Source: an optimization exercise on an open RTL-to-GDS flow (aim: small area). Production flows keep margins and buffers that such runs may drop.
Where RTL was checked, it was by simulation tests only, not by an equivalence proof against the original.
Some runs may be left out. An edit can pass the tests and still lose a function that they never use.
Function not checked in runs 2 to 5 and 13: the RTL went through the layout flow alone.

==> run_1/floorplan.png <==
Bar = 200 um. Pins as bars on the die edge.
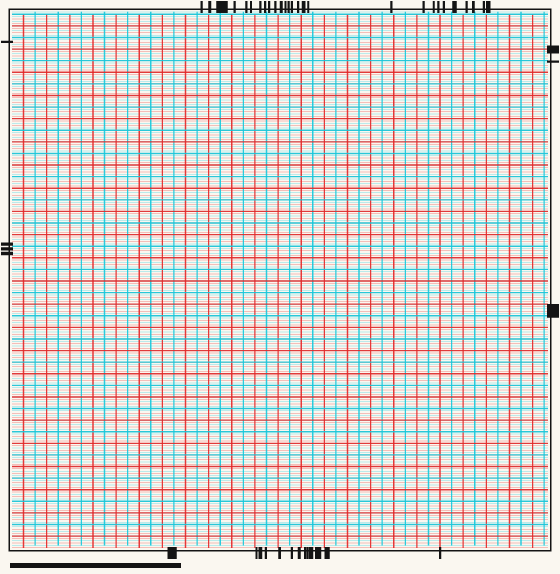
==> run_1/class_map.png <==
Fill, decap, tap and diode cells in gray.
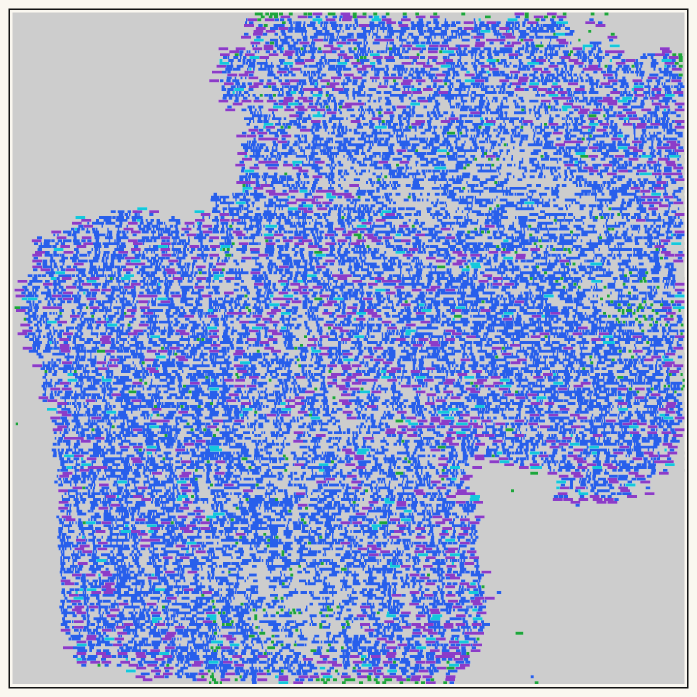
==> run_1/clock_wires.png <==
Bar = 200 um.
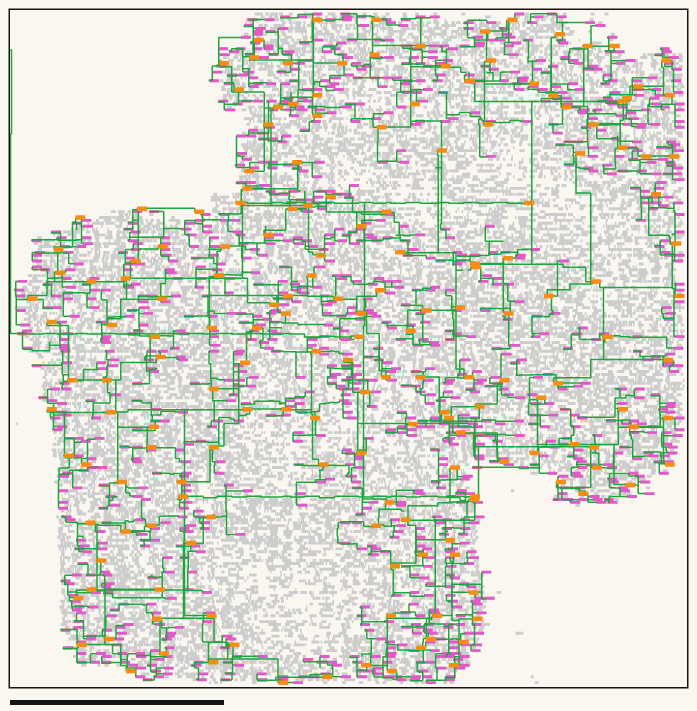
==> run_1/layers.png <==
Two of the layers only.
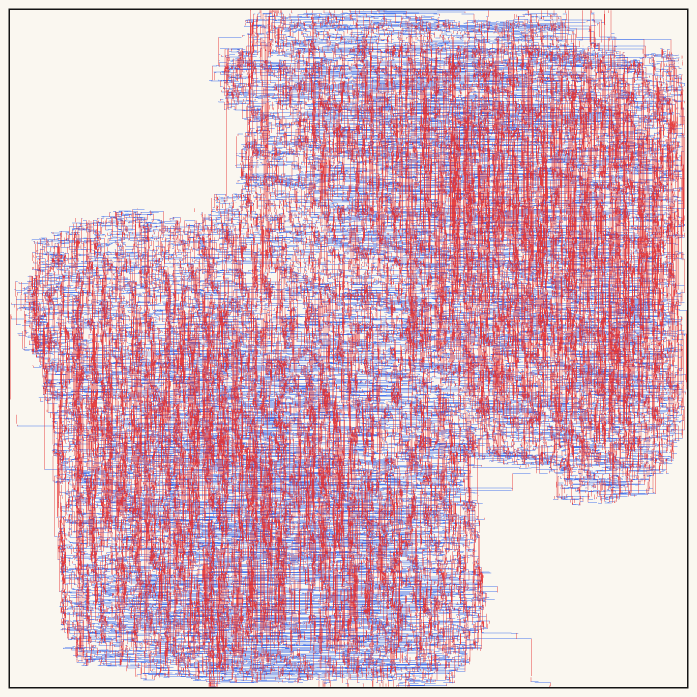
### design/flow/config.mk
export PLATFORM = sky130hd
export DESIGN_NAME = matched_filter_despreader_sync
export DESIGN_NICKNAME = matched_filter_despreader_sync
export VERILOG_FILES = /design/flow/design.v
export SDC_FILE = /design/flow/constraint.sdc
export NUM_CORES = 4
export LEC_CHECK = 0
export CAP_MARGIN = 20
export CORE_MARGIN = 2
export CORE_UTILIZATION = 40
export SLEW_MARGIN = 20
### design/flow/constraint.sdc
create_clock -name core_clock -period 10.0 [get_ports {clk}]
set_input_delay 2.0000 -clock core_clock [delete_from_list [all_inputs] [get_ports {clk}]]
set_output_delay 2.0000 -clock core_clock [all_outputs]
set_load 0.01 [all_outputs]
### design/flow/design.v
module matched_filter_despreader_sync (sample_i, sample_q, input_sample_valid,clk,reset,
										despread_sample_i, despread_sample_q, despread_sample_valid);
input [15:0] sample_i,sample_q;
input input_sample_valid,clk,reset;
output [31:0] despread_sample_i,despread_sample_q;
output despread_sample_valid;
reg signed [31:0] correlator_i  [0:19];
reg signed [31:0] correlator_q  [0:19];
reg despread_sample_valid_d;
integer index_array;
function signed [15:0] BarkerCode_array (input integer idx);
	case (idx)
	19: BarkerCode_array = 128;
	18: BarkerCode_array = -5;
	17: BarkerCode_array = -138;
	16: BarkerCode_array = -30;
	15: BarkerCode_array = 204;
	14: BarkerCode_array = 218;
	13: BarkerCode_array =  -8;
	12: BarkerCode_array = -140;
	11: BarkerCode_array = -25;
	10: BarkerCode_array = 121;
	9: BarkerCode_array = 139;
	8: BarkerCode_array = 129;
	7: BarkerCode_array = 155;
	6: BarkerCode_array = 99;
	5: BarkerCode_array = -57;
	4: BarkerCode_array = -157;
	3: BarkerCode_array = -141;
	2: BarkerCode_array = -120;
	1: BarkerCode_array = -130;
	default: BarkerCode_array = -87;
	endcase
endfunction
always@(posedge clk or posedge reset)
if (reset) begin
	despread_sample_valid_d <= 1'b0;
	for (index_array=0;index_array<=19;index_array=index_array+1) begin
		correlator_i[index_array] <= 32'd0;
		correlator_q[index_array] <= 32'd0;
	end
	end
else begin
		despread_sample_valid_d <= input_sample_valid;
		if (input_sample_valid) begin
			correlator_i[19] <= $signed(sample_i)*BarkerCode_array(19);
	        correlator_q[19] <=  $signed(sample_q)*BarkerCode_array(19);
	    for (index_array=18;index_array>=0;index_array=index_array-1) begin
                correlator_i[index_array] <=  correlator_i[index_array+1] + $signed(sample_i)*BarkerCode_array(index_array);
			    correlator_q[index_array] <=  correlator_q[index_array+1] + $signed(sample_q)*BarkerCode_array(index_array);
	    end
    end
end
assign 	despread_sample_i = correlator_i[0];
assign	despread_sample_q = correlator_q[0];
assign  despread_sample_valid = despread_sample_valid_d;
endmodule
### design/flow/run.sh
#!/bin/bash
# synth_recipe.tcl (not shown) runs the flow's synth.tcl, then flattens the netlist and writes it again
# the make line also repeats each setting of config.mk as NAME=value (left out here)
make -C /OpenROAD-flow-scripts/flow DESIGN_CONFIG=/design/flow/config.mk WORK_HOME=/design/flow/orfs CLKGATE_MAP_FILE= SYNTH_SCRIPT=/design/flow/synth_recipe.tcl finish
==> flow_summary_export.csv, run 1 <==
group,metric,value,unit
critical_path,cp.buffers_inverters,4,
timing,fin_crit,9250,ps
placement,placed_cell_area,168000,um2
synth,netlist_area_before_placement,158000,um2
critical_path,end_kind,"flip-flop",
clock_tree,hold_buffers,0,
timing,final-hold-violation-count,0,
synth,synth_area_leader_cell,"sky130_fd_sc_hd__ha_1",
synth,yosys_most_used_dff,"sky130_fd_sc_hd__dfrtp_1",
floorplanning,taps,5242,
routing,drt-met1-wl,229000,um
clock_tree,clock_sinks,1231,
synth,synth_sequential_area_ratio,0.194,
timing,max_freq,108,MHz
global_routing,grtUsageMet1,0.348,
synth,synth.top_cells.by_area,"sky130_fd_sc_hd__ha_1, sky130_fd_sc_hd__dfrtp_1, sky130_fd_sc_hd__fa_1",
floorplanning,design.die.area,401000,um2
clock_tree,clkTransAtPathRegs,60,ps
min_path,holdCritStartpoint,"correlator_i[9][14]$_DFFE_PP0P_",
finish,layout.area.top_class,"multi-input combinational cells",
timing,timing.slew.headroom,0.181,
clock_tree,number_of_gates_resized_after_cts,0,
synth,synth-adder-area-share,0.394,
global_routing,number_of_antenna_violations_at_the_first_check_in_global_routing,18,
synth,synthXorXnorAreaFrac,0.0735,
global_routing,use_met2,0.417,
routing,route.met2.wl,232000,um
synth,main_combinational_cell_family_by_area_after_synthesis,"adder cells",
synth,yosys.area_share.simple,0.0732,
placement,dp_hpwl,423000,um
status,outcome,"no timing/DRC/antenna violations",
critical_path,timing.critical_path.fanout_max,6,
synth,yosys_warnings,3,
timing,totalNegativeSetupSlack,0,ps
timing,grt_setup_unrepaired,"false",
min_path,hold_depth,1,
global_routing,grt_pass1_wl,778000,um
floorplanning,initial_core_util,0.401,
synth,synth_compound_gate_area_share,0.129,
global_routing,grt-ovfl-total,0,
floorplanning,floorplan.io_pins,100,
clock_tree,cts_post_setup_buffers_inserted,0,
finish,antenna_cells_inserted,6,
global_routing,grt_pass1_vias,121000,
floorplanning,vertical_extent_of_the_die,633,um
finish,n_multi_input_combinational_cell,12000,
routing,route.detailed.drc,0,
critical_path,critical_path.reg2reg.startpoint,"correlator_q[1][4]$_DFFE_PP0P_",
timing,setup_slack,754,ps
critical_path,r2r.worst_path.cells,23,
critical_path,cp_delay_by_family_top,"compound AO/OA/AOI/OAI gates",
routing,wl,515000,um
floorplanning,chipWidth,633,um
critical_path,timing.critical_path.slowest_stage_cell,"sky130_fd_sc_hd__clkdlybuf4s50_1",
routing,dr.max_layer_used,"met5",
routing,route.antenna.remaining_nets,0,
finish,multi_input_area_share,0.670,
clock_tree,tritoncts,"built",
synth,yosys_register_bits,1231,
finish,inv_count,2687,
finish,clk_share,0.0350,
synth,asyncSetResetFlopFracSynth,1.00,
timing,finalMaxSlewViolations,0,
critical_path,cp-start-kind,"input port",
finish,n_fill_cell,38200,
placement,port-buffer-count,99,
critical_path,arrival,10020,ps
floorplanning,core_region_area,395000,um2
critical_path,worst_path_most_repeated_cell,"sky130_fd_sc_hd__a21oi_1",
routing,num_vias,118000,
global_routing,groute.usage.overall,0.259,
finish,layout.cells.non_filler,21900,
finish,drive_gt1_frac,0.105,
routing,routedWlPerCell,23.5,um
clock_tree,htreeDepth,4,
routing,met3RoutedLength,29500,um
synth,yosys-mux-area-fraction,0.0671,
critical_path,r2r_end,"correlator_q[0][30]$_DFFE_PP0P_",
finish,layout.cell_area.non_filler,174000,um2
global_routing,use_met3,0.0391,
min_path,worstHoldEndpoint,"correlator_i[9][14]$_DFFE_PP0P_",
synth,synth.lib_cells_used.distinct,109,
synth,synthesis.nets,20200,
clock_tree,clock_insertion_delay_worst_skew,970,ps
timing,timing.hold.ws,481,ps
clock_tree,numCtsBuffers,178,
synth,post_synth.cell_area_avg,9.84,um2
placement,detailedPlace.worstSlack,-51.9,ps
min_path,hold_class,"reg2reg",
global_routing,grt_max_degree,166,
synth,synthesis.instances,16100,
clock_tree,cts_root_buffer,"sky130_fd_sc_hd__clkbuf_16",
timing,worst_slew_pin_slew,1230,ps
critical_path,setup.worst_path.class,"in2reg",
finish,post-route-util,0.441,
finish,fraction_of_area_in_non_clock_buffers,0.0223,
critical_path,crit_required,10770,ps
global_routing,grt_busiest_layer,"met2",
critical_path,regToRegSetupSlack,3670,ps
## Picture notes: floorplan.png
[red] VSS
[cyan] VDD
rows: 231
met5 straps: 46
met1 rails: 232
met4 straps: 46

## Picture notes: class_map.png
[green] remaining buffers and delay cells | cells: 467
[blue] remaining logic cells | cells: 14638
[purple] registers | cells: 1231
[cyan] clock drivers and dummy loads | cells: 321

## Picture notes: clock_wires.png
[orange] clock-net drivers | count: 178
[green] clock wires | length: 25.4 mm
[magenta] flip-flops | count: 1231
flops lie: widely spread
routed clock nets: 179

## Picture notes: layers.png
[blue] M1 | wire length: 229 mm
[red] M2 | wire length: 232 mm

==> run 1: worst max-delay path by stage <==
stage,cells past startpoint,end,from
after floorplan,1,correlator_i[0][0]$_DFFE_PP0P_,reset
after global placement,32,correlator_q[1][28]$_DFFE_PP0P_,sample_q[2]
after detailed placement,32,correlator_q[1][28]$_DFFE_PP0P_,sample_q[2]
after CTS,32,correlator_q[1][28]$_DFFE_PP0P_,sample_q[2]
after global routing,30,correlator_q[15][31]$_DFFE_PP0P_,sample_q[2]
final,32,correlator_q[1][28]$_DFFE_PP0P_,sample_q[2]
==> run 1: synthesized netlist by cell type, drive strengths merged (18+ instances only) <==
master / instances
inv: 2687
nand4: 64
nand2: 650
nor4: 21
mux2: 899
o21ai: 570
xnor2: 1034
or3: 65
a21o: 458
fa: 1504
nand3b: 18
xor2: 293
ha: 2578
buf: 37
nand2b: 128
o21a: 137
a31o: 42
a21boi: 44
clkbuf: 188
nand3: 212
o2111ai: 20
o211ai: 50
a211o: 41
a211oi: 117
nor3: 209
o21bai: 166
or2: 36
a2111oi: 31
nor2: 714
and2: 61
o31ai: 110
a221oi: 20
o41ai: 31
dfrtp: 1231
o31a: 18
a21oi: 1012
a31oi: 96
nor2b: 137
mux2i: 50
and3: 89
==> run_1/congestion_map.png <==
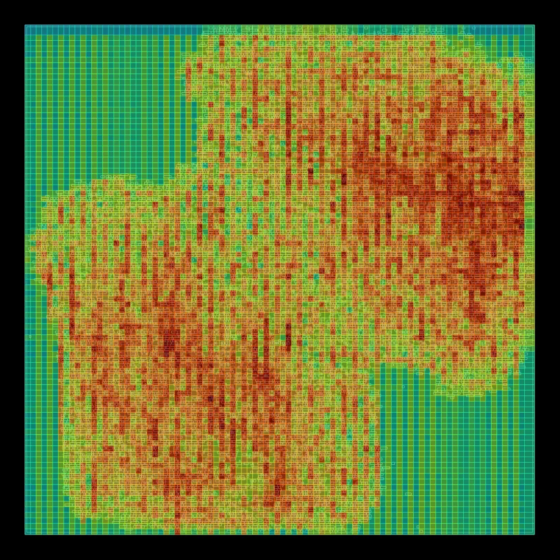

## Run 2: large edit since run 1, in outline
design/flow/design.v: 57 -> 1294 lines; modules unchanged: 0
  matched_filter_despreader_sync: edited, 57 -> 1282 lines
  mfd_fa: new, 6 lines
  mfd_ha: new, 6 lines
==> module mfd_ha as of run 2 <==
module mfd_ha (a, b, s, co);
input a, b;
output s, co;
assign s = a ^ b;
assign co = a & b;
endmodule
==> module mfd_fa as of run 2 <==
module mfd_fa (a, b, c, s, co);
input a, b, c;
output s, co;
assign s = a ^ b ^ c;
assign co = (a & b) | (a & c) | (b & c);
endmodule
--- a/design/flow/config.mk
+++ b/design/flow/config.mk
@@ -8,4 +8,7 @@
 export CAP_MARGIN = 20
 export CORE_MARGIN = 2
-export CORE_UTILIZATION = 40
+export CORE_UTILIZATION = 60
+export CTS_BUF_LIST = sky130_fd_sc_hd__clkbuf_4
+export CTS_CLUSTER_SIZE = 30
 export SLEW_MARGIN = 20
+export SYNTH_HIERARCHICAL = 1
==> run_2/congestion_map.png <==
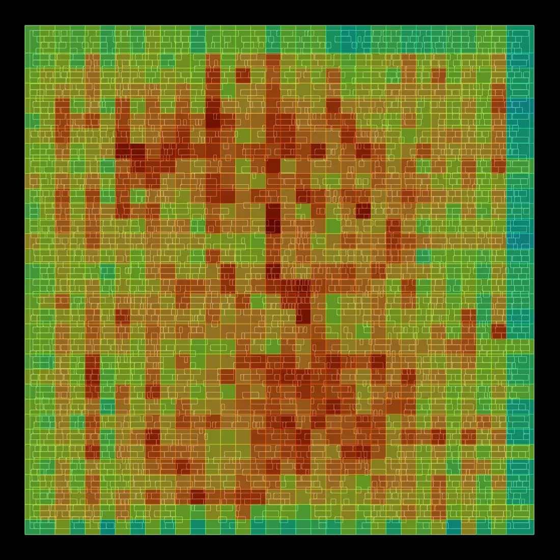
GR Util met2: 0.441
mean routed wirelength per cell: 24.2 um
Tot GR Track Use: 0.307
final core utilization: 0.664

==> run_2/clock_wires.png <==
Bar = 50 um.
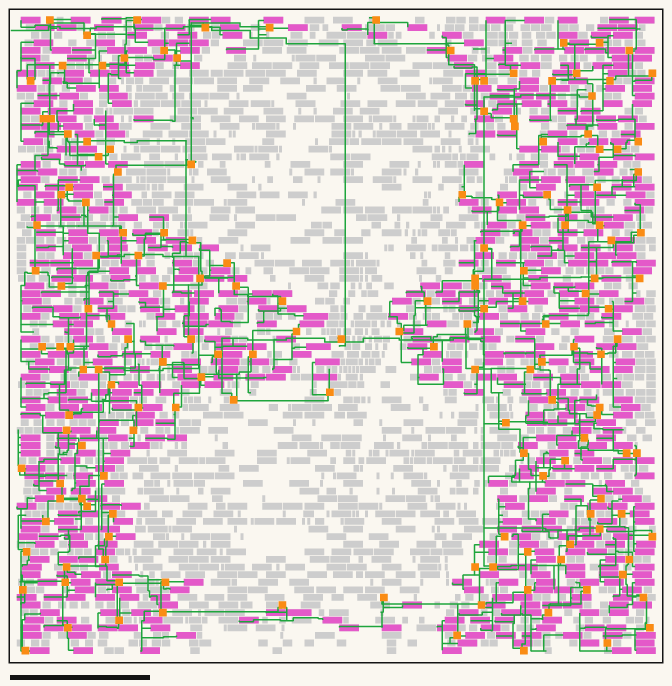
clk_skew: 65.8 ps

==> run_2/class_map.png <==
Fill, decap, tap and diode cells in gray.
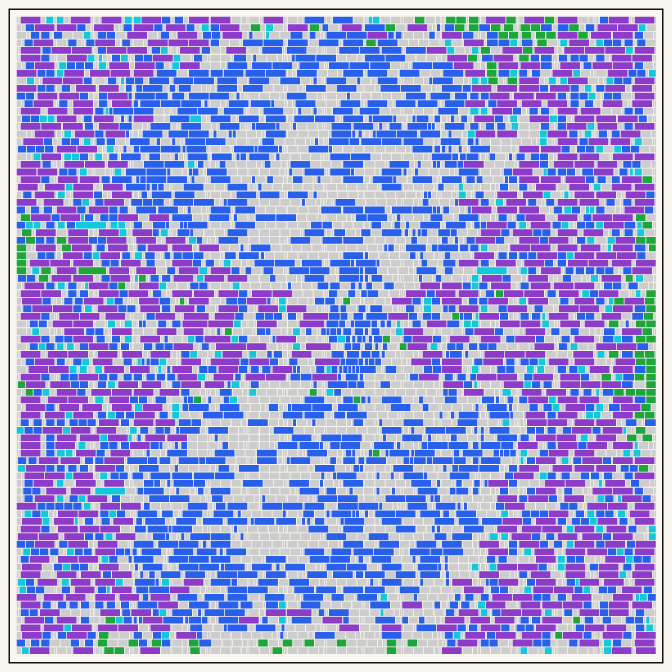
placeable core region: 52300 um2
share of the final layout cell area in sequential cells: 0.396

==> flow_summary_export.csv, run 2 <==
group,metric,value,unit
status,outcome,"no timing/DRC/antenna violations",
timing,totalNegativeSetupSlack,0,ps
clock_tree,numCtsBuffers,166,
routing,drt-met1-wl,36400,um
global_routing,grt_pass1_wl,122000,um
routing,num_vias,19500,
finish,drive_gt1_frac,0.130,
placement,detailedPlace.worstSlack,975,ps
critical_path,cp.buffers_inverters,1,
min_path,hold_depth,0,
global_routing,grt_max_degree,116,
global_routing,grt_pass1_vias,20000,
floorplanning,floorplan.io_pins,100,
clock_tree,htreeDepth,4,
synth,synthesis.instances,2414,
critical_path,worst_path_most_repeated_cell,"sky130_fd_sc_hd__fa_1",
timing,finalMaxSlewViolations,0,
critical_path,end_kind,"flip-flop",
floorplanning,chipWidth,233,um
global_routing,grtUsageMet1,0.442,
critical_path,regToRegSetupSlack,880,ps
routing,dr.max_layer_used,"met5",
finish,layout.cells.non_filler,3309,
critical_path,setup.worst_path.class,"reg2reg",
floorplanning,initial_core_util,0.603,
timing,setup_slack,883,ps
routing,wl,80200,um
timing,grt_setup_unrepaired,"false",
timing,max_freq,110,MHz
synth,yosys_most_used_dff,"sky130_fd_sc_hd__dfxtp_1",
critical_path,cp-start-kind,"flip-flop",
synth,synth.top_cells.by_area,"sky130_fd_sc_hd__dfxtp_1, sky130_fd_sc_hd__fa_1, sky130_fd_sc_hd__a22o_1",
synth,post_synth.cell_area_avg,13.1,um2
timing,final-hold-violation-count,0,
global_routing,use_met3,0.103,
synth,synthesis.nets,2902,
floorplanning,vertical_extent_of_the_die,233,um
timing,timing.hold.ws,379,ps
global_routing,grt-ovfl-total,0,
critical_path,arrival,9990,ps
==> run 2: logic make-up (layout without fill, tap and decap cells) <==
family                     after synthesis  count (layout)  share of synthesized area
buffers and inverters                  322             528                     0.0437
adders and majority gates              453             453                      0.277
and+or+nand+nor                        222             222                     0.0367
xor gates and xnor gates                 4               4                    0.00111
other                                    0               1                          0
DFF                                    684             684                      0.435
AOI/OAI and AO/OA                      649             649                      0.179
muxes                                   80              80                     0.0275
==> run 2: layout make-up <==
class	count	area, um2	share of cell area
sequential	684	13800	0.396
inverter	129	484	0.0139
multi-input combinational	1408	16500	0.473
antenna	1	2.50	0.0000720
timing repair buffer	118	1150	0.0330
tap	688	861	0.0248
clock buffer	231	1730	0.0499
clock inverter	50	322	0.00925
==> run 2: per-module statistics from Yosys, one instance, submodules excluded <==
module / cells inside / copies in the design / cell area [um2]
matched_filter_despreader_sync: 1988 / 1 / 23200
mfd_ha: 1 / 16 / 12.5
mfd_fa: 1 / 410 / 20.0
==> run_2/layers.png <==
Two of the layers only.
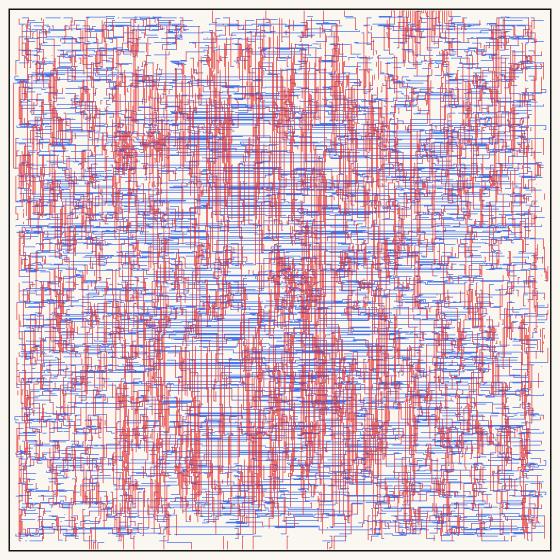

--- run 3 (diff from run 2) ---
--- a/design/flow/config.mk
+++ b/design/flow/config.mk
@@ -8,7 +8,5 @@
 export CAP_MARGIN = 20
 export CORE_MARGIN = 2
 export CORE_UTILIZATION = 60
-export CTS_BUF_LIST = sky130_fd_sc_hd__clkbuf_4
-export CTS_CLUSTER_SIZE = 30
 export SLEW_MARGIN = 20
 export SYNTH_HIERARCHICAL = 1
==> run_3/layers.png <==
Two of the layers only.
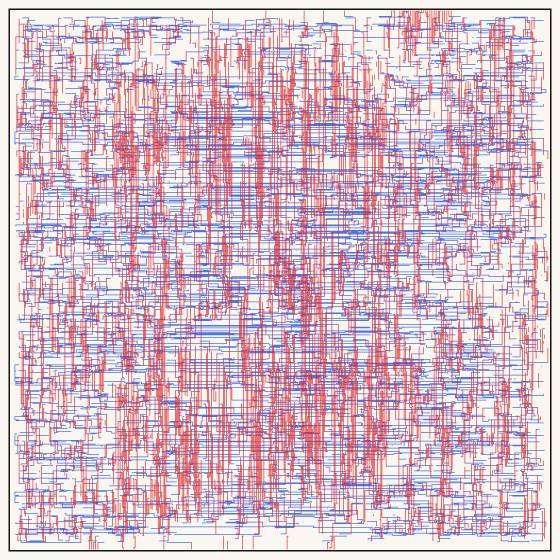
[blue] M1 | wire length: 36.3 mm
[red] M2 | wire length: 35.0 mm

==> run_3/floorplan.png <==
Bar = 50 um. Pins as bars on the die edge.
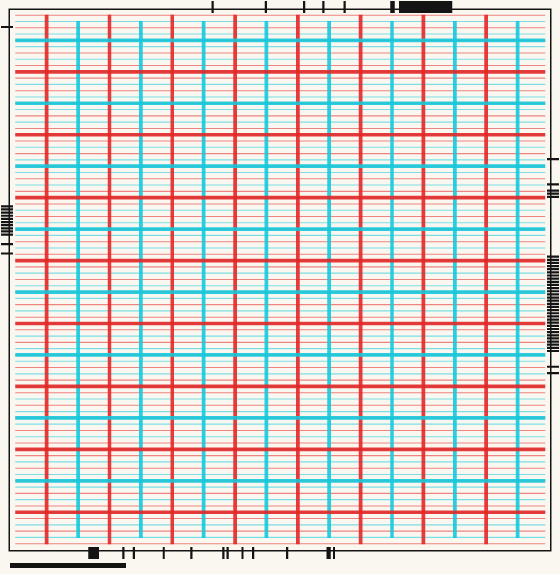
[red] VSS
[cyan] VDD
met5 straps: 16
met1 rails: 85
met4 straps: 16
rows: 84
signal pins: 100

==> run_3/clock_wires.png <==
Bar = 50 um.
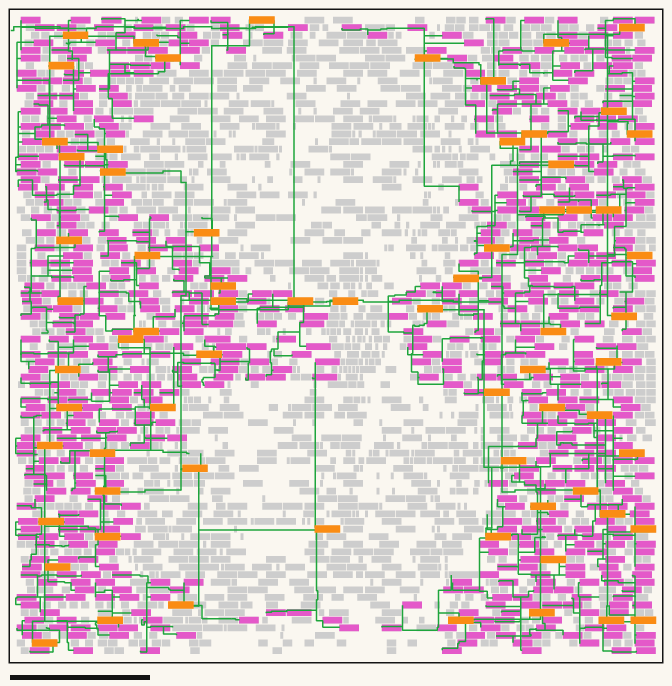
[orange] clock-net drivers | count: 69
[magenta] flip-flops | count: 684
[green] clock wires | length: 7510 um
flops lie: widely spread

==> flow_summary_export.csv, run 3 <==
group,metric,value,unit
status,outcome,"no timing/DRC/antenna violations",
floorplanning,core_region_area,52300,um2
finish,post-route-util,0.670,
min_path,hold_depth,0,
global_routing,use_met2,0.443,
routing,routedWlPerCell,25.2,um
finish,drive_gt1_frac,0.0824,
timing,finalMaxSlewViolations,0,
floorplanning,vertical_extent_of_the_die,233,um
critical_path,regToRegSetupSlack,890,ps
timing,setup_slack,892,ps
finish,layout.cells.non_filler,3151,
global_routing,use_met3,0.0824,
timing,finalClockSkew,21.2,ps
timing,timing.hold.ws,382,ps
synth,synth.top_cells.by_area,"sky130_fd_sc_hd__dfxtp_1, sky130_fd_sc_hd__fa_1, sky130_fd_sc_hd__a22o_1",
global_routing,grt-ovfl-total,0,
critical_path,arrival,9600,ps
global_routing,grt_max_degree,116,
synth,post_synth.cell_area_avg,13.1,um2
global_routing,grtUsageMet1,0.443,
floorplanning,floorplan.io_pins,100,
critical_path,worst_path_most_repeated_cell,"sky130_fd_sc_hd__fa_1",
synth,synthesis.instances,2414,
critical_path,end_kind,"flip-flop",
global_routing,grt_pass1_vias,19100,
finish,antenna_cells_inserted,0,
floorplanning,chipWidth,233,um
placement,detailedPlace.worstSlack,975,ps
synth,synthesis.nets,2902,
timing,totalNegativeSetupSlack,0,ps
timing,max_freq,110,MHz
routing,num_vias,18900,
global_routing,groute.usage.overall,0.303,
global_routing,grt_pass1_wl,120000,um
timing,final-hold-violation-count,0,
routing,wl,79500,um
clock_tree,numCtsBuffers,69,
finish,register_area,13800,um2
clock_tree,htreeDepth,3,
critical_path,setup.worst_path.class,"reg2reg",
-- run 3: critical path: cells and delay by family (launching register included) --
kind            cells  cell delay, ps
simple gates        1             250
flops               1             660
buf+inv             2             220
compound gates      2            1060
fa+ha+maj          19            6780
-- run 3: logic make-up (layout without fill, tap and decap cells) --
group	count (synthesis)	count (layout)	synth area share
flip-flops	684	684	0.435
AO/OA/AOI/OAI	649	649	0.179
adder cells (fa/ha/maj)	453	453	0.277
buffers and inverters	322	371	0.0437
AND/OR/NAND/NOR	222	222	0.0367
multiplexers	80	80	0.0275
XOR/XNOR	4	4	0.00111
-- run 3: per-module statistics from Yosys (local to each module, per instance) --
module	cell area [um2]	cells	flip-flops and latches	copies in the design
mfd_fa	20.0	1	0	410
mfd_ha	12.5	1	0	16
matched_filter_despreader_sync	23200	1988	684	1
-- run 3: final cells by class --
type                            instances  area share
Tap cell                              688      0.0246
Clock inverter                         30      0.0113
Inverter                              129      0.0138
Sequential cell                       684       0.393
Timing Repair Buffer                  117      0.0320
Clock buffer                           95      0.0566
Multi-Input combinational cell       1408       0.469
-- run 3: routing by layer --
layer  wire, um  vias to the layer above
li1           -                     8447
met1      36300                     9735
met2      35000                      539
met3       6010                      129
met4       2080                        2
met5         13                        -
==> run_3/class_map.png <==
Fill, decap, tap and diode cells in gray.
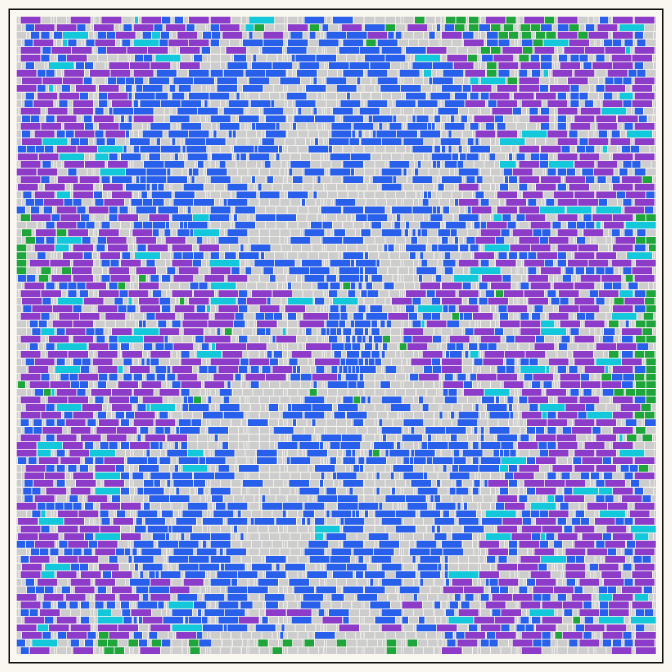

--- run 4 (diff from run 3) ---
==> design/flow/flow/run.sh (new file) <==
#!/bin/bash
export CTS_ARGS="-sink_clustering_enable -repair_clock_nets -dont_use_dummy_load -buf_list sky130_fd_sc_hd__clkbuf_8"
bash standard.sh > standard.log 2>&1
==> design/flow/standard.sh (new file) <==
#!/bin/bash
# synth_recipe.tcl (not shown) runs the flow's synth.tcl, then flattens the netlist and writes it again
# the make line also repeats each setting of config.mk as NAME=value (left out here)
make -C /OpenROAD-flow-scripts/flow DESIGN_CONFIG=/design/flow/config.mk WORK_HOME=/design/flow/orfs CLKGATE_MAP_FILE= SYNTH_SCRIPT=/design/flow/synth_recipe.tcl "${@:-finish}"
removed: design/flow/run.sh
==> run_4/class_map.png <==
Fill, decap, tap and diode cells in gray.
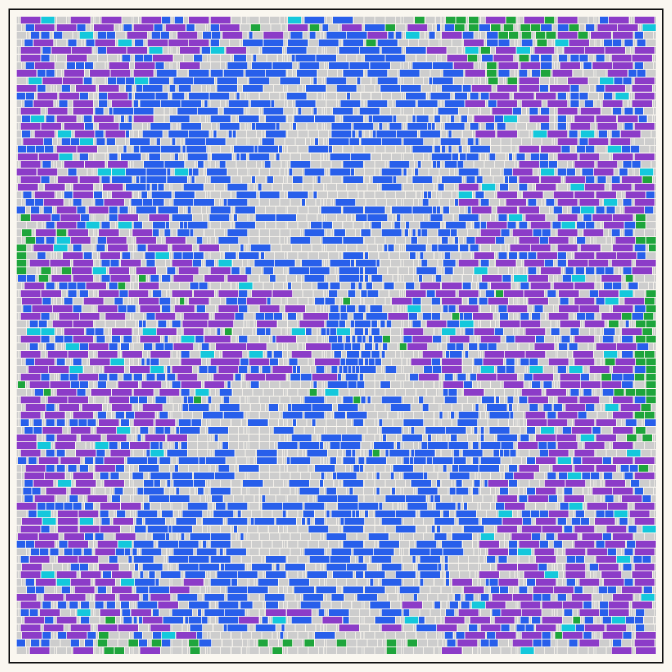
[green] remaining buffers and delay cells | cells: 117
[cyan] clock-net drivers | cells: 104
[purple] registers | cells: 684
[blue] remaining logic cells | cells: 1537

==> run_4/layers.png <==
Two of the layers only.
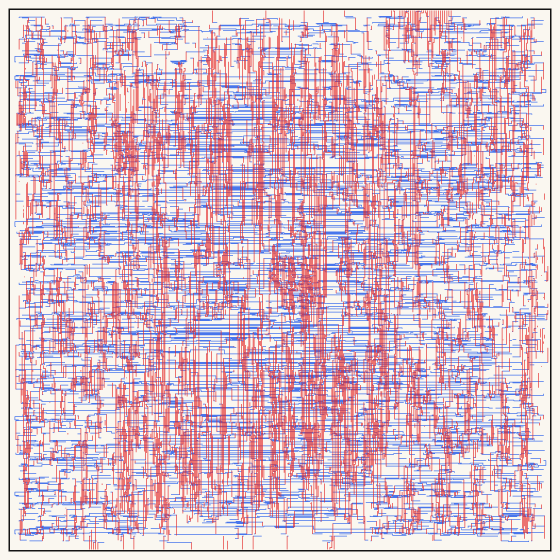
[red] M2 | wire length: 34.5 mm
[blue] M1 | wire length: 36.5 mm

==> run_4/congestion_map.png <==
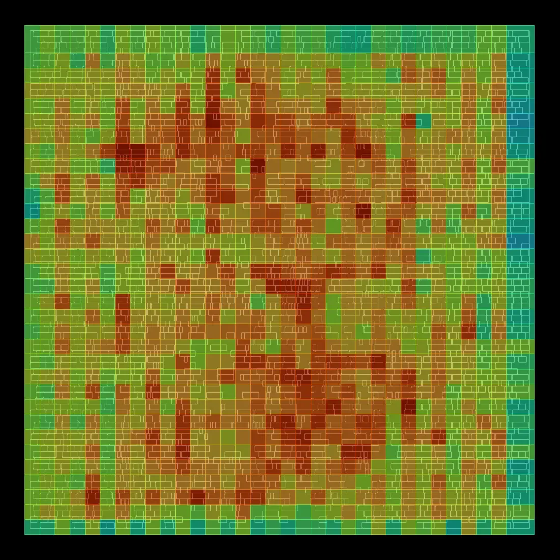
most congested layer reported by global routing: met1
Tot GR Track Use: 0.302
mean routed wirelength per cell: 25.3 um
GR Util met1: 0.445
met3 GRT Util: 0.0865

==> flow_summary_export.csv, run 4 <==
group,metric,value,unit
finish,layout.area.top_class,"multi-input combinational cells",
timing,timing.hold.ws,384,ps
routing,route.detailed.drc,0,
finish,drive_gt1_frac,0.0790,
timing,finalMaxSlewViolations,0,
finish,clk_share,0.0420,
finish,numSequentialCells,684,
synth,post_synth.cell_area_avg,13.1,um2
critical_path,cp.buffers_inverters,1,
finish,antenna_cells_inserted,0,
finish,clockBufferCount,104,
synth,yosys.area_share.simple,0.0367,
synth,yosys-mux-area-fraction,0.0275,
finish,post-route-util,0.652,
floorplanning,chipWidth,233,um
critical_path,worst_path_most_repeated_cell,"sky130_fd_sc_hd__fa_1",
timing,totalNegativeSetupSlack,0,ps
floorplanning,vertical_extent_of_the_die,233,um
finish,n_multi_input_combinational_cell,1408,
timing,final-hold-violation-count,0,
synth,synthXorXnorAreaFrac,0.00111,
clock_tree,htreeDepth,3,
finish,signal_buffers,117,
clock_tree,numCtsBuffers,104,
global_routing,grt-ovfl-total,0,
synth,synth.top_cells.by_area,"sky130_fd_sc_hd__dfxtp_1, sky130_fd_sc_hd__fa_1, sky130_fd_sc_hd__a22o_1",
critical_path,arrival,9680,ps
floorplanning,core_region_area,52300,um2
timing,max_freq,110,MHz
critical_path,regToRegSetupSlack,890,ps
synth,yosys_warnings,7,
min_path,hold_depth,0,
routing,num_vias,18900,
synth,synth_compound_gate_area_share,0.179,
global_routing,grt_pass1_wl,120000,um
synth,synthesis.nets,2902,
critical_path,setup.worst_path.class,"reg2reg",
global_routing,grt_max_degree,116,
synth,synthesis.instances,2414,
timing,report.final.setup_viol,0,
status,outcome,"no timing/DRC/antenna violations",
critical_path,end_kind,"flip-flop",
finish,inv_count,129,
synth,synth-adder-area-share,0.277,
synth,yosysMostFrequentCell,"sky130_fd_sc_hd__dfxtp_1",
finish,register_area,13800,um2
synth,main_combinational_cell_family_by_area_after_synthesis,"adder cells",
finish,fraction_of_area_in_non_clock_buffers,0.0329,
routing,wl,79300,um
floorplanning,floorplan.io_pins,100,
global_routing,grt_pass1_vias,19300,
floorplanning,taps,688,
finish,layout.cells.non_filler,3130,
finish,multi_input_area_share,0.482,
==> run 4: metal layers <==
layer,track usage,vias to the layer above,share of wire
li1,-,8451,-
met1,0.445,9766,0.46
met2,0.435,568,0.44
met3,0.0865,130,0.077
met4,0.0880,2,0.027
met5,0,-,0.00016
==> run 4: worst max-delay path by stage <==
| stage | from | end | slack (ps) | depth (start not counted) |
|---|---|---|---|---|
| final | cnt[1]$_DFFE_PP0P_ | ti[14]$_DFF_P_ | 890 | 22 |
| after global routing | cnt[1]$_DFFE_PP0P_ | ti[14]$_DFF_P_ | 640 | 22 |
| after CTS | cnt[1]$_DFFE_PP0P_ | ti[14]$_DFF_P_ | 1050 | 22 |
| after detailed placement | cnt[1]$_DFFE_PP0P_ | ti[14]$_DFF_P_ | 980 | 20 |
| after global placement | cnt[1]$_DFFE_PP0P_ | ti[14]$_DFF_P_ | 1180 | 22 |
| after floorplan | cnt[1]$_DFFE_PP0P_ | ti[14]$_DFF_P_ | 1850 | 24 |
==> run 4: per-stage QoR <==
step	cell area, um2	worst slack (ps)
finish	34100	886
floorplan	31600	1850
global placement	32700	1180
global route	34100	642
detailed placement	32700	975
CTS	34100	1050
==> run_4/clock_wires.png <==
Bar = 50 um.
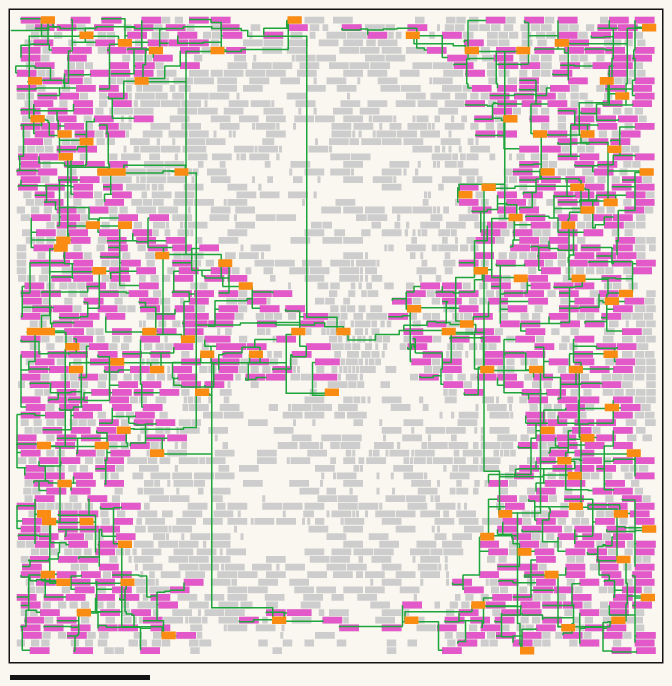

--- run 5 (diff from run 4) ---
==> design/flow/flow/run.sh (replaced) <==
#!/bin/bash
export CTS_ARGS="-sink_clustering_enable -repair_clock_nets -dont_use_dummy_load -buf_list sky130_fd_sc_hd__clkbuf_8 -sink_clustering_size 20 -sink_clustering_max_diameter 60"
bash standard.sh > standard.log 2>&1
==> run_5/clock_wires.png <==
Bar = 50 um.
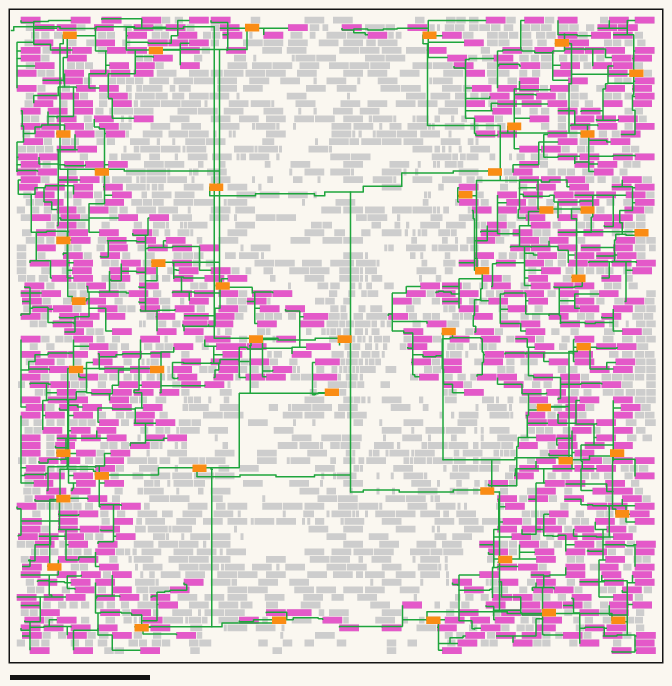
[green] clock wires | length: 6750 um
[orange] clock-net drivers | count: 45
[magenta] flip-flops | count: 684
flops lie: widely spread
routed clock nets: 46

==> run_5/congestion_map.png <==
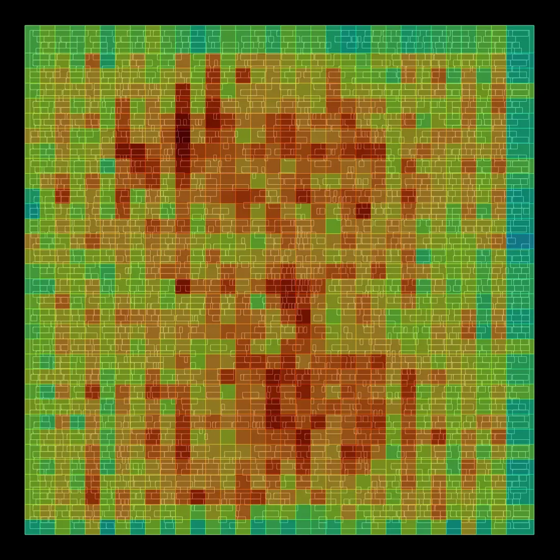
mean routed wirelength per cell: 25.4 um
GR Util met2: 0.432

==> flow_summary_export.csv, run 5 <==
group,metric,value,unit
global_routing,grt_pass1_vias,18700,
finish,top_regs,"ci: 320 flops, cq: 320 flops",
global_routing,grt-ovfl-total,0,
finish,layout.cell_area.non_filler,33300,um2
clock_tree,hold_buffers,0,
critical_path,worst_path_most_repeated_cell,"sky130_fd_sc_hd__fa_1",
synth,netlist_area_before_placement,31600,um2
critical_path,timing.critical_path.fanout_max,16,
placement,detailedPlace.worstSlack,975,ps
global_routing,groute.usage.overall,0.296,
timing,totalNegativeSetupSlack,0,ps
critical_path,cp_delay_by_family_top,"adder cells",
floorplanning,vertical_extent_of_the_die,233,um
synth,synth_edf_count,0,
finish,layout.cells.non_filler,3073,
clock_tree,number_of_gates_resized_after_cts,0,
timing,finalClockSkew,86.0,ps
critical_path,worstPathCellList,"inv_1 -> ha_1 -> o21bai_1 -> a21oi_2 -> and2_1 -> ha_1 -> inv_1 -> fa_1 -> fa_1 -> fa_1 -> fa_1 -> fa_1 -> fa_1 -> fa_1 -> fa_1 -> fa_1 -> ha_1 -> fa_1 -> ha_1 -> ha_1 -> ha_1 -> ha_1 -> fa_1 -> fa_1",
critical_path,crit_path_end,"ti[14]$_DFF_P_",
floorplanning,initial_core_util,0.603,
global_routing,grt_max_degree,116,
synth,yosys_warnings,7,
global_routing,grt_pass1_wl,118000,um
critical_path,setup.worst_path.class,"reg2reg",
synth,synth.top_cells.by_area,"sky130_fd_sc_hd__dfxtp_1, sky130_fd_sc_hd__fa_1, sky130_fd_sc_hd__a22o_1",
floorplanning,floorplan.io_pins,100,
routing,dr.max_layer_used,"met5",
clock_tree,clkTransAtPathRegs,120,ps
finish,final_common_cell,"sky130_fd_sc_hd__dfxtp_1",
synth,synth.top_cells.by_count,"sky130_fd_sc_hd__dfxtp_1, sky130_fd_sc_hd__a22o_1, sky130_fd_sc_hd__fa_1",
floorplanning,core_region_area,52300,um2
routing,drt-met1-wl,36200,um
critical_path,stages_on_worst_setup_path,24,
critical_path,end_kind,"flip-flop",
placement,port-buffer-count,99,
synth,synth_top_area_share,0.426,
critical_path,critical_path.reg2reg.startpoint,"cnt[1]$_DFFE_PP0P_",
clock_tree,htreeDepth,2,
routing,initial_drt_markers,1502,
routing,route.met2.wl,34200,um
status,outcome,"no timing/DRC/antenna violations",
global_routing,grt_busiest_layer,"met1",
floorplanning,rows,84,
floorplanning,chipWidth,233,um
critical_path,critical-path-max-stage-delay,800,ps
synth,post_synth.cell_area_avg,13.1,um2
finish,drive_gt1_frac,0.0562,
timing,timing.hold.ws,374,ps
routing,drt-vias-per-instance,6.04,
critical_path,r2r_end,"ti[14]$_DFF_P_",
global_routing,grtUsageMet1,0.443,
routing,num_vias,18600,
critical_path,cp.buffers_inverters,2,
timing,timing.slew.headroom,0.208,
min_path,hold_depth,0,
clock_tree,clock_insertion_delay_worst_skew,670,ps
clock_tree,numCtsBuffers,45,
finish,post-route-util,0.636,
critical_path,critical_path.startpoint,"cnt[1]$_DFFE_PP0P_",
critical_path,regToRegSetupSlack,940,ps
global_routing,use_met3,0.0790,
synth,asyncSetResetFlopFracSynth,0.0175,
finish,design.final.nets,2873,
clock_tree,clock_sinks,684,
timing,finalMaxSlewViolations,0,
routing,route.antenna.remaining_nets,0,
synth,synth_area_leader_cell,"sky130_fd_sc_hd__dfxtp_1",
routing,dr.pass1.iters,5,
timing,max_freq,110,MHz
min_path,hold_class,"reg2reg",
floorplanning,design.die.area,54500,um2
clock_tree,cts_root_buffer,"sky130_fd_sc_hd__clkbuf_8",
placement,placed_cell_area,32700,um2
timing,setup_slack,942,ps
timing,final-hold-violation-count,0,
placement,place_inst,3026,
critical_path,cp-start-kind,"flip-flop",
clock_tree,cts_max_path_buffers,3,
critical_path,crit_required,10550,ps
routing,wl,78000,um
synth,synthesis.nets,2902,
min_path,holdCritStartpoint,"s2$_DFF_PP0_",
synth,yosysMostFrequentCell,"sky130_fd_sc_hd__dfxtp_1",
placement,gp_routability_congestion,0.983,
critical_path,timing.critical_path.slowest_stage_cell,"sky130_fd_sc_hd__a21oi_2",
flow_run,max_cap_violations,0,
timing,report.final.setup_viol,0,
synth,yosys_register_bits,684,
finish,area_growth_syn_to_layout,5.44,%
clock_tree,tritoncts,"built",
timing,fin_crit,9060,ps
timing,worst_slew_pin_slew,1190,ps
routing,met3RoutedLength,5830,um
routing,route.detailed.drc,0,
critical_path,arrival,9610,ps
synth,synthesis.instances,2414,
==> run_5/class_map.png <==
Fill, decap, tap and diode cells in gray.
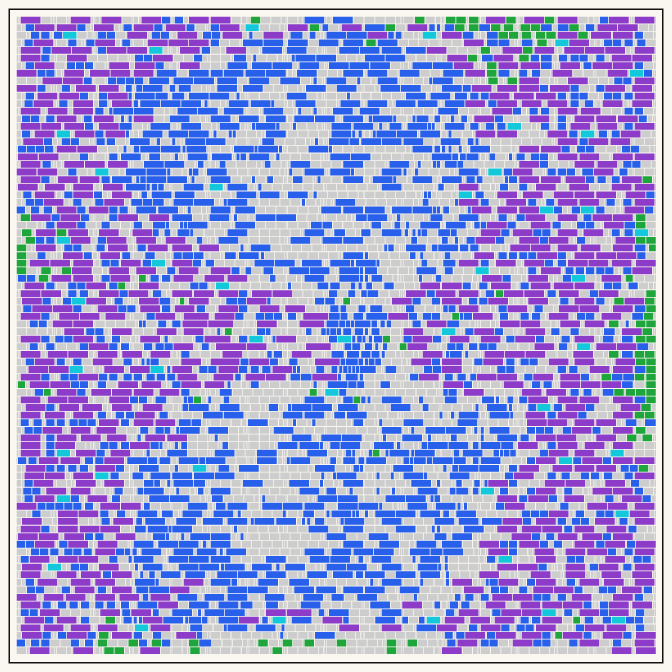
[purple] registers | cells: 684
[green] remaining buffers and delay cells | cells: 117
[blue] remaining logic cells | cells: 1537
[cyan] clock-net drivers | cells: 45

-- run 5: cell counts after synthesis --
No cell type changed its count.
-- run 5: cell type report --
cell class	instances	area, um2
Antenna cell	2	5.00
Clock buffer	45	619
Fill cell	4006	19000
Inverter	129	484
Multi-Input combinational cell	1408	16500
Sequential cell	684	13800
Tap cell	688	861
Timing Repair Buffer	117	1120
-- run 5: cell families (layout without fill, tap and decap cells) --
logic type | Yosys count | after routing | synth area share
xor gates and xnor gates | 4 | 4 | 0.00111
and+or+nand+nor | 222 | 222 | 0.0367
buffers and inverters | 322 | 291 | 0.0437
AOI/OAI and AO/OA | 649 | 649 | 0.179
adders and majority gates | 453 | 453 | 0.277
DFF | 684 | 684 | 0.435
muxes | 80 | 80 | 0.0275
other | 0 | 2 | 0
==> run_5/layers.png <==
Two of the layers only.
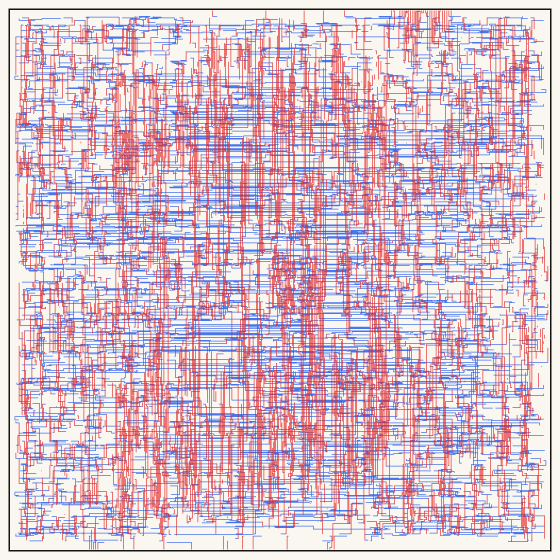

--- run 6: outline of the changes from run 5 ---
design/flow/design.v: 1294 -> 1228 lines; modules unchanged: 2
  matched_filter_despreader_sync: edited, 1282 -> 1210 lines
  mfd_fa1: new, 6 lines
==> module mfd_fa1 as of run 6 <==
module mfd_fa1 (a, b, s, co);
input a, b;
output s, co;
assign s = ~(a ^ b);
assign co = a | b;
endmodule
==> design/flow/flow/run.sh (replaced) <==
#!/bin/bash
# Own flow: the standard layout, with a leaner clock tree (no dummy loads,
# clusters of about 30 sinks per clkbuf_16) and the smallest buffer on each port.
# The ORFS output goes to standard.log in this folder.
export CTS_ARGS="-sink_clustering_enable -repair_clock_nets -dont_use_dummy_load -buf_list sky130_fd_sc_hd__clkbuf_16 -sink_clustering_size 30 -sink_clustering_max_diameter 80"
export BUFFER_PORTS_ARGS="-buffer_cell sky130_fd_sc_hd__buf_1"
bash standard.sh > standard.log 2>&1
==> run_6/layers.png <==
Two of the layers only.
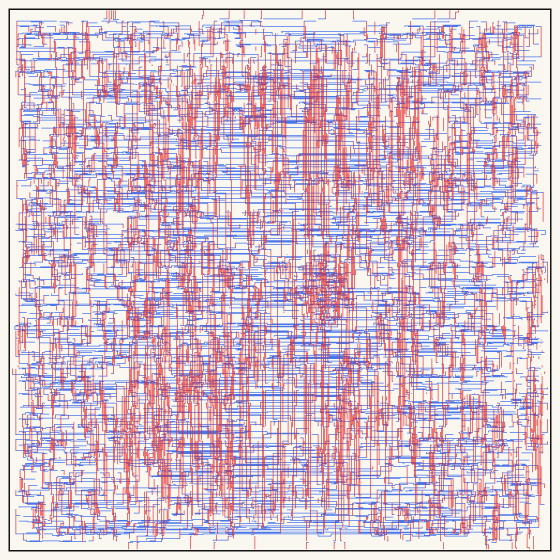
Routed WL: 76200 um
routed vias: 18100
mean routed wirelength per cell: 25.4 um
Tot GR Track Use: 0.292

==> run_6/clock_wires.png <==
Bar = 50 um.
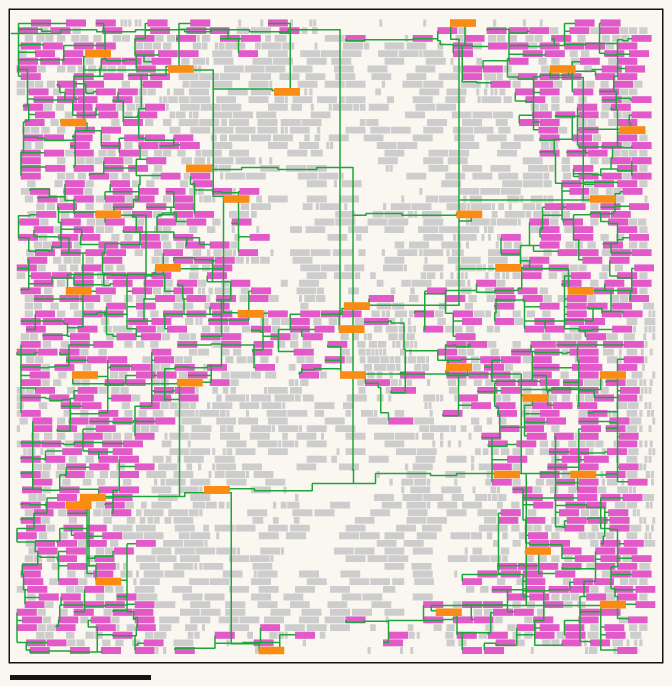
source-to-sink clock delay at the later pin of the worst-skew pair: 600 ps

==> flow_summary_export.csv, run 6 <==
group,metric,value,unit
finish,design.final.nets,2803,
synth,netlist_area_before_placement,31100,um2
floorplanning,design.die.area,53700,um2
synth,synthXorXnorAreaFrac,0.000281,
clock_tree,cts_root_buffer,"sky130_fd_sc_hd__clkbuf_16",
critical_path,crit_required,10440,ps
placement,placed_cell_area,31700,um2
critical_path,r2r_end,"tq[14]$_DFF_P_",
finish,combined_area_of_the_multi_input_logic_cells,16100,um2
synth,yosys-mux-area-fraction,0.0266,
clock_tree,htreeDepth,2,
clock_tree,numCtsBuffers,35,
critical_path,timing.critical_path.fanout_max,11,
placement,place_inst,2961,
clock_tree,cts_max_path_buffers,3,
status,outcome,"no timing/DRC/antenna violations",
floorplanning,vertical_extent_of_the_die,232,um
clock_tree,tritoncts,"built",
synth,synthesis.instances,2348,
global_routing,grt_pass1_wl,115000,um
timing,totalNegativeSetupSlack,0,ps
timing,max_freq,106,MHz
finish,top_regs,"ci: 320 flops, cq: 320 flops",
critical_path,cp.buffers_inverters,1,
synth,main_combinational_cell_family_by_area_after_synthesis,"adder cells",
critical_path,end_kind,"flip-flop",
critical_path,critical_path.startpoint,"cnt[1]$_DFFE_PP0P_",
placement,port-buffer-count,99,
clock_tree,number_of_gates_resized_after_cts,0,
timing,timing.slew.headroom,0.286,
synth,asyncSetResetFlopFracSynth,0.0175,
flow_run,max_cap_violations,0,
synth,synth_top_area_share,0.432,
critical_path,cp_delay_by_family_top,"adder cells",
finish,n_fill_cell,3936,
routing,route.met2.wl,32800,um
timing,finalMaxSlewViolations,0,
clock_tree,clock_sinks,684,
finish,final_common_cell,"sky130_fd_sc_hd__dfxtp_1",
routing,dr.max_layer_used,"met5",
finish,drive_gt1_frac,0.0557,
global_routing,grt_max_degree,260,
critical_path,critical_path.reg2reg.startpoint,"cnt[1]$_DFFE_PP0P_",
synth,yosys.area_share.simple,0.0338,
min_path,holdCritStartpoint,"s2$_DFF_PP0_",
synth,synth-adder-area-share,0.278,
routing,dr.pass1.iters,5,
synth,synth_area_leader_cell,"sky130_fd_sc_hd__dfxtp_1",
floorplanning,rows,83,
finish,layout.cell_area.non_filler,32600,um2
clock_tree,hold_buffers,0,
routing,met3RoutedLength,5810,um
global_routing,grt_pass1_vias,18400,
min_path,hold_depth,0,
timing,final-hold-violation-count,0,
clock_tree,clkTransAtPathRegs,100,ps
finish,register_area,13800,um2
routing,initial_drt_markers,1492,
finish,layout.cells.non_filler,2998,
timing,fin_crit,9450,ps
floorplanning,core_region_area,51300,um2
synth,synth_edf_count,0,
critical_path,worstPathCellList,"inv_1 -> ha_1 -> nand2b_1 -> o21ai_1 -> mux2_2 -> fa_1 -> fa_1 -> fa_1 -> fa_1 -> fa_1 -> fa_1 -> fa_1 -> ha_1 -> fa_1 -> fa_1 -> fa_1 -> fa_1 -> fa_1 -> ha_1 -> ha_1 -> ha_1 -> fa_1 -> fa_1",
critical_path,stages_on_worst_setup_path,23,
finish,area_growth_syn_to_layout,4.69,%
min_path,hold_class,"reg2reg",
critical_path,timing.critical_path.slowest_stage_cell,"sky130_fd_sc_hd__o21ai_1",
synth,synth.top_cells.by_count,"sky130_fd_sc_hd__dfxtp_1, sky130_fd_sc_hd__a22o_1, sky130_fd_sc_hd__fa_1",
synth,yosys_register_bits,684,
==> run_6/congestion_map.png <==
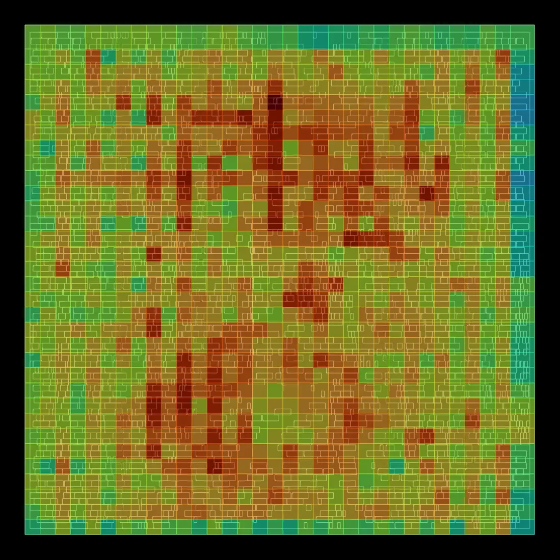
met3 GRT Util: 0.0794
final core utilization: 0.635
GR Util met2: 0.420
GR Util met1: 0.442

run 6: cell count changes after synthesis, sizes merged, moves of 3 or more:
cell / previous run / this run
a21oi: 13 / 10
mux2i: 26 / 22
buf: 84 / 76
xnor2: 4 / 1
nand2b: 12 / 4
fa: 410 / 406
nor3b: 4 / 0
and2b: 0 / 3
clkbuf: 109 / 114
nor2b: 21 / 25
a21o: 4 / 0
nand2: 96 / 86
inv: 129 / 104
run 6: cell type report:
cell class / instances / share of cell area
diodes: 1 / 0.0000768
repair buffers: 124 / 0.0184
well taps: 680 / 0.0261
clock buffers: 35 / 0.0269
multi-input cells: 1370 / 0.494
inverters: 104 / 0.0120
flip-flops and latches: 684 / 0.422
==> run_6/class_map.png <==
Fill, decap, tap and diode cells in gray.
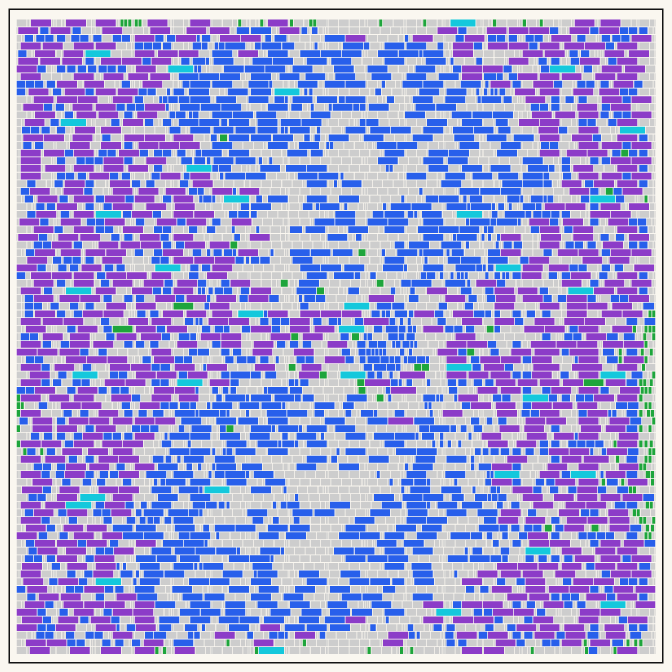

--- run 7 (diff from run 6) ---
==> design/flow/flow/run.sh (replaced) <==
#!/bin/bash
# Own flow: the standard layout, with a leaner clock tree (no dummy loads,
# clusters of about 12 sinks per clkbuf_4) and the smallest buffer on each port.
# The ORFS output goes to standard.log in this folder.
export CTS_ARGS="-sink_clustering_enable -repair_clock_nets -dont_use_dummy_load -buf_list sky130_fd_sc_hd__clkbuf_4 -sink_clustering_size 12 -sink_clustering_max_diameter 40"
export BUFFER_PORTS_ARGS="-buffer_cell sky130_fd_sc_hd__buf_1"
bash standard.sh > standard.log 2>&1
==> run_7/class_map.png <==
Fill, decap, tap and diode cells in gray.
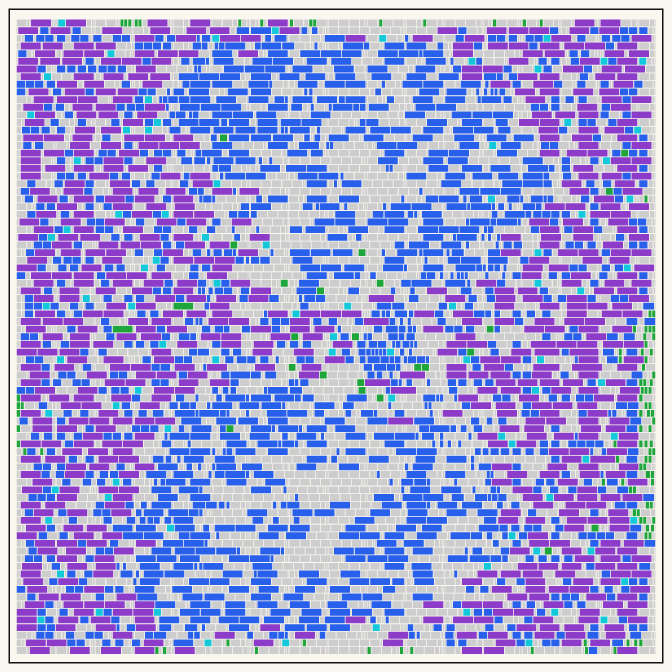
[cyan] clock-net drivers | cells: 86
[blue] remaining logic cells | cells: 1474
[green] remaining buffers and delay cells | cells: 123
[purple] registers | cells: 684

==> run_7/layers.png <==
Two of the layers only.
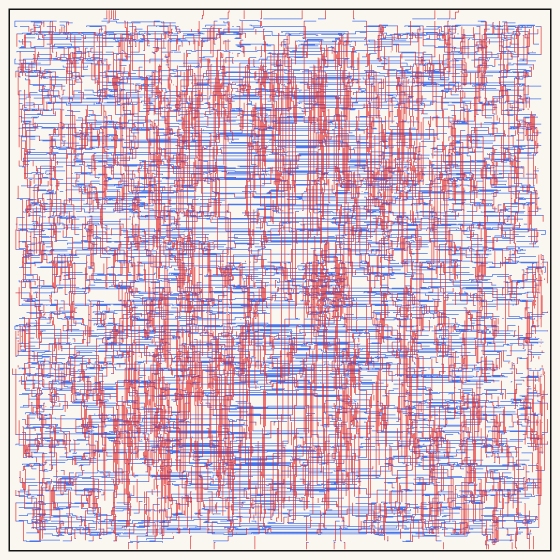
[blue] M1 | wire length: 36.9 mm
[red] M2 | wire length: 33.3 mm

==> run_7/congestion_map.png <==
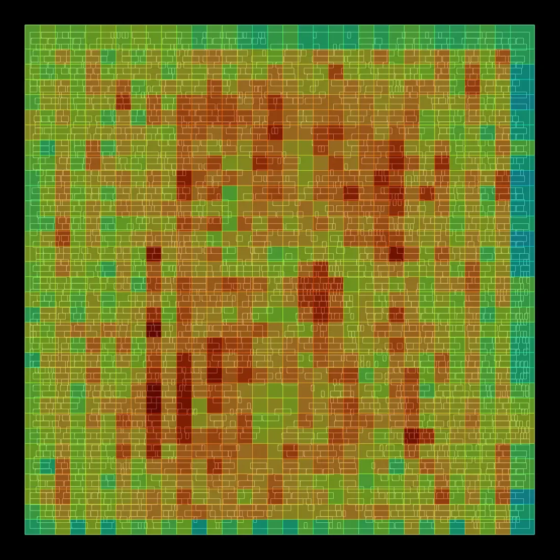
mean routed wirelength per cell: 25.1 um
met3 GRT Util: 0.0544
GR Util met2: 0.429

==> flow_summary_export.csv, run 7 <==
group,metric,value,unit
timing,fin_crit,9470,ps
global_routing,grtUsageMet1,0.457,
critical_path,timing.critical_path.slowest_stage_cell,"sky130_fd_sc_hd__o21ai_1",
timing,totalNegativeSetupSlack,0,ps
finish,design.final.nets,2853,
clock_tree,numCtsBuffers,86,
clock_tree,clock_insertion_delay_worst_skew,870,ps
placement,port-buffer-count,99,
synth,netlist_area_before_placement,31100,um2
critical_path,arrival,10140,ps
clock_tree,cts_max_path_buffers,3,
critical_path,timing.critical_path.fanout_max,11,
finish,layout.cell_area.non_filler,32300,um2
global_routing,grt_max_degree,260,
clock_tree,htreeDepth,3,
synth,synth_edf_count,0,
finish,layout.cells.non_filler,3049,
placement,gp_routability_congestion,0.968,
floorplanning,vertical_extent_of_the_die,232,um
critical_path,r2r_end,"tq[14]$_DFF_P_",
routing,route.met2.wl,33300,um
synth,main_combinational_cell_family_by_area_after_synthesis,"adder cells",
global_routing,grt_pass1_vias,18900,
critical_path,critical_path.startpoint,"cnt[1]$_DFFE_PP0P_",
global_routing,grt_pass1_wl,117000,um
critical_path,end_kind,"flip-flop",
floorplanning,core_region_area,51300,um2
synth,synth.top_cells.by_count,"sky130_fd_sc_hd__dfxtp_1, sky130_fd_sc_hd__a22o_1, sky130_fd_sc_hd__fa_1",
finish,top_regs,"ci: 320 flops, cq: 320 flops",
synth,yosys_register_bits,684,
synth,synth_area_leader_cell,"sky130_fd_sc_hd__dfxtp_1",
synth,synth-adder-area-share,0.278,
synth,synth_top_area_share,0.432,
critical_path,crit_required,10670,ps
min_path,hold_class,"reg2reg",
timing,finalMaxSlewViolations,0,
routing,dr.pass1.iters,5,
routing,dr.max_layer_used,"met4",
flow_run,max_cap_violations,0,
finish,final_common_cell,"sky130_fd_sc_hd__dfxtp_1",
synth,yosys-mux-area-fraction,0.0266,
routing,wl,76400,um
clock_tree,hold_buffers,0,
clock_tree,cts_root_buffer,"sky130_fd_sc_hd__clkbuf_4",
critical_path,cp-start-kind,"flip-flop",
routing,num_vias,18500,
min_path,holdCritStartpoint,"s1$_DFF_PP0_",
timing,final.period_utilization,0.947,
routing,initial_drt_markers,1630,
synth,synthesis.instances,2348,
timing,max_freq,106,MHz
critical_path,critical_path.reg2reg.startpoint,"cnt[1]$_DFFE_PP0P_",
critical_path,worstPathCellList,"inv_1 -> ha_1 -> nand2b_1 -> o21ai_1 -> mux2_2 -> fa_1 -> fa_1 -> fa_1 -> fa_1 -> fa_1 -> fa_1 -> fa_1 -> ha_1 -> fa_1 -> fa_1 -> fa_1 -> fa_1 -> fa_1 -> ha_1 -> ha_1 -> ha_1 -> fa_1 -> fa_1",
finish,area_growth_syn_to_layout,3.90,%
min_path,hold_depth,0,
clock_tree,clock_sinks,684,
synth,synthXorXnorAreaFrac,0.000281,
global_routing,groute.usage.overall,0.295,
finish,post-route-util,0.630,
finish,drive_gt1_frac,0.0756,
routing,met3RoutedLength,4790,um
placement,placed_cell_area,31700,um2
clock_tree,clkTransAtPathRegs,110,ps
synth,yosys.area_share.simple,0.0338,
timing,timing.slew.headroom,0.273,
timing,final-hold-violation-count,0,
status,outcome,"no timing/DRC/antenna violations",
floorplanning,rows,83,
clock_tree,tritoncts,"built",
critical_path,crit_path_end,"tq[14]$_DFF_P_",
floorplanning,design.die.area,53700,um2
placement,place_inst,2961,
[run 7: logic make-up after synthesis]
logic type      after synthesis
compound gates              640
xor+xnor                      1
fa+ha+maj                   449
buf+inv                     294
flops                       684
mux                          76
simple gates                204
[run 7: Yosys stat by module, one instance, submodules excluded]
module,flip-flops and latches,cell area (um2),copies in the design,cells
matched_filter_despreader_sync,684,22300,1,1848
mfd_fa1,0,27.5,14,5
mfd_fa,0,20.0,406,1
mfd_ha,0,12.5,24,1
[run 7: layout make-up]
cell class | instances | area, um2
timing repair buffer | 123 | 578
sequential | 684 | 13800
clock buffer | 86 | 646
multi-input combinational | 1370 | 16100
antenna | 2 | 5.00
fill | 3979 | 19000
inverter | 104 | 390
tap | 680 | 851
[run 7: critical path, delay by kind of cell (launching register included)]
family	cells	cell delay, ps
adders and majority gates	19	7310
AOI/OAI and AO/OA	1	740
DFF	1	550
muxes	1	460
buffers and inverters	1	160
and+or+nand+nor	1	140
==> run_7/floorplan.png <==
Bar = 50 um. Pins as bars on the die edge.
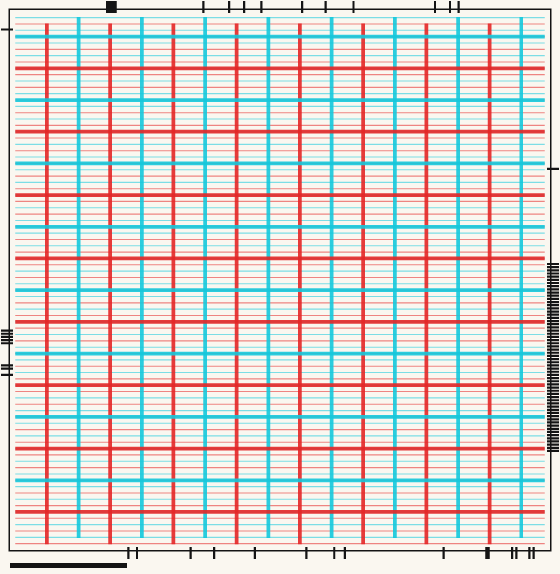

--- run 8 (diff from run 7) ---
==> design/flow/flow/run.sh (replaced) <==
#!/bin/bash
# Own flow: the standard layout, with a leaner clock tree (no dummy loads,
# clusters of about 16 sinks per clkbuf_8) and the smallest buffer on each port.
# The ORFS output goes to standard.log in this folder.
export CTS_ARGS="-sink_clustering_enable -repair_clock_nets -dont_use_dummy_load -buf_list sky130_fd_sc_hd__clkbuf_8 -sink_clustering_size 16 -sink_clustering_max_diameter 50"
export BUFFER_PORTS_ARGS="-buffer_cell sky130_fd_sc_hd__buf_1"
bash standard.sh > standard.log 2>&1
--- a/design/flow/config.mk
+++ b/design/flow/config.mk
@@ -7,6 +7,6 @@
 export LEC_CHECK = 0
 export CAP_MARGIN = 20
 export CORE_MARGIN = 2
-export CORE_UTILIZATION = 60
+export CORE_UTILIZATION = 75
 export SLEW_MARGIN = 20
 export SYNTH_HIERARCHICAL = 1
==> run_8/floorplan.png <==
Bar = 50 um. Pins as bars on the die edge.
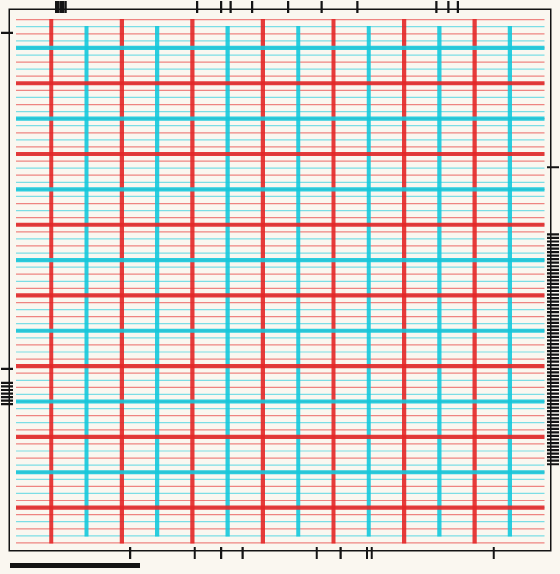
[cyan] VDD
[red] VSS
met4 straps: 14
rows: 74

==> run_8/congestion_map.png <==
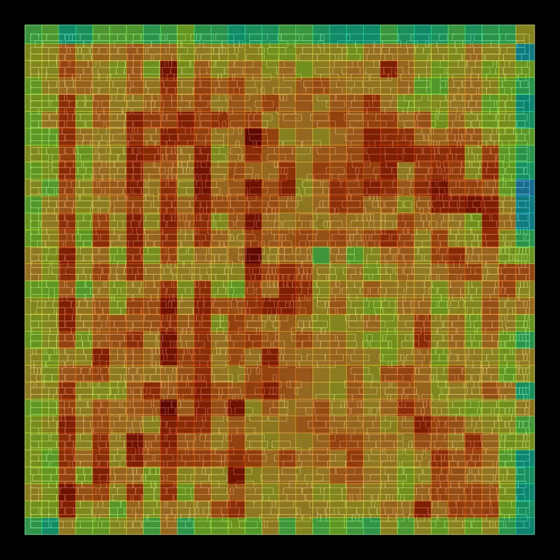
GR Util met1: 0.554
GR Util met2: 0.577

==> flow_summary_export.csv, run 8 <==
group,metric,value,unit
finish,layout.cell_area.non_filler,32200,um2
timing,max_freq,107,MHz
routing,initial_drt_markers,2152,
timing,final-hold-violation-count,0,
clock_tree,hold_buffers,0,
finish,area_growth_syn_to_layout,3.45,%
synth,netlist_area_before_placement,31100,um2
synth,yosys-mux-area-fraction,0.0266,
timing,final.period_utilization,0.934,
placement,port-buffer-count,99,
clock_tree,cts_max_path_buffers,3,
clock_tree,clock_sinks,684,
flow_run,max_cap_violations,0,
finish,n_fill_cell,2199,
placement,gp_routability_congestion,0.989,
floorplanning,vertical_extent_of_the_die,208,um
finish,drive_gt1_frac,0.0605,
finish,register_area,13800,um2
synth,yosys_register_bits,684,
routing,dr.pass1.iters,6,
synth,main_combinational_cell_family_by_area_after_synthesis,"adder cells",
global_routing,use_met3,0.0746,
finish,antenna_cells_inserted,0,
placement,placed_cell_area,31500,um2
clock_tree,htreeDepth,2,
global_routing,grt_max_degree,234,
critical_path,end_kind,"flip-flop",
timing,finalMaxSlewViolations,0,
synth,synth_area_leader_cell,"sky130_fd_sc_hd__dfxtp_1",
status,outcome,"no timing/DRC/antenna violations",
routing,route.met2.wl,36300,um
finish,post-route-util,0.787,
routing,num_vias,19200,
clock_tree,numCtsBuffers,53,
critical_path,cp.buffers_inverters,1,
placement,place_inst,2810,
synth,synth_top_area_share,0.432,
critical_path,timing.critical_path.slowest_stage_cell,"sky130_fd_sc_hd__o21ai_1",
min_path,hold_class,"reg2reg",
synth,synthesis.instances,2348,
finish,design.final.nets,2817,
clock_tree,cts_root_buffer,"sky130_fd_sc_hd__clkbuf_8",
synth,synth.top_cells.by_count,"sky130_fd_sc_hd__dfxtp_1, sky130_fd_sc_hd__a22o_1, sky130_fd_sc_hd__fa_1",
floorplanning,rows,74,
global_routing,grt_pass1_vias,20000,
finish,final_common_cell,"sky130_fd_sc_hd__dfxtp_1",
routing,met3RoutedLength,6440,um
finish,combined_area_of_the_multi_input_logic_cells,16100,um2
critical_path,arrival,9880,ps
clock_tree,clkTransAtPathRegs,100,ps
clock_tree,tritoncts,"built",
critical_path,cp_delay_by_family_top,"adder cells",
==> run_8/class_map.png <==
Fill, decap, tap and diode cells in gray.
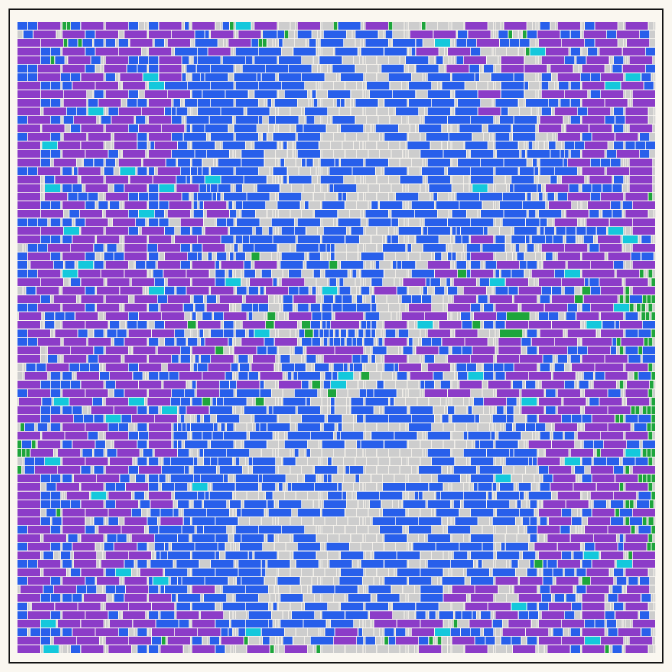
[green] remaining buffers and delay cells | cells: 120
[blue] remaining logic cells | cells: 1474
[purple] registers | cells: 684
[cyan] clock-net drivers | cells: 53

==> run 8: cell counts after synthesis <==
Identical to the previous run, type by type.
==> run 8: area by class of cell <==
type | count | share of cell area
Sequential cell | 684 | 0.427
Inverter | 104 | 0.0121
Timing Repair Buffer | 120 | 0.0173
Clock buffer | 53 | 0.0227
Tap cell | 532 | 0.0207
Multi-Input combinational cell | 1370 | 0.500
==> run 8: modules after synthesis (local to each module, per instance) <==
module | cells inside | area [um2] | flip-flops and latches
matched_filter_despreader_sync | 1848 | 22300 | 684
mfd_fa | 1 | 20.0 | 0
mfd_fa1 | 5 | 27.5 | 0
mfd_ha | 1 | 12.5 | 0
==> run 8: path summary, 6_finish.rpt <==
check	from	endpoint	slack [ps]	cells after the start
max in group asynchronous	reset	cnt[0]$_DFFE_PP0P_	8230	2
max reg2reg	cnt[1]$_DFFE_PP0P_	ti[14]$_DFF_P_	660	23
min in group asynchronous	reset	cnt[4]$_DFFE_PP0P_	1310	2
min reg2reg	s1$_DFF_PP0_	s2$_DFF_PP0_	380	0
max	cnt[1]$_DFFE_PP0P_	ti[14]$_DFF_P_	660	23
min	s1$_DFF_PP0_	s2$_DFF_PP0_	380	0
==> run_8/layers.png <==
Two of the layers only.
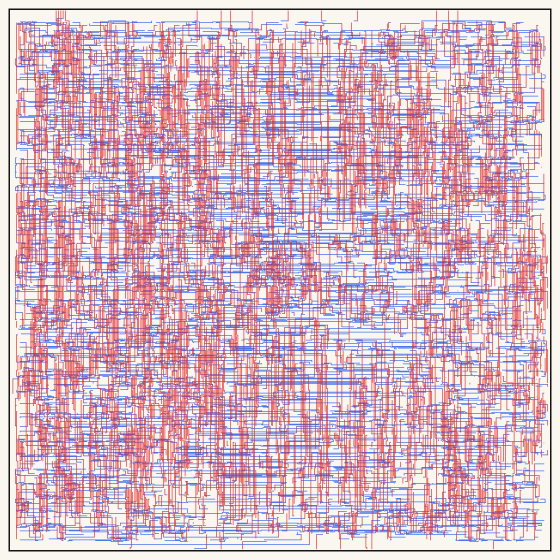

--- run 9 (diff from run 8) ---
--- a/design/flow/config.mk
+++ b/design/flow/config.mk
@@ -7,6 +7,6 @@
 export LEC_CHECK = 0
 export CAP_MARGIN = 20
 export CORE_MARGIN = 2
-export CORE_UTILIZATION = 75
+export CORE_UTILIZATION = 60
 export SLEW_MARGIN = 20
 export SYNTH_HIERARCHICAL = 1
==> run_9/layers.png <==
Two of the layers only.
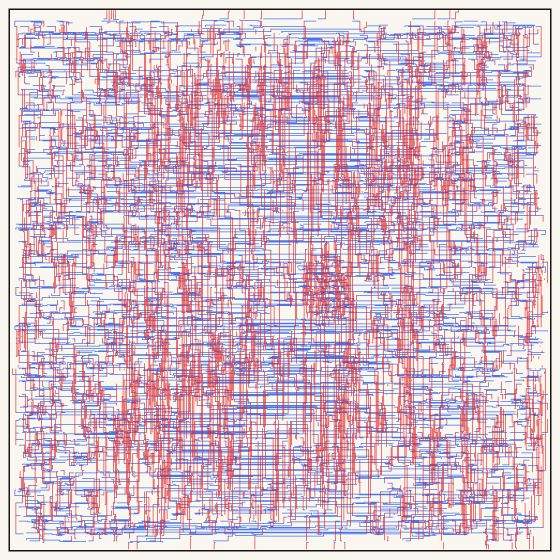
mean routed wirelength per cell: 25.3 um
Routed WL: 76400 um
routed vias: 18300
Tot GR Track Use: 0.294

==> run_9/class_map.png <==
Fill, decap, tap and diode cells in gray.
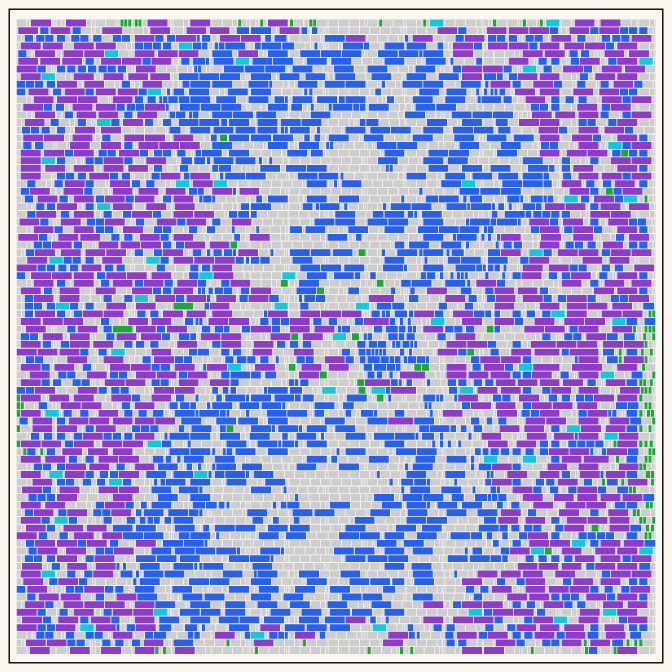
[cyan] clock-net drivers | cells: 59
[blue] remaining logic cells | cells: 1474
[purple] registers | cells: 684
[green] remaining buffers and delay cells | cells: 123

==> run_9/clock_wires.png <==
Bar = 50 um.
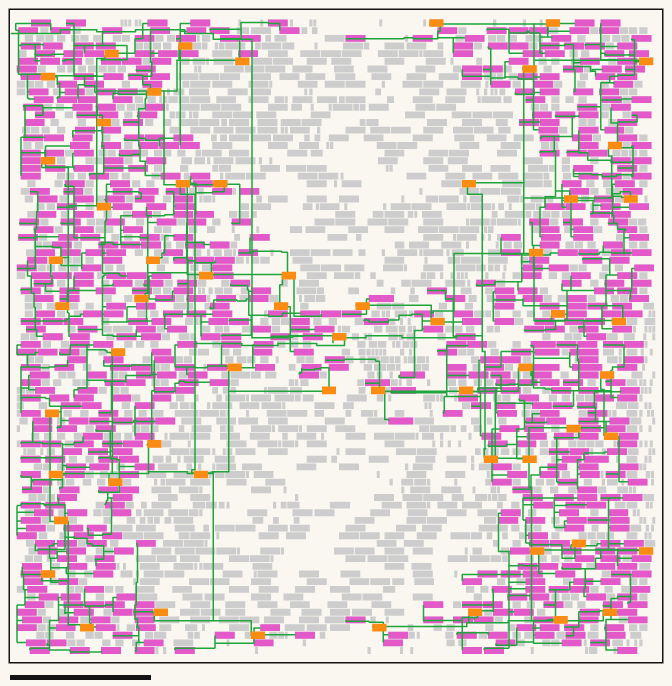
[green] clock wires | length: 7030 um
[orange] clock-net drivers | count: 59
[magenta] flip-flops | count: 684
flops lie: widely spread
routed clock nets: 60

==> flow_summary_export.csv, run 9 <==
group,metric,value,unit
status,outcome,"no timing/DRC/antenna violations",
global_routing,use_met2,0.428,
critical_path,crit_required,10530,ps
synth,main_combinational_cell_family_by_area_after_synthesis,"adder cells",
synth,yosysMostFrequentCell,"sky130_fd_sc_hd__dfxtp_1",
timing,worst_slew_pin_slew,1140,ps
routing,dr.pass1.iters,5,
timing,report.final.setup_viol,0,
global_routing,number_of_antenna_violations_at_the_first_check_in_global_routing,1,
critical_path,cp.buffers_inverters,1,
synth,yosys_warnings,7,
critical_path,worstPathCellList,"inv_1 -> ha_1 -> nand2b_1 -> o21ai_1 -> mux2_2 -> fa_1 -> fa_1 -> fa_1 -> fa_1 -> fa_1 -> fa_1 -> fa_1 -> ha_1 -> fa_1 -> fa_1 -> fa_1 -> fa_1 -> fa_1 -> ha_1 -> ha_1 -> ha_1 -> fa_1 -> fa_1",
finish,top_regs,"ci: 320 flops, cq: 320 flops",
finish,area_growth_syn_to_layout,4.44,%
timing,final-hold-violation-count,0,
critical_path,regToRegSetupSlack,550,ps
placement,place_inst,2961,
finish,n_fill_cell,3953,
finish,post-route-util,0.634,
critical_path,arrival,9980,ps
finish,design.final.nets,2826,
finish,final_common_cell,"sky130_fd_sc_hd__dfxtp_1",
synth,yosys_register_bits,684,
routing,drt-met1-wl,37200,um
timing,timing.hold.ws,385,ps
clock_tree,cts_post_setup_buffers_inserted,0,
routing,route.antenna.remaining_nets,0,
timing,fin_crit,9450,ps
routing,route.met2.wl,33000,um
floorplanning,floorplan.io_pins,100,
timing,grt_setup_unrepaired,"false",
critical_path,setup.worst_path.class,"reg2reg",
placement,port-buffer-count,99,
timing,finalClockSkew,87.3,ps
clock_tree,htreeDepth,2,
finish,combined_area_of_the_multi_input_logic_cells,16100,um2
timing,final.period_utilization,0.945,
placement,dp_hpwl,59400,um
synth,synthXorXnorAreaFrac,0.000281,
clock_tree,clock_sinks,684,
finish,layout.cell_area.non_filler,32500,um2
global_routing,grtUsageMet1,0.465,
placement,detailedPlace.worstSlack,577,ps
global_routing,grt_busiest_layer,"met1",
synth,asyncSetResetFlopFracSynth,0.0175,
synth,yosys-mux-area-fraction,0.0266,
finish,register_area,13800,um2
clock_tree,tritoncts,"built",
critical_path,worst_path_most_repeated_cell,"sky130_fd_sc_hd__fa_1",
routing,route.detailed.drc,0,
flow_run,max_cap_violations,0,
critical_path,critical-path-max-stage-delay,730,ps
clock_tree,clock_insertion_delay_worst_skew,720,ps
critical_path,timing.critical_path.fanout_max,11,
critical_path,stages_on_worst_setup_path,23,
clock_tree,hold_buffers,0,
placement,placed_cell_area,31700,um2
critical_path,r2r_end,"tq[14]$_DFF_P_",
synth,synth_sequential_area_ratio,0.442,
synth,synth.lib_cells_used.distinct,41,
timing,setup_slack,546,ps
critical_path,end_kind,"flip-flop",
synth,yosys_most_used_dff,"sky130_fd_sc_hd__dfxtp_1",
finish,drive_gt1_frac,0.0650,
synth,post_synth.cell_area_avg,13.3,um2
clock_tree,number_of_gates_resized_after_cts,0,
finish,layout.cells.non_filler,3023,
floorplanning,vertical_extent_of_the_die,232,um
critical_path,timing.critical_path.slowest_stage_cell,"sky130_fd_sc_hd__o21ai_1",
global_routing,grt-ovfl-total,0,
synth,synth_compound_gate_area_share,0.178,
synth,netlist_area_before_placement,31100,um2
critical_path,cp_delay_by_family_top,"adder cells",
routing,drt-vias-per-instance,6.06,
clock_tree,numCtsBuffers,59,
timing,max_freq,106,MHz
floorplanning,initial_core_util,0.607,
synth,synth.top_cells.by_count,"sky130_fd_sc_hd__dfxtp_1, sky130_fd_sc_hd__a22o_1, sky130_fd_sc_hd__fa_1",
synth,synth_area_leader_cell,"sky130_fd_sc_hd__dfxtp_1",
critical_path,r2r.worst_path.cells,23,
routing,initial_drt_markers,1589,
routing,met3RoutedLength,4450,um
critical_path,cp-start-kind,"flip-flop",
floorplanning,chipWidth,232,um
synth,synth.top_cells.by_area,"sky130_fd_sc_hd__dfxtp_1, sky130_fd_sc_hd__fa_1, sky130_fd_sc_hd__a22o_1",
critical_path,critical_path.reg2reg.startpoint,"cnt[1]$_DFFE_PP0P_",
global_routing,use_met3,0.0414,
critical_path,critical_path.startpoint,"cnt[1]$_DFFE_PP0P_",
placement,gp_routability_congestion,0.968,
synth,synth_edf_count,0,
synth,synthesis.instances,2348,
global_routing,grt_pass1_vias,18700,
synth,synth_top_area_share,0.432,
floorplanning,core_region_area,51300,um2
synth,synth-adder-area-share,0.278,
finish,layout_common_cells,"sky130_fd_sc_hd__dfxtp_1, sky130_fd_sc_hd__a22o_1, sky130_fd_sc_hd__fa_1",
floorplanning,rows,83,
critical_path,crit_path_end,"tq[14]$_DFF_P_",
global_routing,grt_max_degree,260,
timing,finalMaxSlewViolations,0,
min_path,hold_class,"reg2reg",
clock_tree,clkTransAtPathRegs,100,ps
clock_tree,cts_max_path_buffers,3,
clock_tree,cts_root_buffer,"sky130_fd_sc_hd__clkbuf_8",
run 9: cell counts after synthesis:
No cell type changed its count.
run 9: how the worst min path moves through the flow:
stage | start | to | slack (ps) | depth (start not counted)
after floorplan | s2$_DFF_PP0_ | s3$_DFF_PP0_ | 350 | 0
after global placement | s1$_DFF_PP0_ | s2$_DFF_PP0_ | 350 | 0
after detailed placement | s2$_DFF_PP0_ | s3$_DFF_PP0_ | 360 | 0
after CTS | s1$_DFF_PP0_ | s2$_DFF_PP0_ | 390 | 0
after global routing | cq[193]$_DFF_P_ | cq[197]$_DFF_P_ | 390 | 1
final | s2$_DFF_PP0_ | s3$_DFF_PP0_ | 380 | 0
run 9: layout make-up:
| cell class | count | share of cell area |
|---|---|---|
| tap | 680 | 0.0262 |
| timing repair buffer | 123 | 0.0178 |
| multi-input combinational | 1370 | 0.495 |
| sequential | 684 | 0.423 |
| clock buffer | 59 | 0.0250 |
| antenna | 3 | 0.000231 |
| inverter | 104 | 0.0120 |
==> run_9/congestion_map.png <==
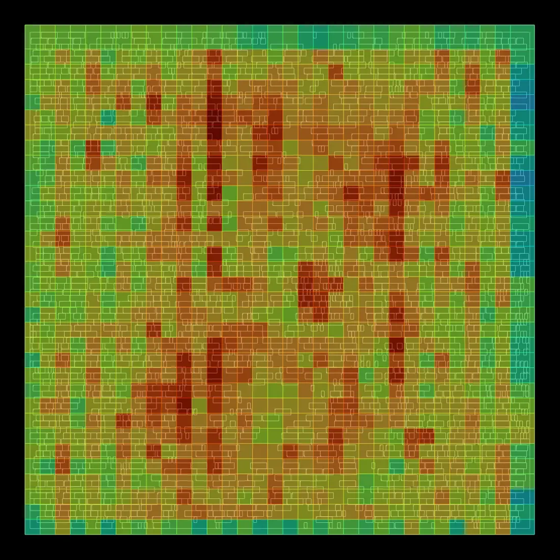

--- run 10: outline of the changes from run 9 ---
design/flow/design.v: 1228 -> 1188 lines; modules unchanged: 2
  matched_filter_despreader_sync: edited, 1210 -> 1166 lines
  mfd_xnor: new, 5 lines
  mfd_or: new, 5 lines
  removed: mfd_fa1
==> module mfd_or as of run 10 <==
module mfd_or (a, b, y);
input a, b;
output y;
assign y = a | b;
endmodule
==> module mfd_xnor as of run 10 <==
module mfd_xnor (a, b, y);
input a, b;
output y;
assign y = ~(a ^ b);
endmodule
--- a/design/flow/config.mk
+++ b/design/flow/config.mk
@@ -8,5 +8,5 @@
 export CAP_MARGIN = 20
 export CORE_MARGIN = 2
-export CORE_UTILIZATION = 60
+export CORE_UTILIZATION = 75
 export SLEW_MARGIN = 20
 export SYNTH_HIERARCHICAL = 1
==> run_10/congestion_map.png <==
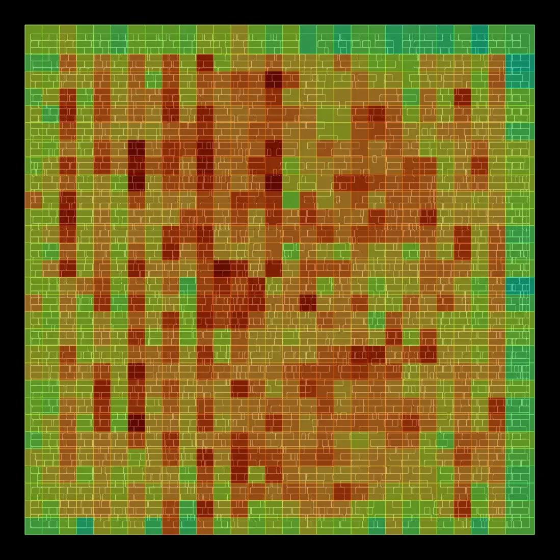
Tot GR Track Use: 0.349
final core utilization: 0.787

==> run_10/clock_wires.png <==
Bar = 50 um.
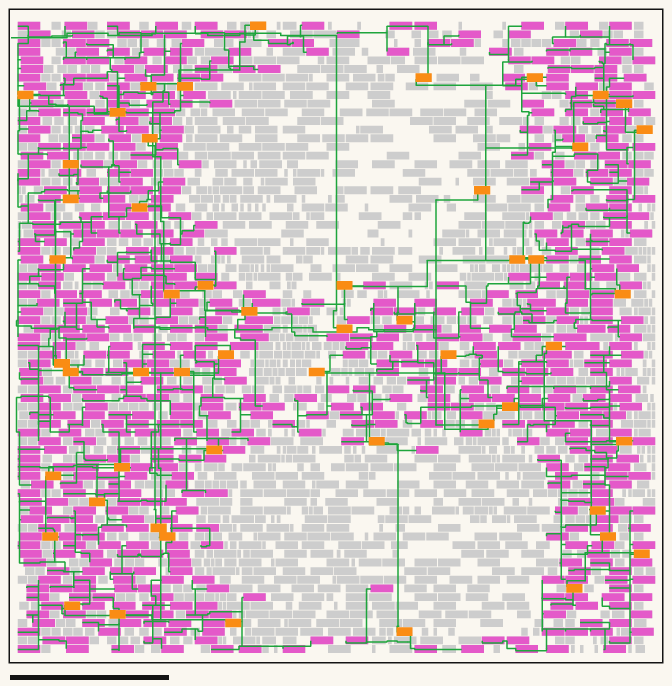
[green] clock wires | length: 6650 um
[magenta] flip-flops | count: 684
[orange] clock-net drivers | count: 53
flops lie: widely spread

==> flow_summary_export.csv, run 10 <==
group,metric,value,unit
status,outcome,"no timing/DRC/antenna violations",
critical_path,r2r_end,"ti[14]$_DFF_P_",
critical_path,cp-start-kind,"flip-flop",
routing,dr.pass1.iters,6,
routing,drt-vias-per-instance,6.58,
min_path,holdCritStartpoint,"s1$_DFF_PP0_",
synth,synthesis.instances,2281,
critical_path,crit_path_end,"ti[14]$_DFF_P_",
global_routing,number_of_antenna_violations_at_the_first_check_in_global_routing,0,
critical_path,critical_path.reg2reg.startpoint,"cnt[1]$_DFFE_PP0P_",
global_routing,grt-ovfl-total,0,
floorplanning,initial_core_util,0.760,
critical_path,worst_path_most_repeated_cell,"sky130_fd_sc_hd__fa_1",
synth,yosysMostFrequentCell,"sky130_fd_sc_hd__dfxtp_1",
critical_path,critical_path.startpoint,"cnt[1]$_DFFE_PP0P_",
timing,grt_setup_unrepaired,"false",
floorplanning,rows,73,
flow_run,max_cap_violations,0,
finish,drive_gt1_frac,0.0606,
synth,netlist_area_before_placement,30300,um2
critical_path,setup.worst_path.class,"reg2reg",
synth,synth_sequential_area_ratio,0.455,
placement,gp_routability_congestion,0.991,
synth,yosys_most_used_dff,"sky130_fd_sc_hd__dfxtp_1",
placement,detailedPlace.worstSlack,780,ps
global_routing,grt_max_degree,278,
finish,combined_area_of_the_multi_input_logic_cells,15500,um2
critical_path,timing.critical_path.fanout_max,11,
critical_path,cp_delay_by_family_top,"adder cells",
finish,area_growth_syn_to_layout,3.55,%
critical_path,worstPathCellList,"inv_1 -> ha_1 -> o21bai_1 -> o21ai_2 -> nand2_1 -> or2_1 -> fa_1 -> fa_1 -> fa_1 -> fa_1 -> fa_1 -> fa_1 -> fa_1 -> fa_1 -> fa_1 -> fa_1 -> ha_1 -> fa_1 -> ha_1 -> fa_1 -> fa_1 -> ha_1 -> fa_1 -> fa_1",
critical_path,regToRegSetupSlack,690,ps
synth,synth.lib_cells_used.distinct,43,
timing,max_freq,107,MHz
synth,asyncSetResetFlopFracSynth,0.0175,
min_path,hold_depth,0,
routing,initial_drt_markers,1826,
finish,layout.cells.non_filler,2786,
floorplanning,vertical_extent_of_the_die,205,um
timing,finalMaxSlewViolations,0,
routing,routedWlPerCell,25.6,um
synth,post_synth.cell_area_avg,13.3,um2
placement,port-buffer-count,99,
clock_tree,numCtsBuffers,53,
critical_path,crit_required,10550,ps
timing,fin_crit,9310,ps
finish,antenna_cells_inserted,0,
timing,final.period_utilization,0.931,
timing,setup_slack,693,ps
synth,yosys_warnings,7,
synth,synth_edf_count,0,
placement,place_inst,2732,
min_path,worstHoldEndpoint,"s2$_DFF_PP0_",
routing,num_vias,18300,
min_path,hold_class,"reg2reg",
critical_path,r2r.worst_path.cells,24,
critical_path,cp.buffers_inverters,1,
timing,final-hold-violation-count,0,
finish,n_fill_cell,2260,
finish,register_area,13800,um2
critical_path,stages_on_worst_setup_path,24,
routing,route.detailed.drc,0,
timing,finalClockSkew,74.6,ps
timing,worst_slew_pin_slew,1070,ps
finish,top_regs,"ci: 320 flops, cq: 320 flops",
critical_path,timing.critical_path.slowest_stage_cell,"sky130_fd_sc_hd__dfrtp_1",
clock_tree,cts_root_buffer,"sky130_fd_sc_hd__clkbuf_8",
clock_tree,number_of_gates_resized_after_cts,0,
clock_tree,clock_sinks,684,
synth,synth_area_leader_cell,"sky130_fd_sc_hd__dfxtp_1",
clock_tree,clock_insertion_delay_worst_skew,670,ps
timing,report.final.setup_viol,0,
synth,synth.top_cells.by_area,"sky130_fd_sc_hd__dfxtp_1, sky130_fd_sc_hd__fa_1, sky130_fd_sc_hd__a22o_1",
timing,timing.hold.ws,396,ps
finish,final_common_cell,"sky130_fd_sc_hd__dfxtp_1",
placement,placed_cell_area,30600,um2
finish,design.final.nets,2697,
synth,synth.top_cells.by_count,"sky130_fd_sc_hd__dfxtp_1, sky130_fd_sc_hd__a22o_1, sky130_fd_sc_hd__fa_1",
critical_path,critical-path-max-stage-delay,580,ps
clock_tree,cts_post_setup_buffers_inserted,0,
clock_tree,cts_max_path_buffers,3,
synth,synth_top_area_share,0.445,
floorplanning,chipWidth,205,um
==> run_10/class_map.png <==
Fill, decap, tap and diode cells in gray.
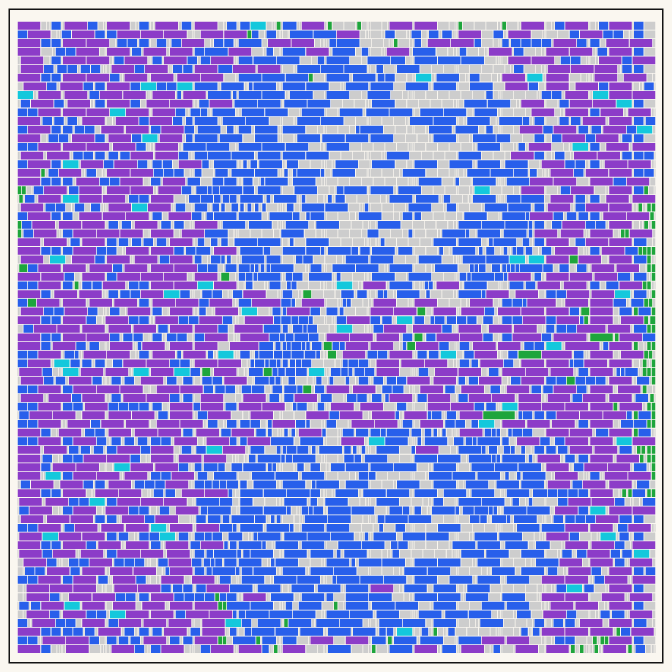
[cyan] clock-net drivers | cells: 53
[green] remaining buffers and delay cells | cells: 117
[purple] registers | cells: 684
[blue] remaining logic cells | cells: 1407

## run 10: layer usage
layer / part of all wire / GRT usage / wire [um]
met5: 0 / 0 / 0
met4: 0.021 / 0.0807 / 1470
met3: 0.079 / 0.0652 / 5600
met2: 0.46 / 0.544 / 32900
met1: 0.44 / 0.516 / 31300
## run 10: logic make-up (layout without fill, tap and decap cells)
family	Yosys count	in the layout	share of synthesized area
adders and majority gates	399	399	0.256
DFF	684	684	0.455
and+or+nand+nor	227	227	0.0390
buffers and inverters	236	216	0.0346
xor gates and xnor gates	23	23	0.00666
AOI/OAI and AO/OA	642	642	0.184
muxes	70	70	0.0251
## run 10: layout make-up
type,count,share of cell area
clock buffer,53,0.0233
inverter,46,0.00551
multi-input combinational,1361,0.493
sequential,684,0.439
tap,525,0.0210
timing repair buffer,117,0.0176
==> run_10/layers.png <==
Two of the layers only.
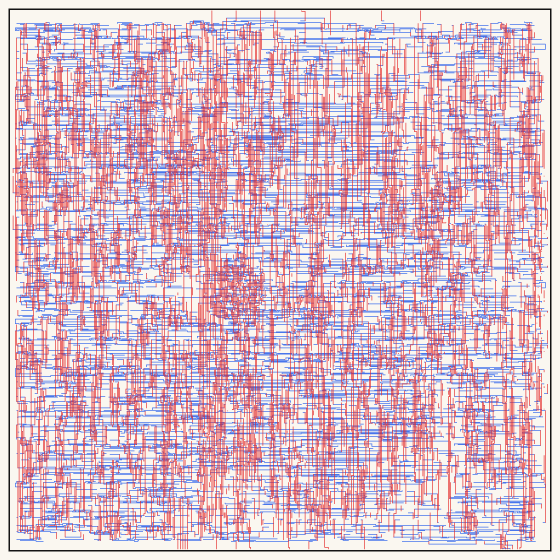

--- run 11 (diff from run 10) ---
--- a/design/flow/config.mk
+++ b/design/flow/config.mk
@@ -5,8 +5,9 @@
 export SDC_FILE = /design/flow/constraint.sdc
 export NUM_CORES = 4
 export LEC_CHECK = 0
+export ABC_AREA = 1
 export CAP_MARGIN = 20
 export CORE_MARGIN = 2
-export CORE_UTILIZATION = 75
+export CORE_UTILIZATION = 85
 export SLEW_MARGIN = 20
 export SYNTH_HIERARCHICAL = 1
==> run_11/layers.png <==
Two of the layers only.
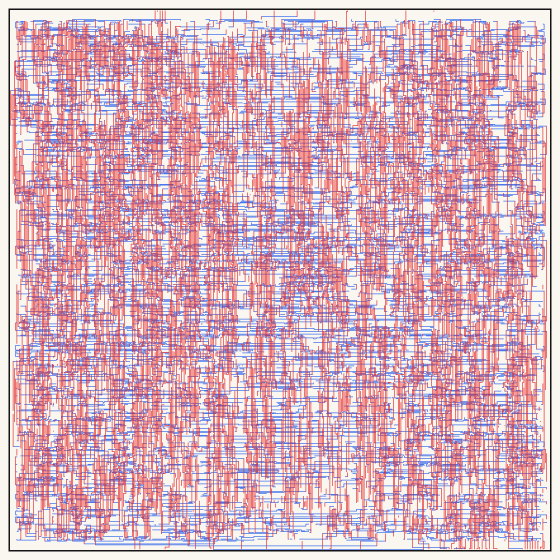
[red] M2 | wire length: 41.4 mm
[blue] M1 | wire length: 30.6 mm

==> run_11/floorplan.png <==
Bar = 50 um. Pins as bars on the die edge.
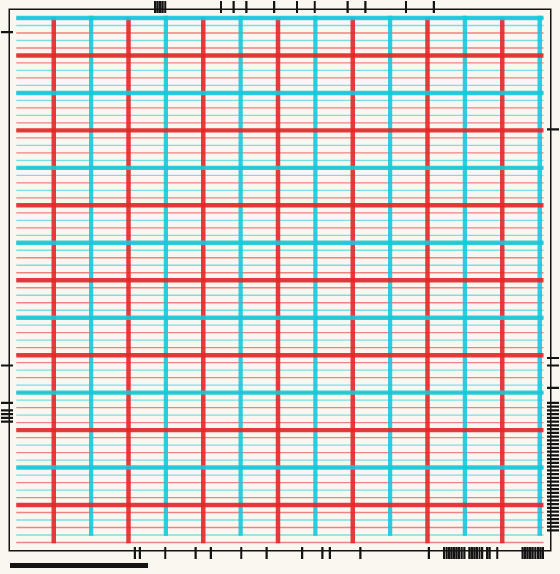
[cyan] VDD
[red] VSS
rows: 70
met5 straps: 14
met4 straps: 14
met1 rails: 71

==> flow_summary_export.csv, run 11 <==
group,metric,value,unit
status,outcome,"no timing/DRC/antenna violations",
critical_path,setup.worst_path.class,"reg2reg",
timing,worst_slew_pin_slew,1100,ps
flow_run,max_cap_violations,0,
placement,detailedPlace.worstSlack,1040,ps
routing,met3RoutedLength,11000,um
placement,port-buffer-count,99,
critical_path,crit_required,10640,ps
floorplanning,vertical_extent_of_the_die,196,um
clock_tree,tritoncts,"built",
placement,placed_cell_area,31400,um2
timing,max_freq,111,MHz
critical_path,r2r.worst_path.cells,26,
synth,yosys_warnings,7,
global_routing,grt-ovfl-total,0,
synth,netlist_area_before_placement,31300,um2
critical_path,worst_path_most_repeated_cell,"sky130_fd_sc_hd__fa_1",
timing,setup_slack,958,ps
routing,drt-met1-wl,30600,um
timing,report.final.setup_viol,0,
synth,synth-adder-area-share,0.247,
placement,place_inst,3564,
synth,post_synth.cell_area_avg,9.89,um2
routing,route.detailed.drc,0,
routing,route.met2.wl,41400,um
finish,inv_count,807,
floorplanning,rows,70,
synth,yosys_most_used_dff,"sky130_fd_sc_hd__dfxtp_1",
synth,synth_edf_count,0,
synth,yosys-mux-area-fraction,0,
timing,final-hold-violation-count,0,
clock_tree,cts_max_path_buffers,3,
finish,area_growth_syn_to_layout,2.63,%
floorplanning,chipWidth,196,um
clock_tree,number_of_gates_resized_after_cts,0,
placement,gp_routability_congestion,1.05,
critical_path,timing.critical_path.slowest_stage_cell,"sky130_fd_sc_hd__fa_1",
synth,synth_top_area_share,0.429,
synth,synth_compound_gate_area_share,0.130,
clock_tree,clock_insertion_delay_worst_skew,730,ps
timing,finalClockSkew,108,ps
synth,asyncSetResetFlopFracSynth,0.0175,
critical_path,timing.critical_path.fanout_max,8,
global_routing,number_of_antenna_violations_at_the_first_check_in_global_routing,2,
finish,design.final.nets,3585,
finish,drive_gt1_frac,0.0302,
timing,fin_crit,9040,ps
clock_tree,clkTransAtPathRegs,100,ps
clock_tree,numCtsBuffers,53,
finish,clockBufferCount,53,
finish,fraction_of_area_in_non_clock_buffers,0.0147,
finish,multi_input_area_share,0.422,
routing,dr.pass1.iters,8,
clock_tree,clock_sinks,684,
finish,register_area,13800,um2
min_path,hold_class,"reg2reg",
critical_path,critical-path-max-stage-delay,580,ps
finish,combined_area_of_the_multi_input_logic_cells,13600,um2
finish,n_fill_cell,1498,
critical_path,cp-start-kind,"flip-flop",
synth,synthesis.instances,3169,
routing,drt-vias-per-instance,6.49,
routing,initial_drt_markers,3280,
finish,top_regs,"ci: 320 flops, cq: 320 flops",
synth,synthXorXnorAreaFrac,0.000559,
synth,yosys.area_share.simple,0.0555,
routing,dr.max_layer_used,"met5",
synth,synth_sequential_area_ratio,0.439,
finish,signal_buffers,109,
finish,layout.cells.non_filler,3617,
synth,yosysMostFrequentCell,"sky130_fd_sc_hd__inv_1",
synth,main_combinational_cell_family_by_area_after_synthesis,"adder cells",
finish,seqAreaFraction,0.428,
synth,synth.lib_cells_used.distinct,30,
min_path,hold_depth,0,
finish,n_multi_input_combinational_cell,1496,
synth,synth.top_cells.by_count,"sky130_fd_sc_hd__inv_1, sky130_fd_sc_hd__dfxtp_1, sky130_fd_sc_hd__o22ai_1",
timing,grt_setup_unrepaired,"false",
clock_tree,cts_root_buffer,"sky130_fd_sc_hd__clkbuf_8",
placement,dp_hpwl,61800,um
timing,final.period_utilization,0.904,
global_routing,groute.usage.overall,0.473,
finish,clk_share,0.0227,
routing,num_vias,23500,
finish,layout.area.top_class,"registers",
clock_tree,cts_post_setup_buffers_inserted,0,
finish,antenna_cells_inserted,0,
synth,synth.top_cells.by_area,"sky130_fd_sc_hd__dfxtp_1, sky130_fd_sc_hd__fa_1, sky130_fd_sc_hd__o22ai_1",
routing,routedWlPerCell,24.6,um
finish,final_common_cell,"sky130_fd_sc_hd__inv_1",
timing,finalMaxSlewViolations,0,
floorplanning,taps,468,
floorplanning,initial_core_util,0.860,
global_routing,grt_max_degree,250,
synth,synth_area_leader_cell,"sky130_fd_sc_hd__dfxtp_1",
==> run_11/clock_wires.png <==
Bar = 50 um.
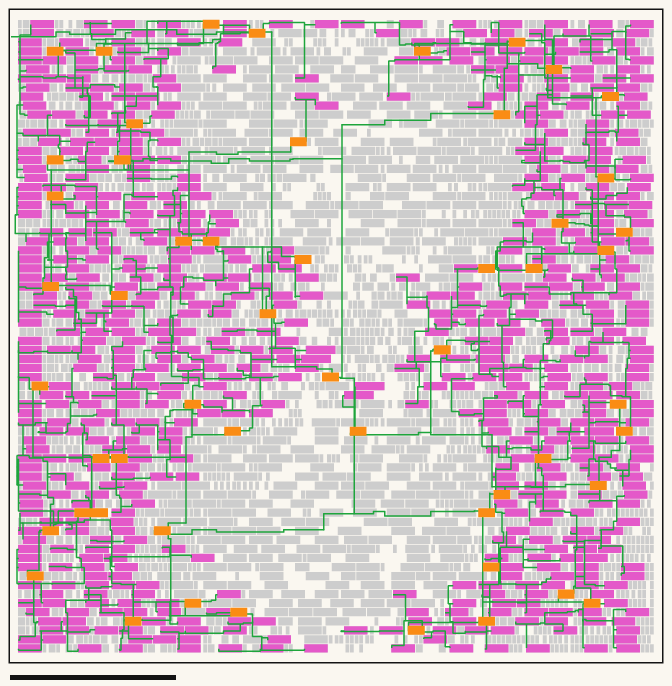
[orange] clock-net drivers | count: 53
[magenta] flip-flops | count: 684
[green] clock wires | length: 6460 um
routed clock nets: 54

run 11: path summary, 6_finish.rpt:
check	slack, ps	startpoint	endpoint
min in group asynchronous	1320	reset	cnt[1]$_DFFE_PP0P_
max in group asynchronous	8190	reset	cnt[3]$_DFFE_PP0P_
worst min register to register	350	s2$_DFF_PP0_	s3$_DFF_PP0_
worst max register to register	960	cnt[0]$_DFFE_PP0P_	tq[15]$_DFF_P_
worst max-delay path	960	cnt[0]$_DFFE_PP0P_	tq[15]$_DFF_P_
worst min-delay path	350	s2$_DFF_PP0_	s3$_DFF_PP0_
run 11: stage by stage:
step | hold WS, ps | util
2_1_floorplan | 354 | -
3_3_place_gp | 360 | 0.863
3_5_place_dp | 379 | 0.863
4_1_cts | 357 | 0.883
5_1_grt | 363 | 0.883
6_report | 346 | 0.883
run 11: worst max-delay path: cells and delay by family (launching register included):
| family | cells | cell delay [ps] |
|---|---|---|
| adder cells (fa/ha/maj) | 19 | 7380 |
| buffers and inverters | 4 | 600 |
| AND/OR/NAND/NOR | 3 | 500 |
| flip-flops | 1 | 490 |
run 11: routing by layer:
layer	GRT usage	vias up
met1	0.604	11200
met2	0.756	1867
met4	0.254	4
li1	-	9919
met5	0	-
met3	0.117	469
==> run_11/congestion_map.png <==
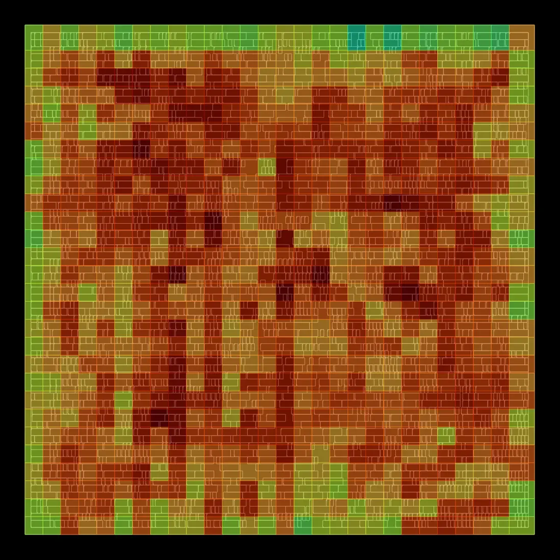

--- run 12 (diff from run 11) ---
--- a/design/flow/config.mk
+++ b/design/flow/config.mk
@@ -5,7 +5,6 @@
 export SDC_FILE = /design/flow/constraint.sdc
 export NUM_CORES = 4
 export LEC_CHECK = 0
-export ABC_AREA = 1
 export CAP_MARGIN = 20
 export CORE_MARGIN = 2
 export CORE_UTILIZATION = 85
==> run_12/congestion_map.png <==
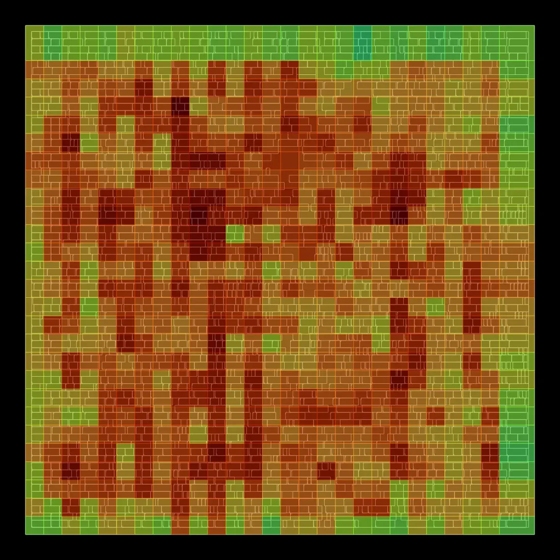
Tot GR Track Use: 0.417
most congested layer reported by global routing: met2

==> run_12/layers.png <==
Two of the layers only.
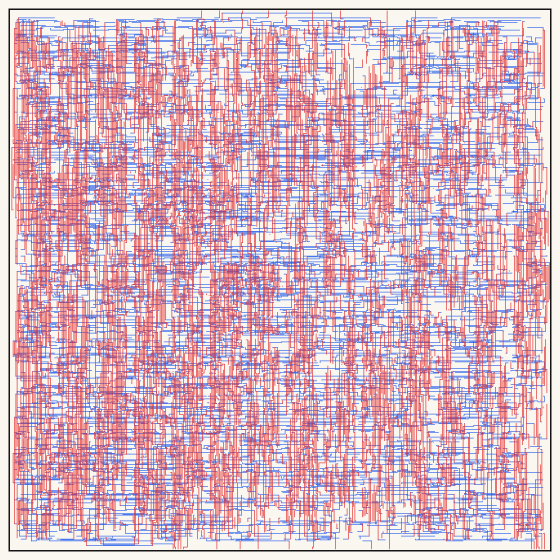
[blue] M1 | wire length: 29.0 mm
[red] M2 | wire length: 37.5 mm

==> run_12/floorplan.png <==
Bar = 50 um. Pins as bars on the die edge.
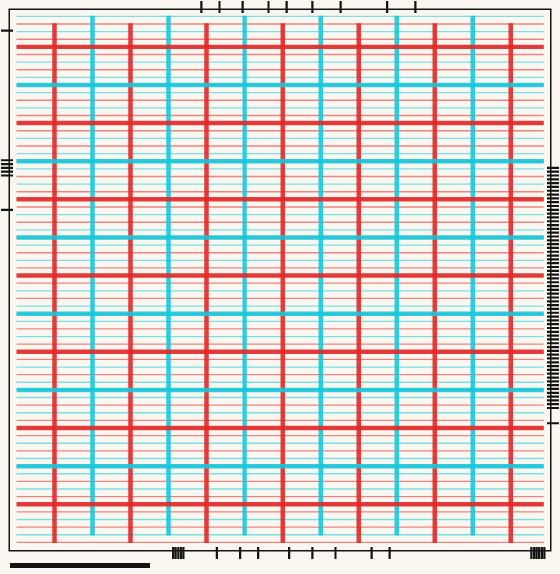
[cyan] VDD
[red] VSS
met4 straps: 13
met1 rails: 70
met5 straps: 13
signal pins: 100

==> flow_summary_export.csv, run 12 <==
group,metric,value,unit
finish,design.final.nets,2694,
critical_path,timing.critical_path.fanout_max,16,
placement,port-buffer-count,99,
global_routing,grt-ovfl-total,0,
finish,layout.cells.non_filler,2719,
routing,route.detailed.drc,0,
routing,met3RoutedLength,8260,um
global_routing,number_of_antenna_violations_at_the_first_check_in_global_routing,2,
critical_path,r2r.worst_path.cells,21,
critical_path,timing.critical_path.slowest_stage_cell,"sky130_fd_sc_hd__a21oi_2",
placement,dp_hpwl,53600,um
clock_tree,number_of_gates_resized_after_cts,0,
synth,synth_compound_gate_area_share,0.184,
synth,yosys.area_share.simple,0.0390,
min_path,hold_depth,0,
critical_path,worst_path_most_repeated_cell,"sky130_fd_sc_hd__fa_1",
synth,post_synth.cell_area_avg,13.3,um2
finish,final_common_cell,"sky130_fd_sc_hd__dfxtp_1",
finish,register_area,13800,um2
finish,clockBufferCount,52,
clock_tree,clock_sinks,684,
synth,synth.top_cells.by_count,"sky130_fd_sc_hd__dfxtp_1, sky130_fd_sc_hd__a22o_1, sky130_fd_sc_hd__fa_1",
critical_path,cp_delay_by_family_top,"adder cells",
min_path,worstHoldEndpoint,"s3$_DFF_PP0_",
synth,asyncSetResetFlopFracSynth,0.0175,
timing,report.final.setup_viol,0,
synth,synth_sequential_area_ratio,0.455,
clock_tree,tritoncts,"built",
routing,num_vias,19600,
floorplanning,taps,461,
floorplanning,chipWidth,193,um
critical_path,critical-path-max-stage-delay,740,ps
routing,routedWlPerCell,28.9,um
timing,fin_crit,9230,ps
global_routing,grtUsageMet1,0.566,
finish,top_regs,"ci: 320 flops, cq: 320 flops",
critical_path,cp-start-kind,"flip-flop",
placement,detailedPlace.worstSlack,831,ps
global_routing,use_met2,0.668,
status,outcome,"no timing/DRC/antenna violations",
timing,finalClockSkew,77.6,ps
synth,yosys-mux-area-fraction,0.0251,
placement,gp_routability_congestion,1.04,
clock_tree,cts_root_buffer,"sky130_fd_sc_hd__clkbuf_8",
synth,yosys_warnings,7,
flow_run,max_cap_violations,0,
critical_path,critical_path.reg2reg.startpoint,"cnt[3]$_DFFE_PP0P_",
min_path,holdCritStartpoint,"s2$_DFF_PP0_",
synth,synth.lib_cells_used.distinct,43,
finish,fraction_of_area_in_non_clock_buffers,0.0164,
critical_path,crit_required,10540,ps
finish,multi_input_area_share,0.495,
routing,dr.max_layer_used,"met5",
critical_path,regToRegSetupSlack,770,ps
finish,signal_buffers,115,
min_path,hold_class,"reg2reg",
synth,yosysMostFrequentCell,"sky130_fd_sc_hd__dfxtp_1",
clock_tree,clkTransAtPathRegs,100,ps
floorplanning,vertical_extent_of_the_die,193,um
critical_path,cp.buffers_inverters,0,
routing,dr.pass1.iters,5,
global_routing,use_met3,0.0853,
critical_path,r2r_end,"tq[14]$_DFF_P_",
finish,post-route-util,0.884,
critical_path,setup.worst_path.class,"reg2reg",
synth,synth_edf_count,0,
timing,timing.hold.ws,376,ps
synth,main_combinational_cell_family_by_area_after_synthesis,"adder cells",
timing,setup_slack,769,ps
timing,finalMaxSlewViolations,0,
routing,route.met2.wl,37500,um
-- run 12: cell types whose count changed after synthesis, sizes merged, moves of 23 or more --
cell and delta:
clkbuf +86, buf -78, mux2 +48, o22ai -600, nor2 -95, nand2 -212
o21ai -42, nor2b +30, xnor2 +23, and2 +55, a22o +608, inv -760
-- run 12: worst max-delay path by stage --
stage,from,endpoint,slack [ps],cells after the start
after global routing,cnt[0]$_DFFE_PP0P_,tq[14]$_DFF_P_,500,23
after floorplan,cnt[1]$_DFFE_PP0P_,tq[14]$_DFF_P_,1450,25
final,cnt[3]$_DFFE_PP0P_,tq[14]$_DFF_P_,770,21
after CTS,cnt[1]$_DFFE_PP0P_,ti[14]$_DFF_P_,800,22
after global placement,cnt[1]$_DFFE_PP0P_,ti[14]$_DFF_P_,1050,24
after detailed placement,cnt[1]$_DFFE_PP0P_,ti[14]$_DFF_P_,830,22
==> run_12/clock_wires.png <==
Bar = 50 um.
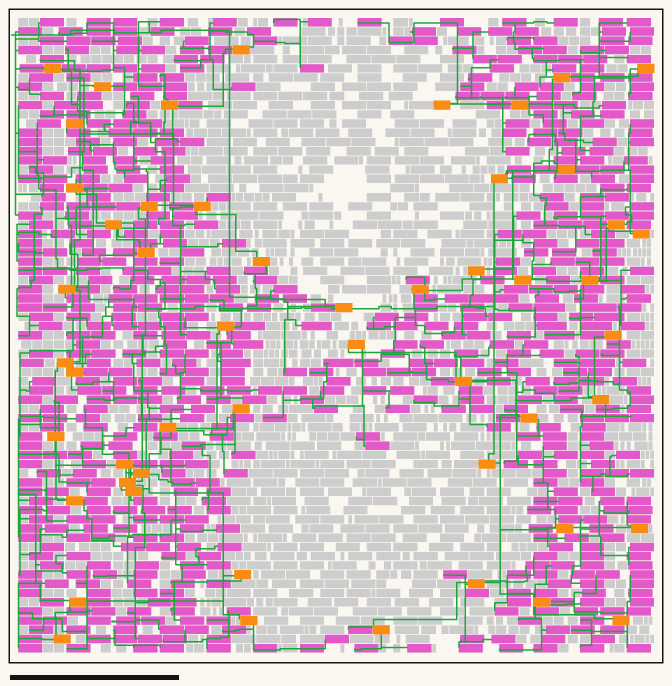

## Run 13: large edit since run 12, in outline
design/flow/design.v: 1188 -> 1176 lines; modules unchanged: 4
  matched_filter_despreader_sync: edited, 1166 -> 1154 lines
==> run_13/clock_wires.png <==
Bar = 50 um.
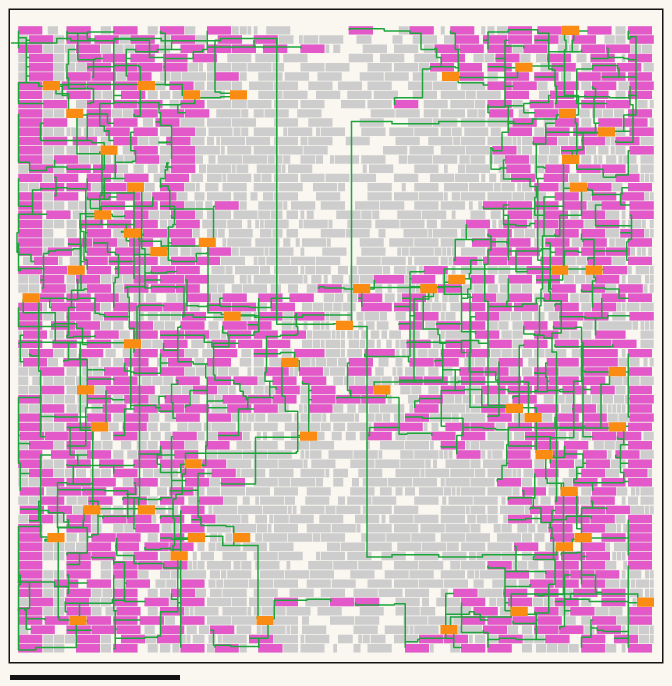
[green] clock wires | length: 6820 um
[orange] clock-net drivers | count: 53
[magenta] flip-flops | count: 684
routed clock nets: 54

==> run_13/floorplan.png <==
Bar = 50 um. Pins as bars on the die edge.
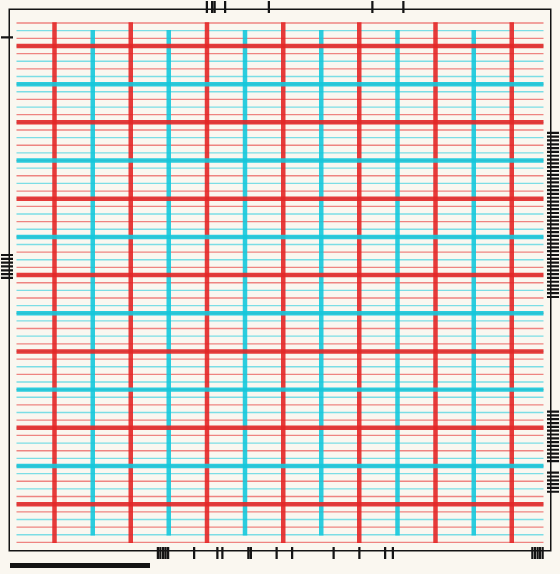
vertical extent of the die: 192 um
horizontal die dimension: 192 um
placeable core region: 34700 um2

==> run_13/class_map.png <==
Fill, decap, tap and diode cells in gray.
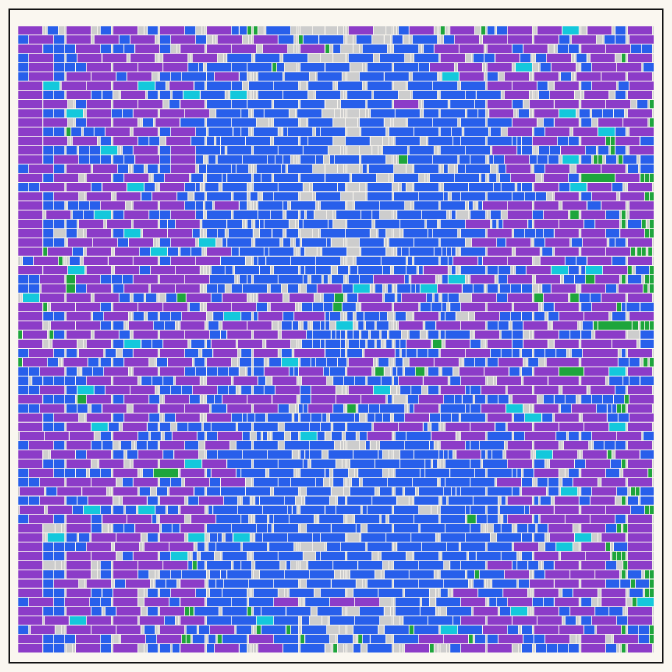
final core utilization: 0.898
share of the final layout cell area in sequential cells: 0.441
row count: 68
post-route cell area: 31200 um2

==> flow_summary_export.csv, run 13 <==
group,metric,value,unit
clock_tree,clkTransAtPathRegs,100,ps
finish,top_regs,"ci: 320 flops, cq: 320 flops",
clock_tree,number_of_gates_resized_after_cts,0,
status,outcome,"no timing/DRC/antenna violations",
synth,yosysMostFrequentCell,"sky130_fd_sc_hd__dfxtp_1",
critical_path,worst_path_most_repeated_cell,"sky130_fd_sc_hd__fa_1",
critical_path,critical_path.reg2reg.startpoint,"cnt[1]$_DFFE_PP0P_",
clock_tree,cts_root_buffer,"sky130_fd_sc_hd__clkbuf_8",
timing,fin_crit,9390,ps
synth,yosys_warnings,7,
critical_path,cp.buffers_inverters,1,
critical_path,cp-start-kind,"flip-flop",
global_routing,groute.usage.overall,0.450,
critical_path,r2r.worst_path.cells,23,
synth,synth.lib_cells_used.distinct,44,
critical_path,crit_required,10540,ps
min_path,hold_class,"reg2reg",
synth,asyncSetResetFlopFracSynth,0.0175,
flow_run,max_cap_violations,0,
timing,setup_slack,608,ps
synth,synth_edf_count,0,
critical_path,timing.critical_path.slowest_stage_cell,"sky130_fd_sc_hd__dfrtp_1",
synth,synth_sequential_area_ratio,0.456,
timing,timing.hold.ws,420,ps
routing,num_vias,20500,
timing,report.final.setup_viol,0,
timing,finalMaxSlewViolations,0,
critical_path,stages_on_worst_setup_path,23,
critical_path,timing.critical_path.fanout_max,11,
critical_path,setup.worst_path.class,"reg2reg",
critical_path,cp_delay_by_family_top,"adder cells",
placement,detailedPlace.worstSlack,862,ps
routing,dr.pass1.iters,8,
global_routing,grt-ovfl-total,0,
routing,route.detailed.drc,0,
synth,synth.top_cells.by_count,"sky130_fd_sc_hd__dfxtp_1, sky130_fd_sc_hd__a22o_1, sky130_fd_sc_hd__fa_1",
finish,design.final.nets,2687,
timing,finalClockSkew,89.0,ps
finish,layout.cells.non_filler,2714,
synth,post_synth.cell_area_avg,13.3,um2
critical_path,crit_path_end,"ti[14]$_DFF_P_",
finish,final_common_cell,"sky130_fd_sc_hd__dfxtp_1",
placement,dp_hpwl,54000,um
clock_tree,tritoncts,"built",
placement,gp_routability_congestion,1.03,
-- run 13: changes by cell type after synthesis, sizes merged --
cell    change
fa          -4
buf         -2
ha          -2
nor2b      -18
or2        +18
clkbuf      +2
-- run 13: cells by family after synthesis --
logic type / share of synthesized area
and+or+nand+nor: 0.0392
AOI/OAI and AO/OA: 0.184
buffers and inverters: 0.0344
xor gates and xnor gates: 0.00668
DFF: 0.456
adders and majority gates: 0.254
muxes: 0.0252
-- run 13: modules after synthesis, one instance, submodules excluded --
module / copies in the design / flip-flops and latches
matched_filter_despreader_sync: 1 / 684
mfd_or: 22 / 0
mfd_xnor: 22 / 0
mfd_ha: 24 / 0
mfd_fa: 364 / 0
-- run 13: routing by layer --
layer  GRT usage  up-vias  routed length [um]
met5           0        -                  12
met4       0.218        2                5480
met3       0.125      477               11000
met2       0.704     1801               40000
met1       0.588    10200               30000
li1            -     7998                   -
-- run 13: layout make-up --
class / count / area [um2]
multi-input cells: 1355 / 15400
flip-flops and latches: 684 / 13800
fillers: 1260 / 3530
clock buffers: 53 / 729
repair buffers: 119 / 588
well taps: 455 / 569
inverters: 46 / 173
diodes: 2 / 5.00

what the ideal ports hide:
The results above use ideal ports. As a check the final layouts listed here were re-extracted and re-timed, cells and wires unchanged. Step 1: set_driving_cell puts a clkbuf_16 on clk and a buf_2 on each other input, an assumption about the parent block. Step 2 also shifts input and output timing later by t, the mid clock arrival at the registers, as if the neighbouring blocks saw the same clock. Three values: ideal, step 1, step 2; two values: the first two.
run | t (ns) | slack for setup (ns) | hold slack, ns | worst slew at a driven data input, ns | cell pins on the clock port's net
run 1 | 1.028 | 0.754 / 0.836 / -0.192 | 0.481 / 0.481 / 0.481 | 0.18 | 1
run 2 | 1.022 | 0.883 / 0.883 / 0.883 | 0.379 / 0.379 / 0.379 | 0.07 | 1
run 3 | 0.663 | 0.892 / 0.892 / 0.892 | 0.382 / 0.382 / 0.382 | 0.06 | 1
run 4 | 0.718 | 0.886 / 0.886 / 0.886 | 0.384 / 0.384 / 0.384 | 0.07 | 1
run 5 | 0.689 | 0.942 / 0.942 / 0.942 | 0.374 / 0.374 / 0.374 | 0.07 | 1
run 6 | 0.615 | 0.552 / 0.552 / 0.552 | 0.389 / 0.389 / 0.389 | 0.04 | 1
run 7 | 0.863 | 0.532 / 0.532 / 0.532 | 0.386 / 0.386 / 0.386 | 0.04 | 1
run 8 | 0.707 | 0.659 / 0.659 / 0.659 | 0.384 / 0.384 / 0.384 | 0.04 | 1
run 9 | 0.726 | 0.546 / 0.546 / 0.546 | 0.385 / 0.385 / 0.385 | 0.04 | 1
run 10 | 0.694 | 0.693 / 0.693 / 0.693 | 0.396 / 0.396 / 0.396 | 0.05 | 1
run 11 | 0.733 | 0.958 / 0.958 / 0.958 | 0.346 / 0.346 / 0.346 | 0.05 | 1
run 12 | 0.695 | 0.769 / 0.769 / 0.769 | 0.376 / 0.376 / 0.376 | 0.05 | 1
run 13 | 0.735 | 0.608 / 0.608 / 0.608 | 0.420 / 0.420 / 0.420 | 0.09 | 1
With both steps, setup timing fails in run 1, where it was met with ideal ports. The setup slack of run 1, which loses most, moves by +0.082 ns with the drivers and by -0.946 ns with both steps.
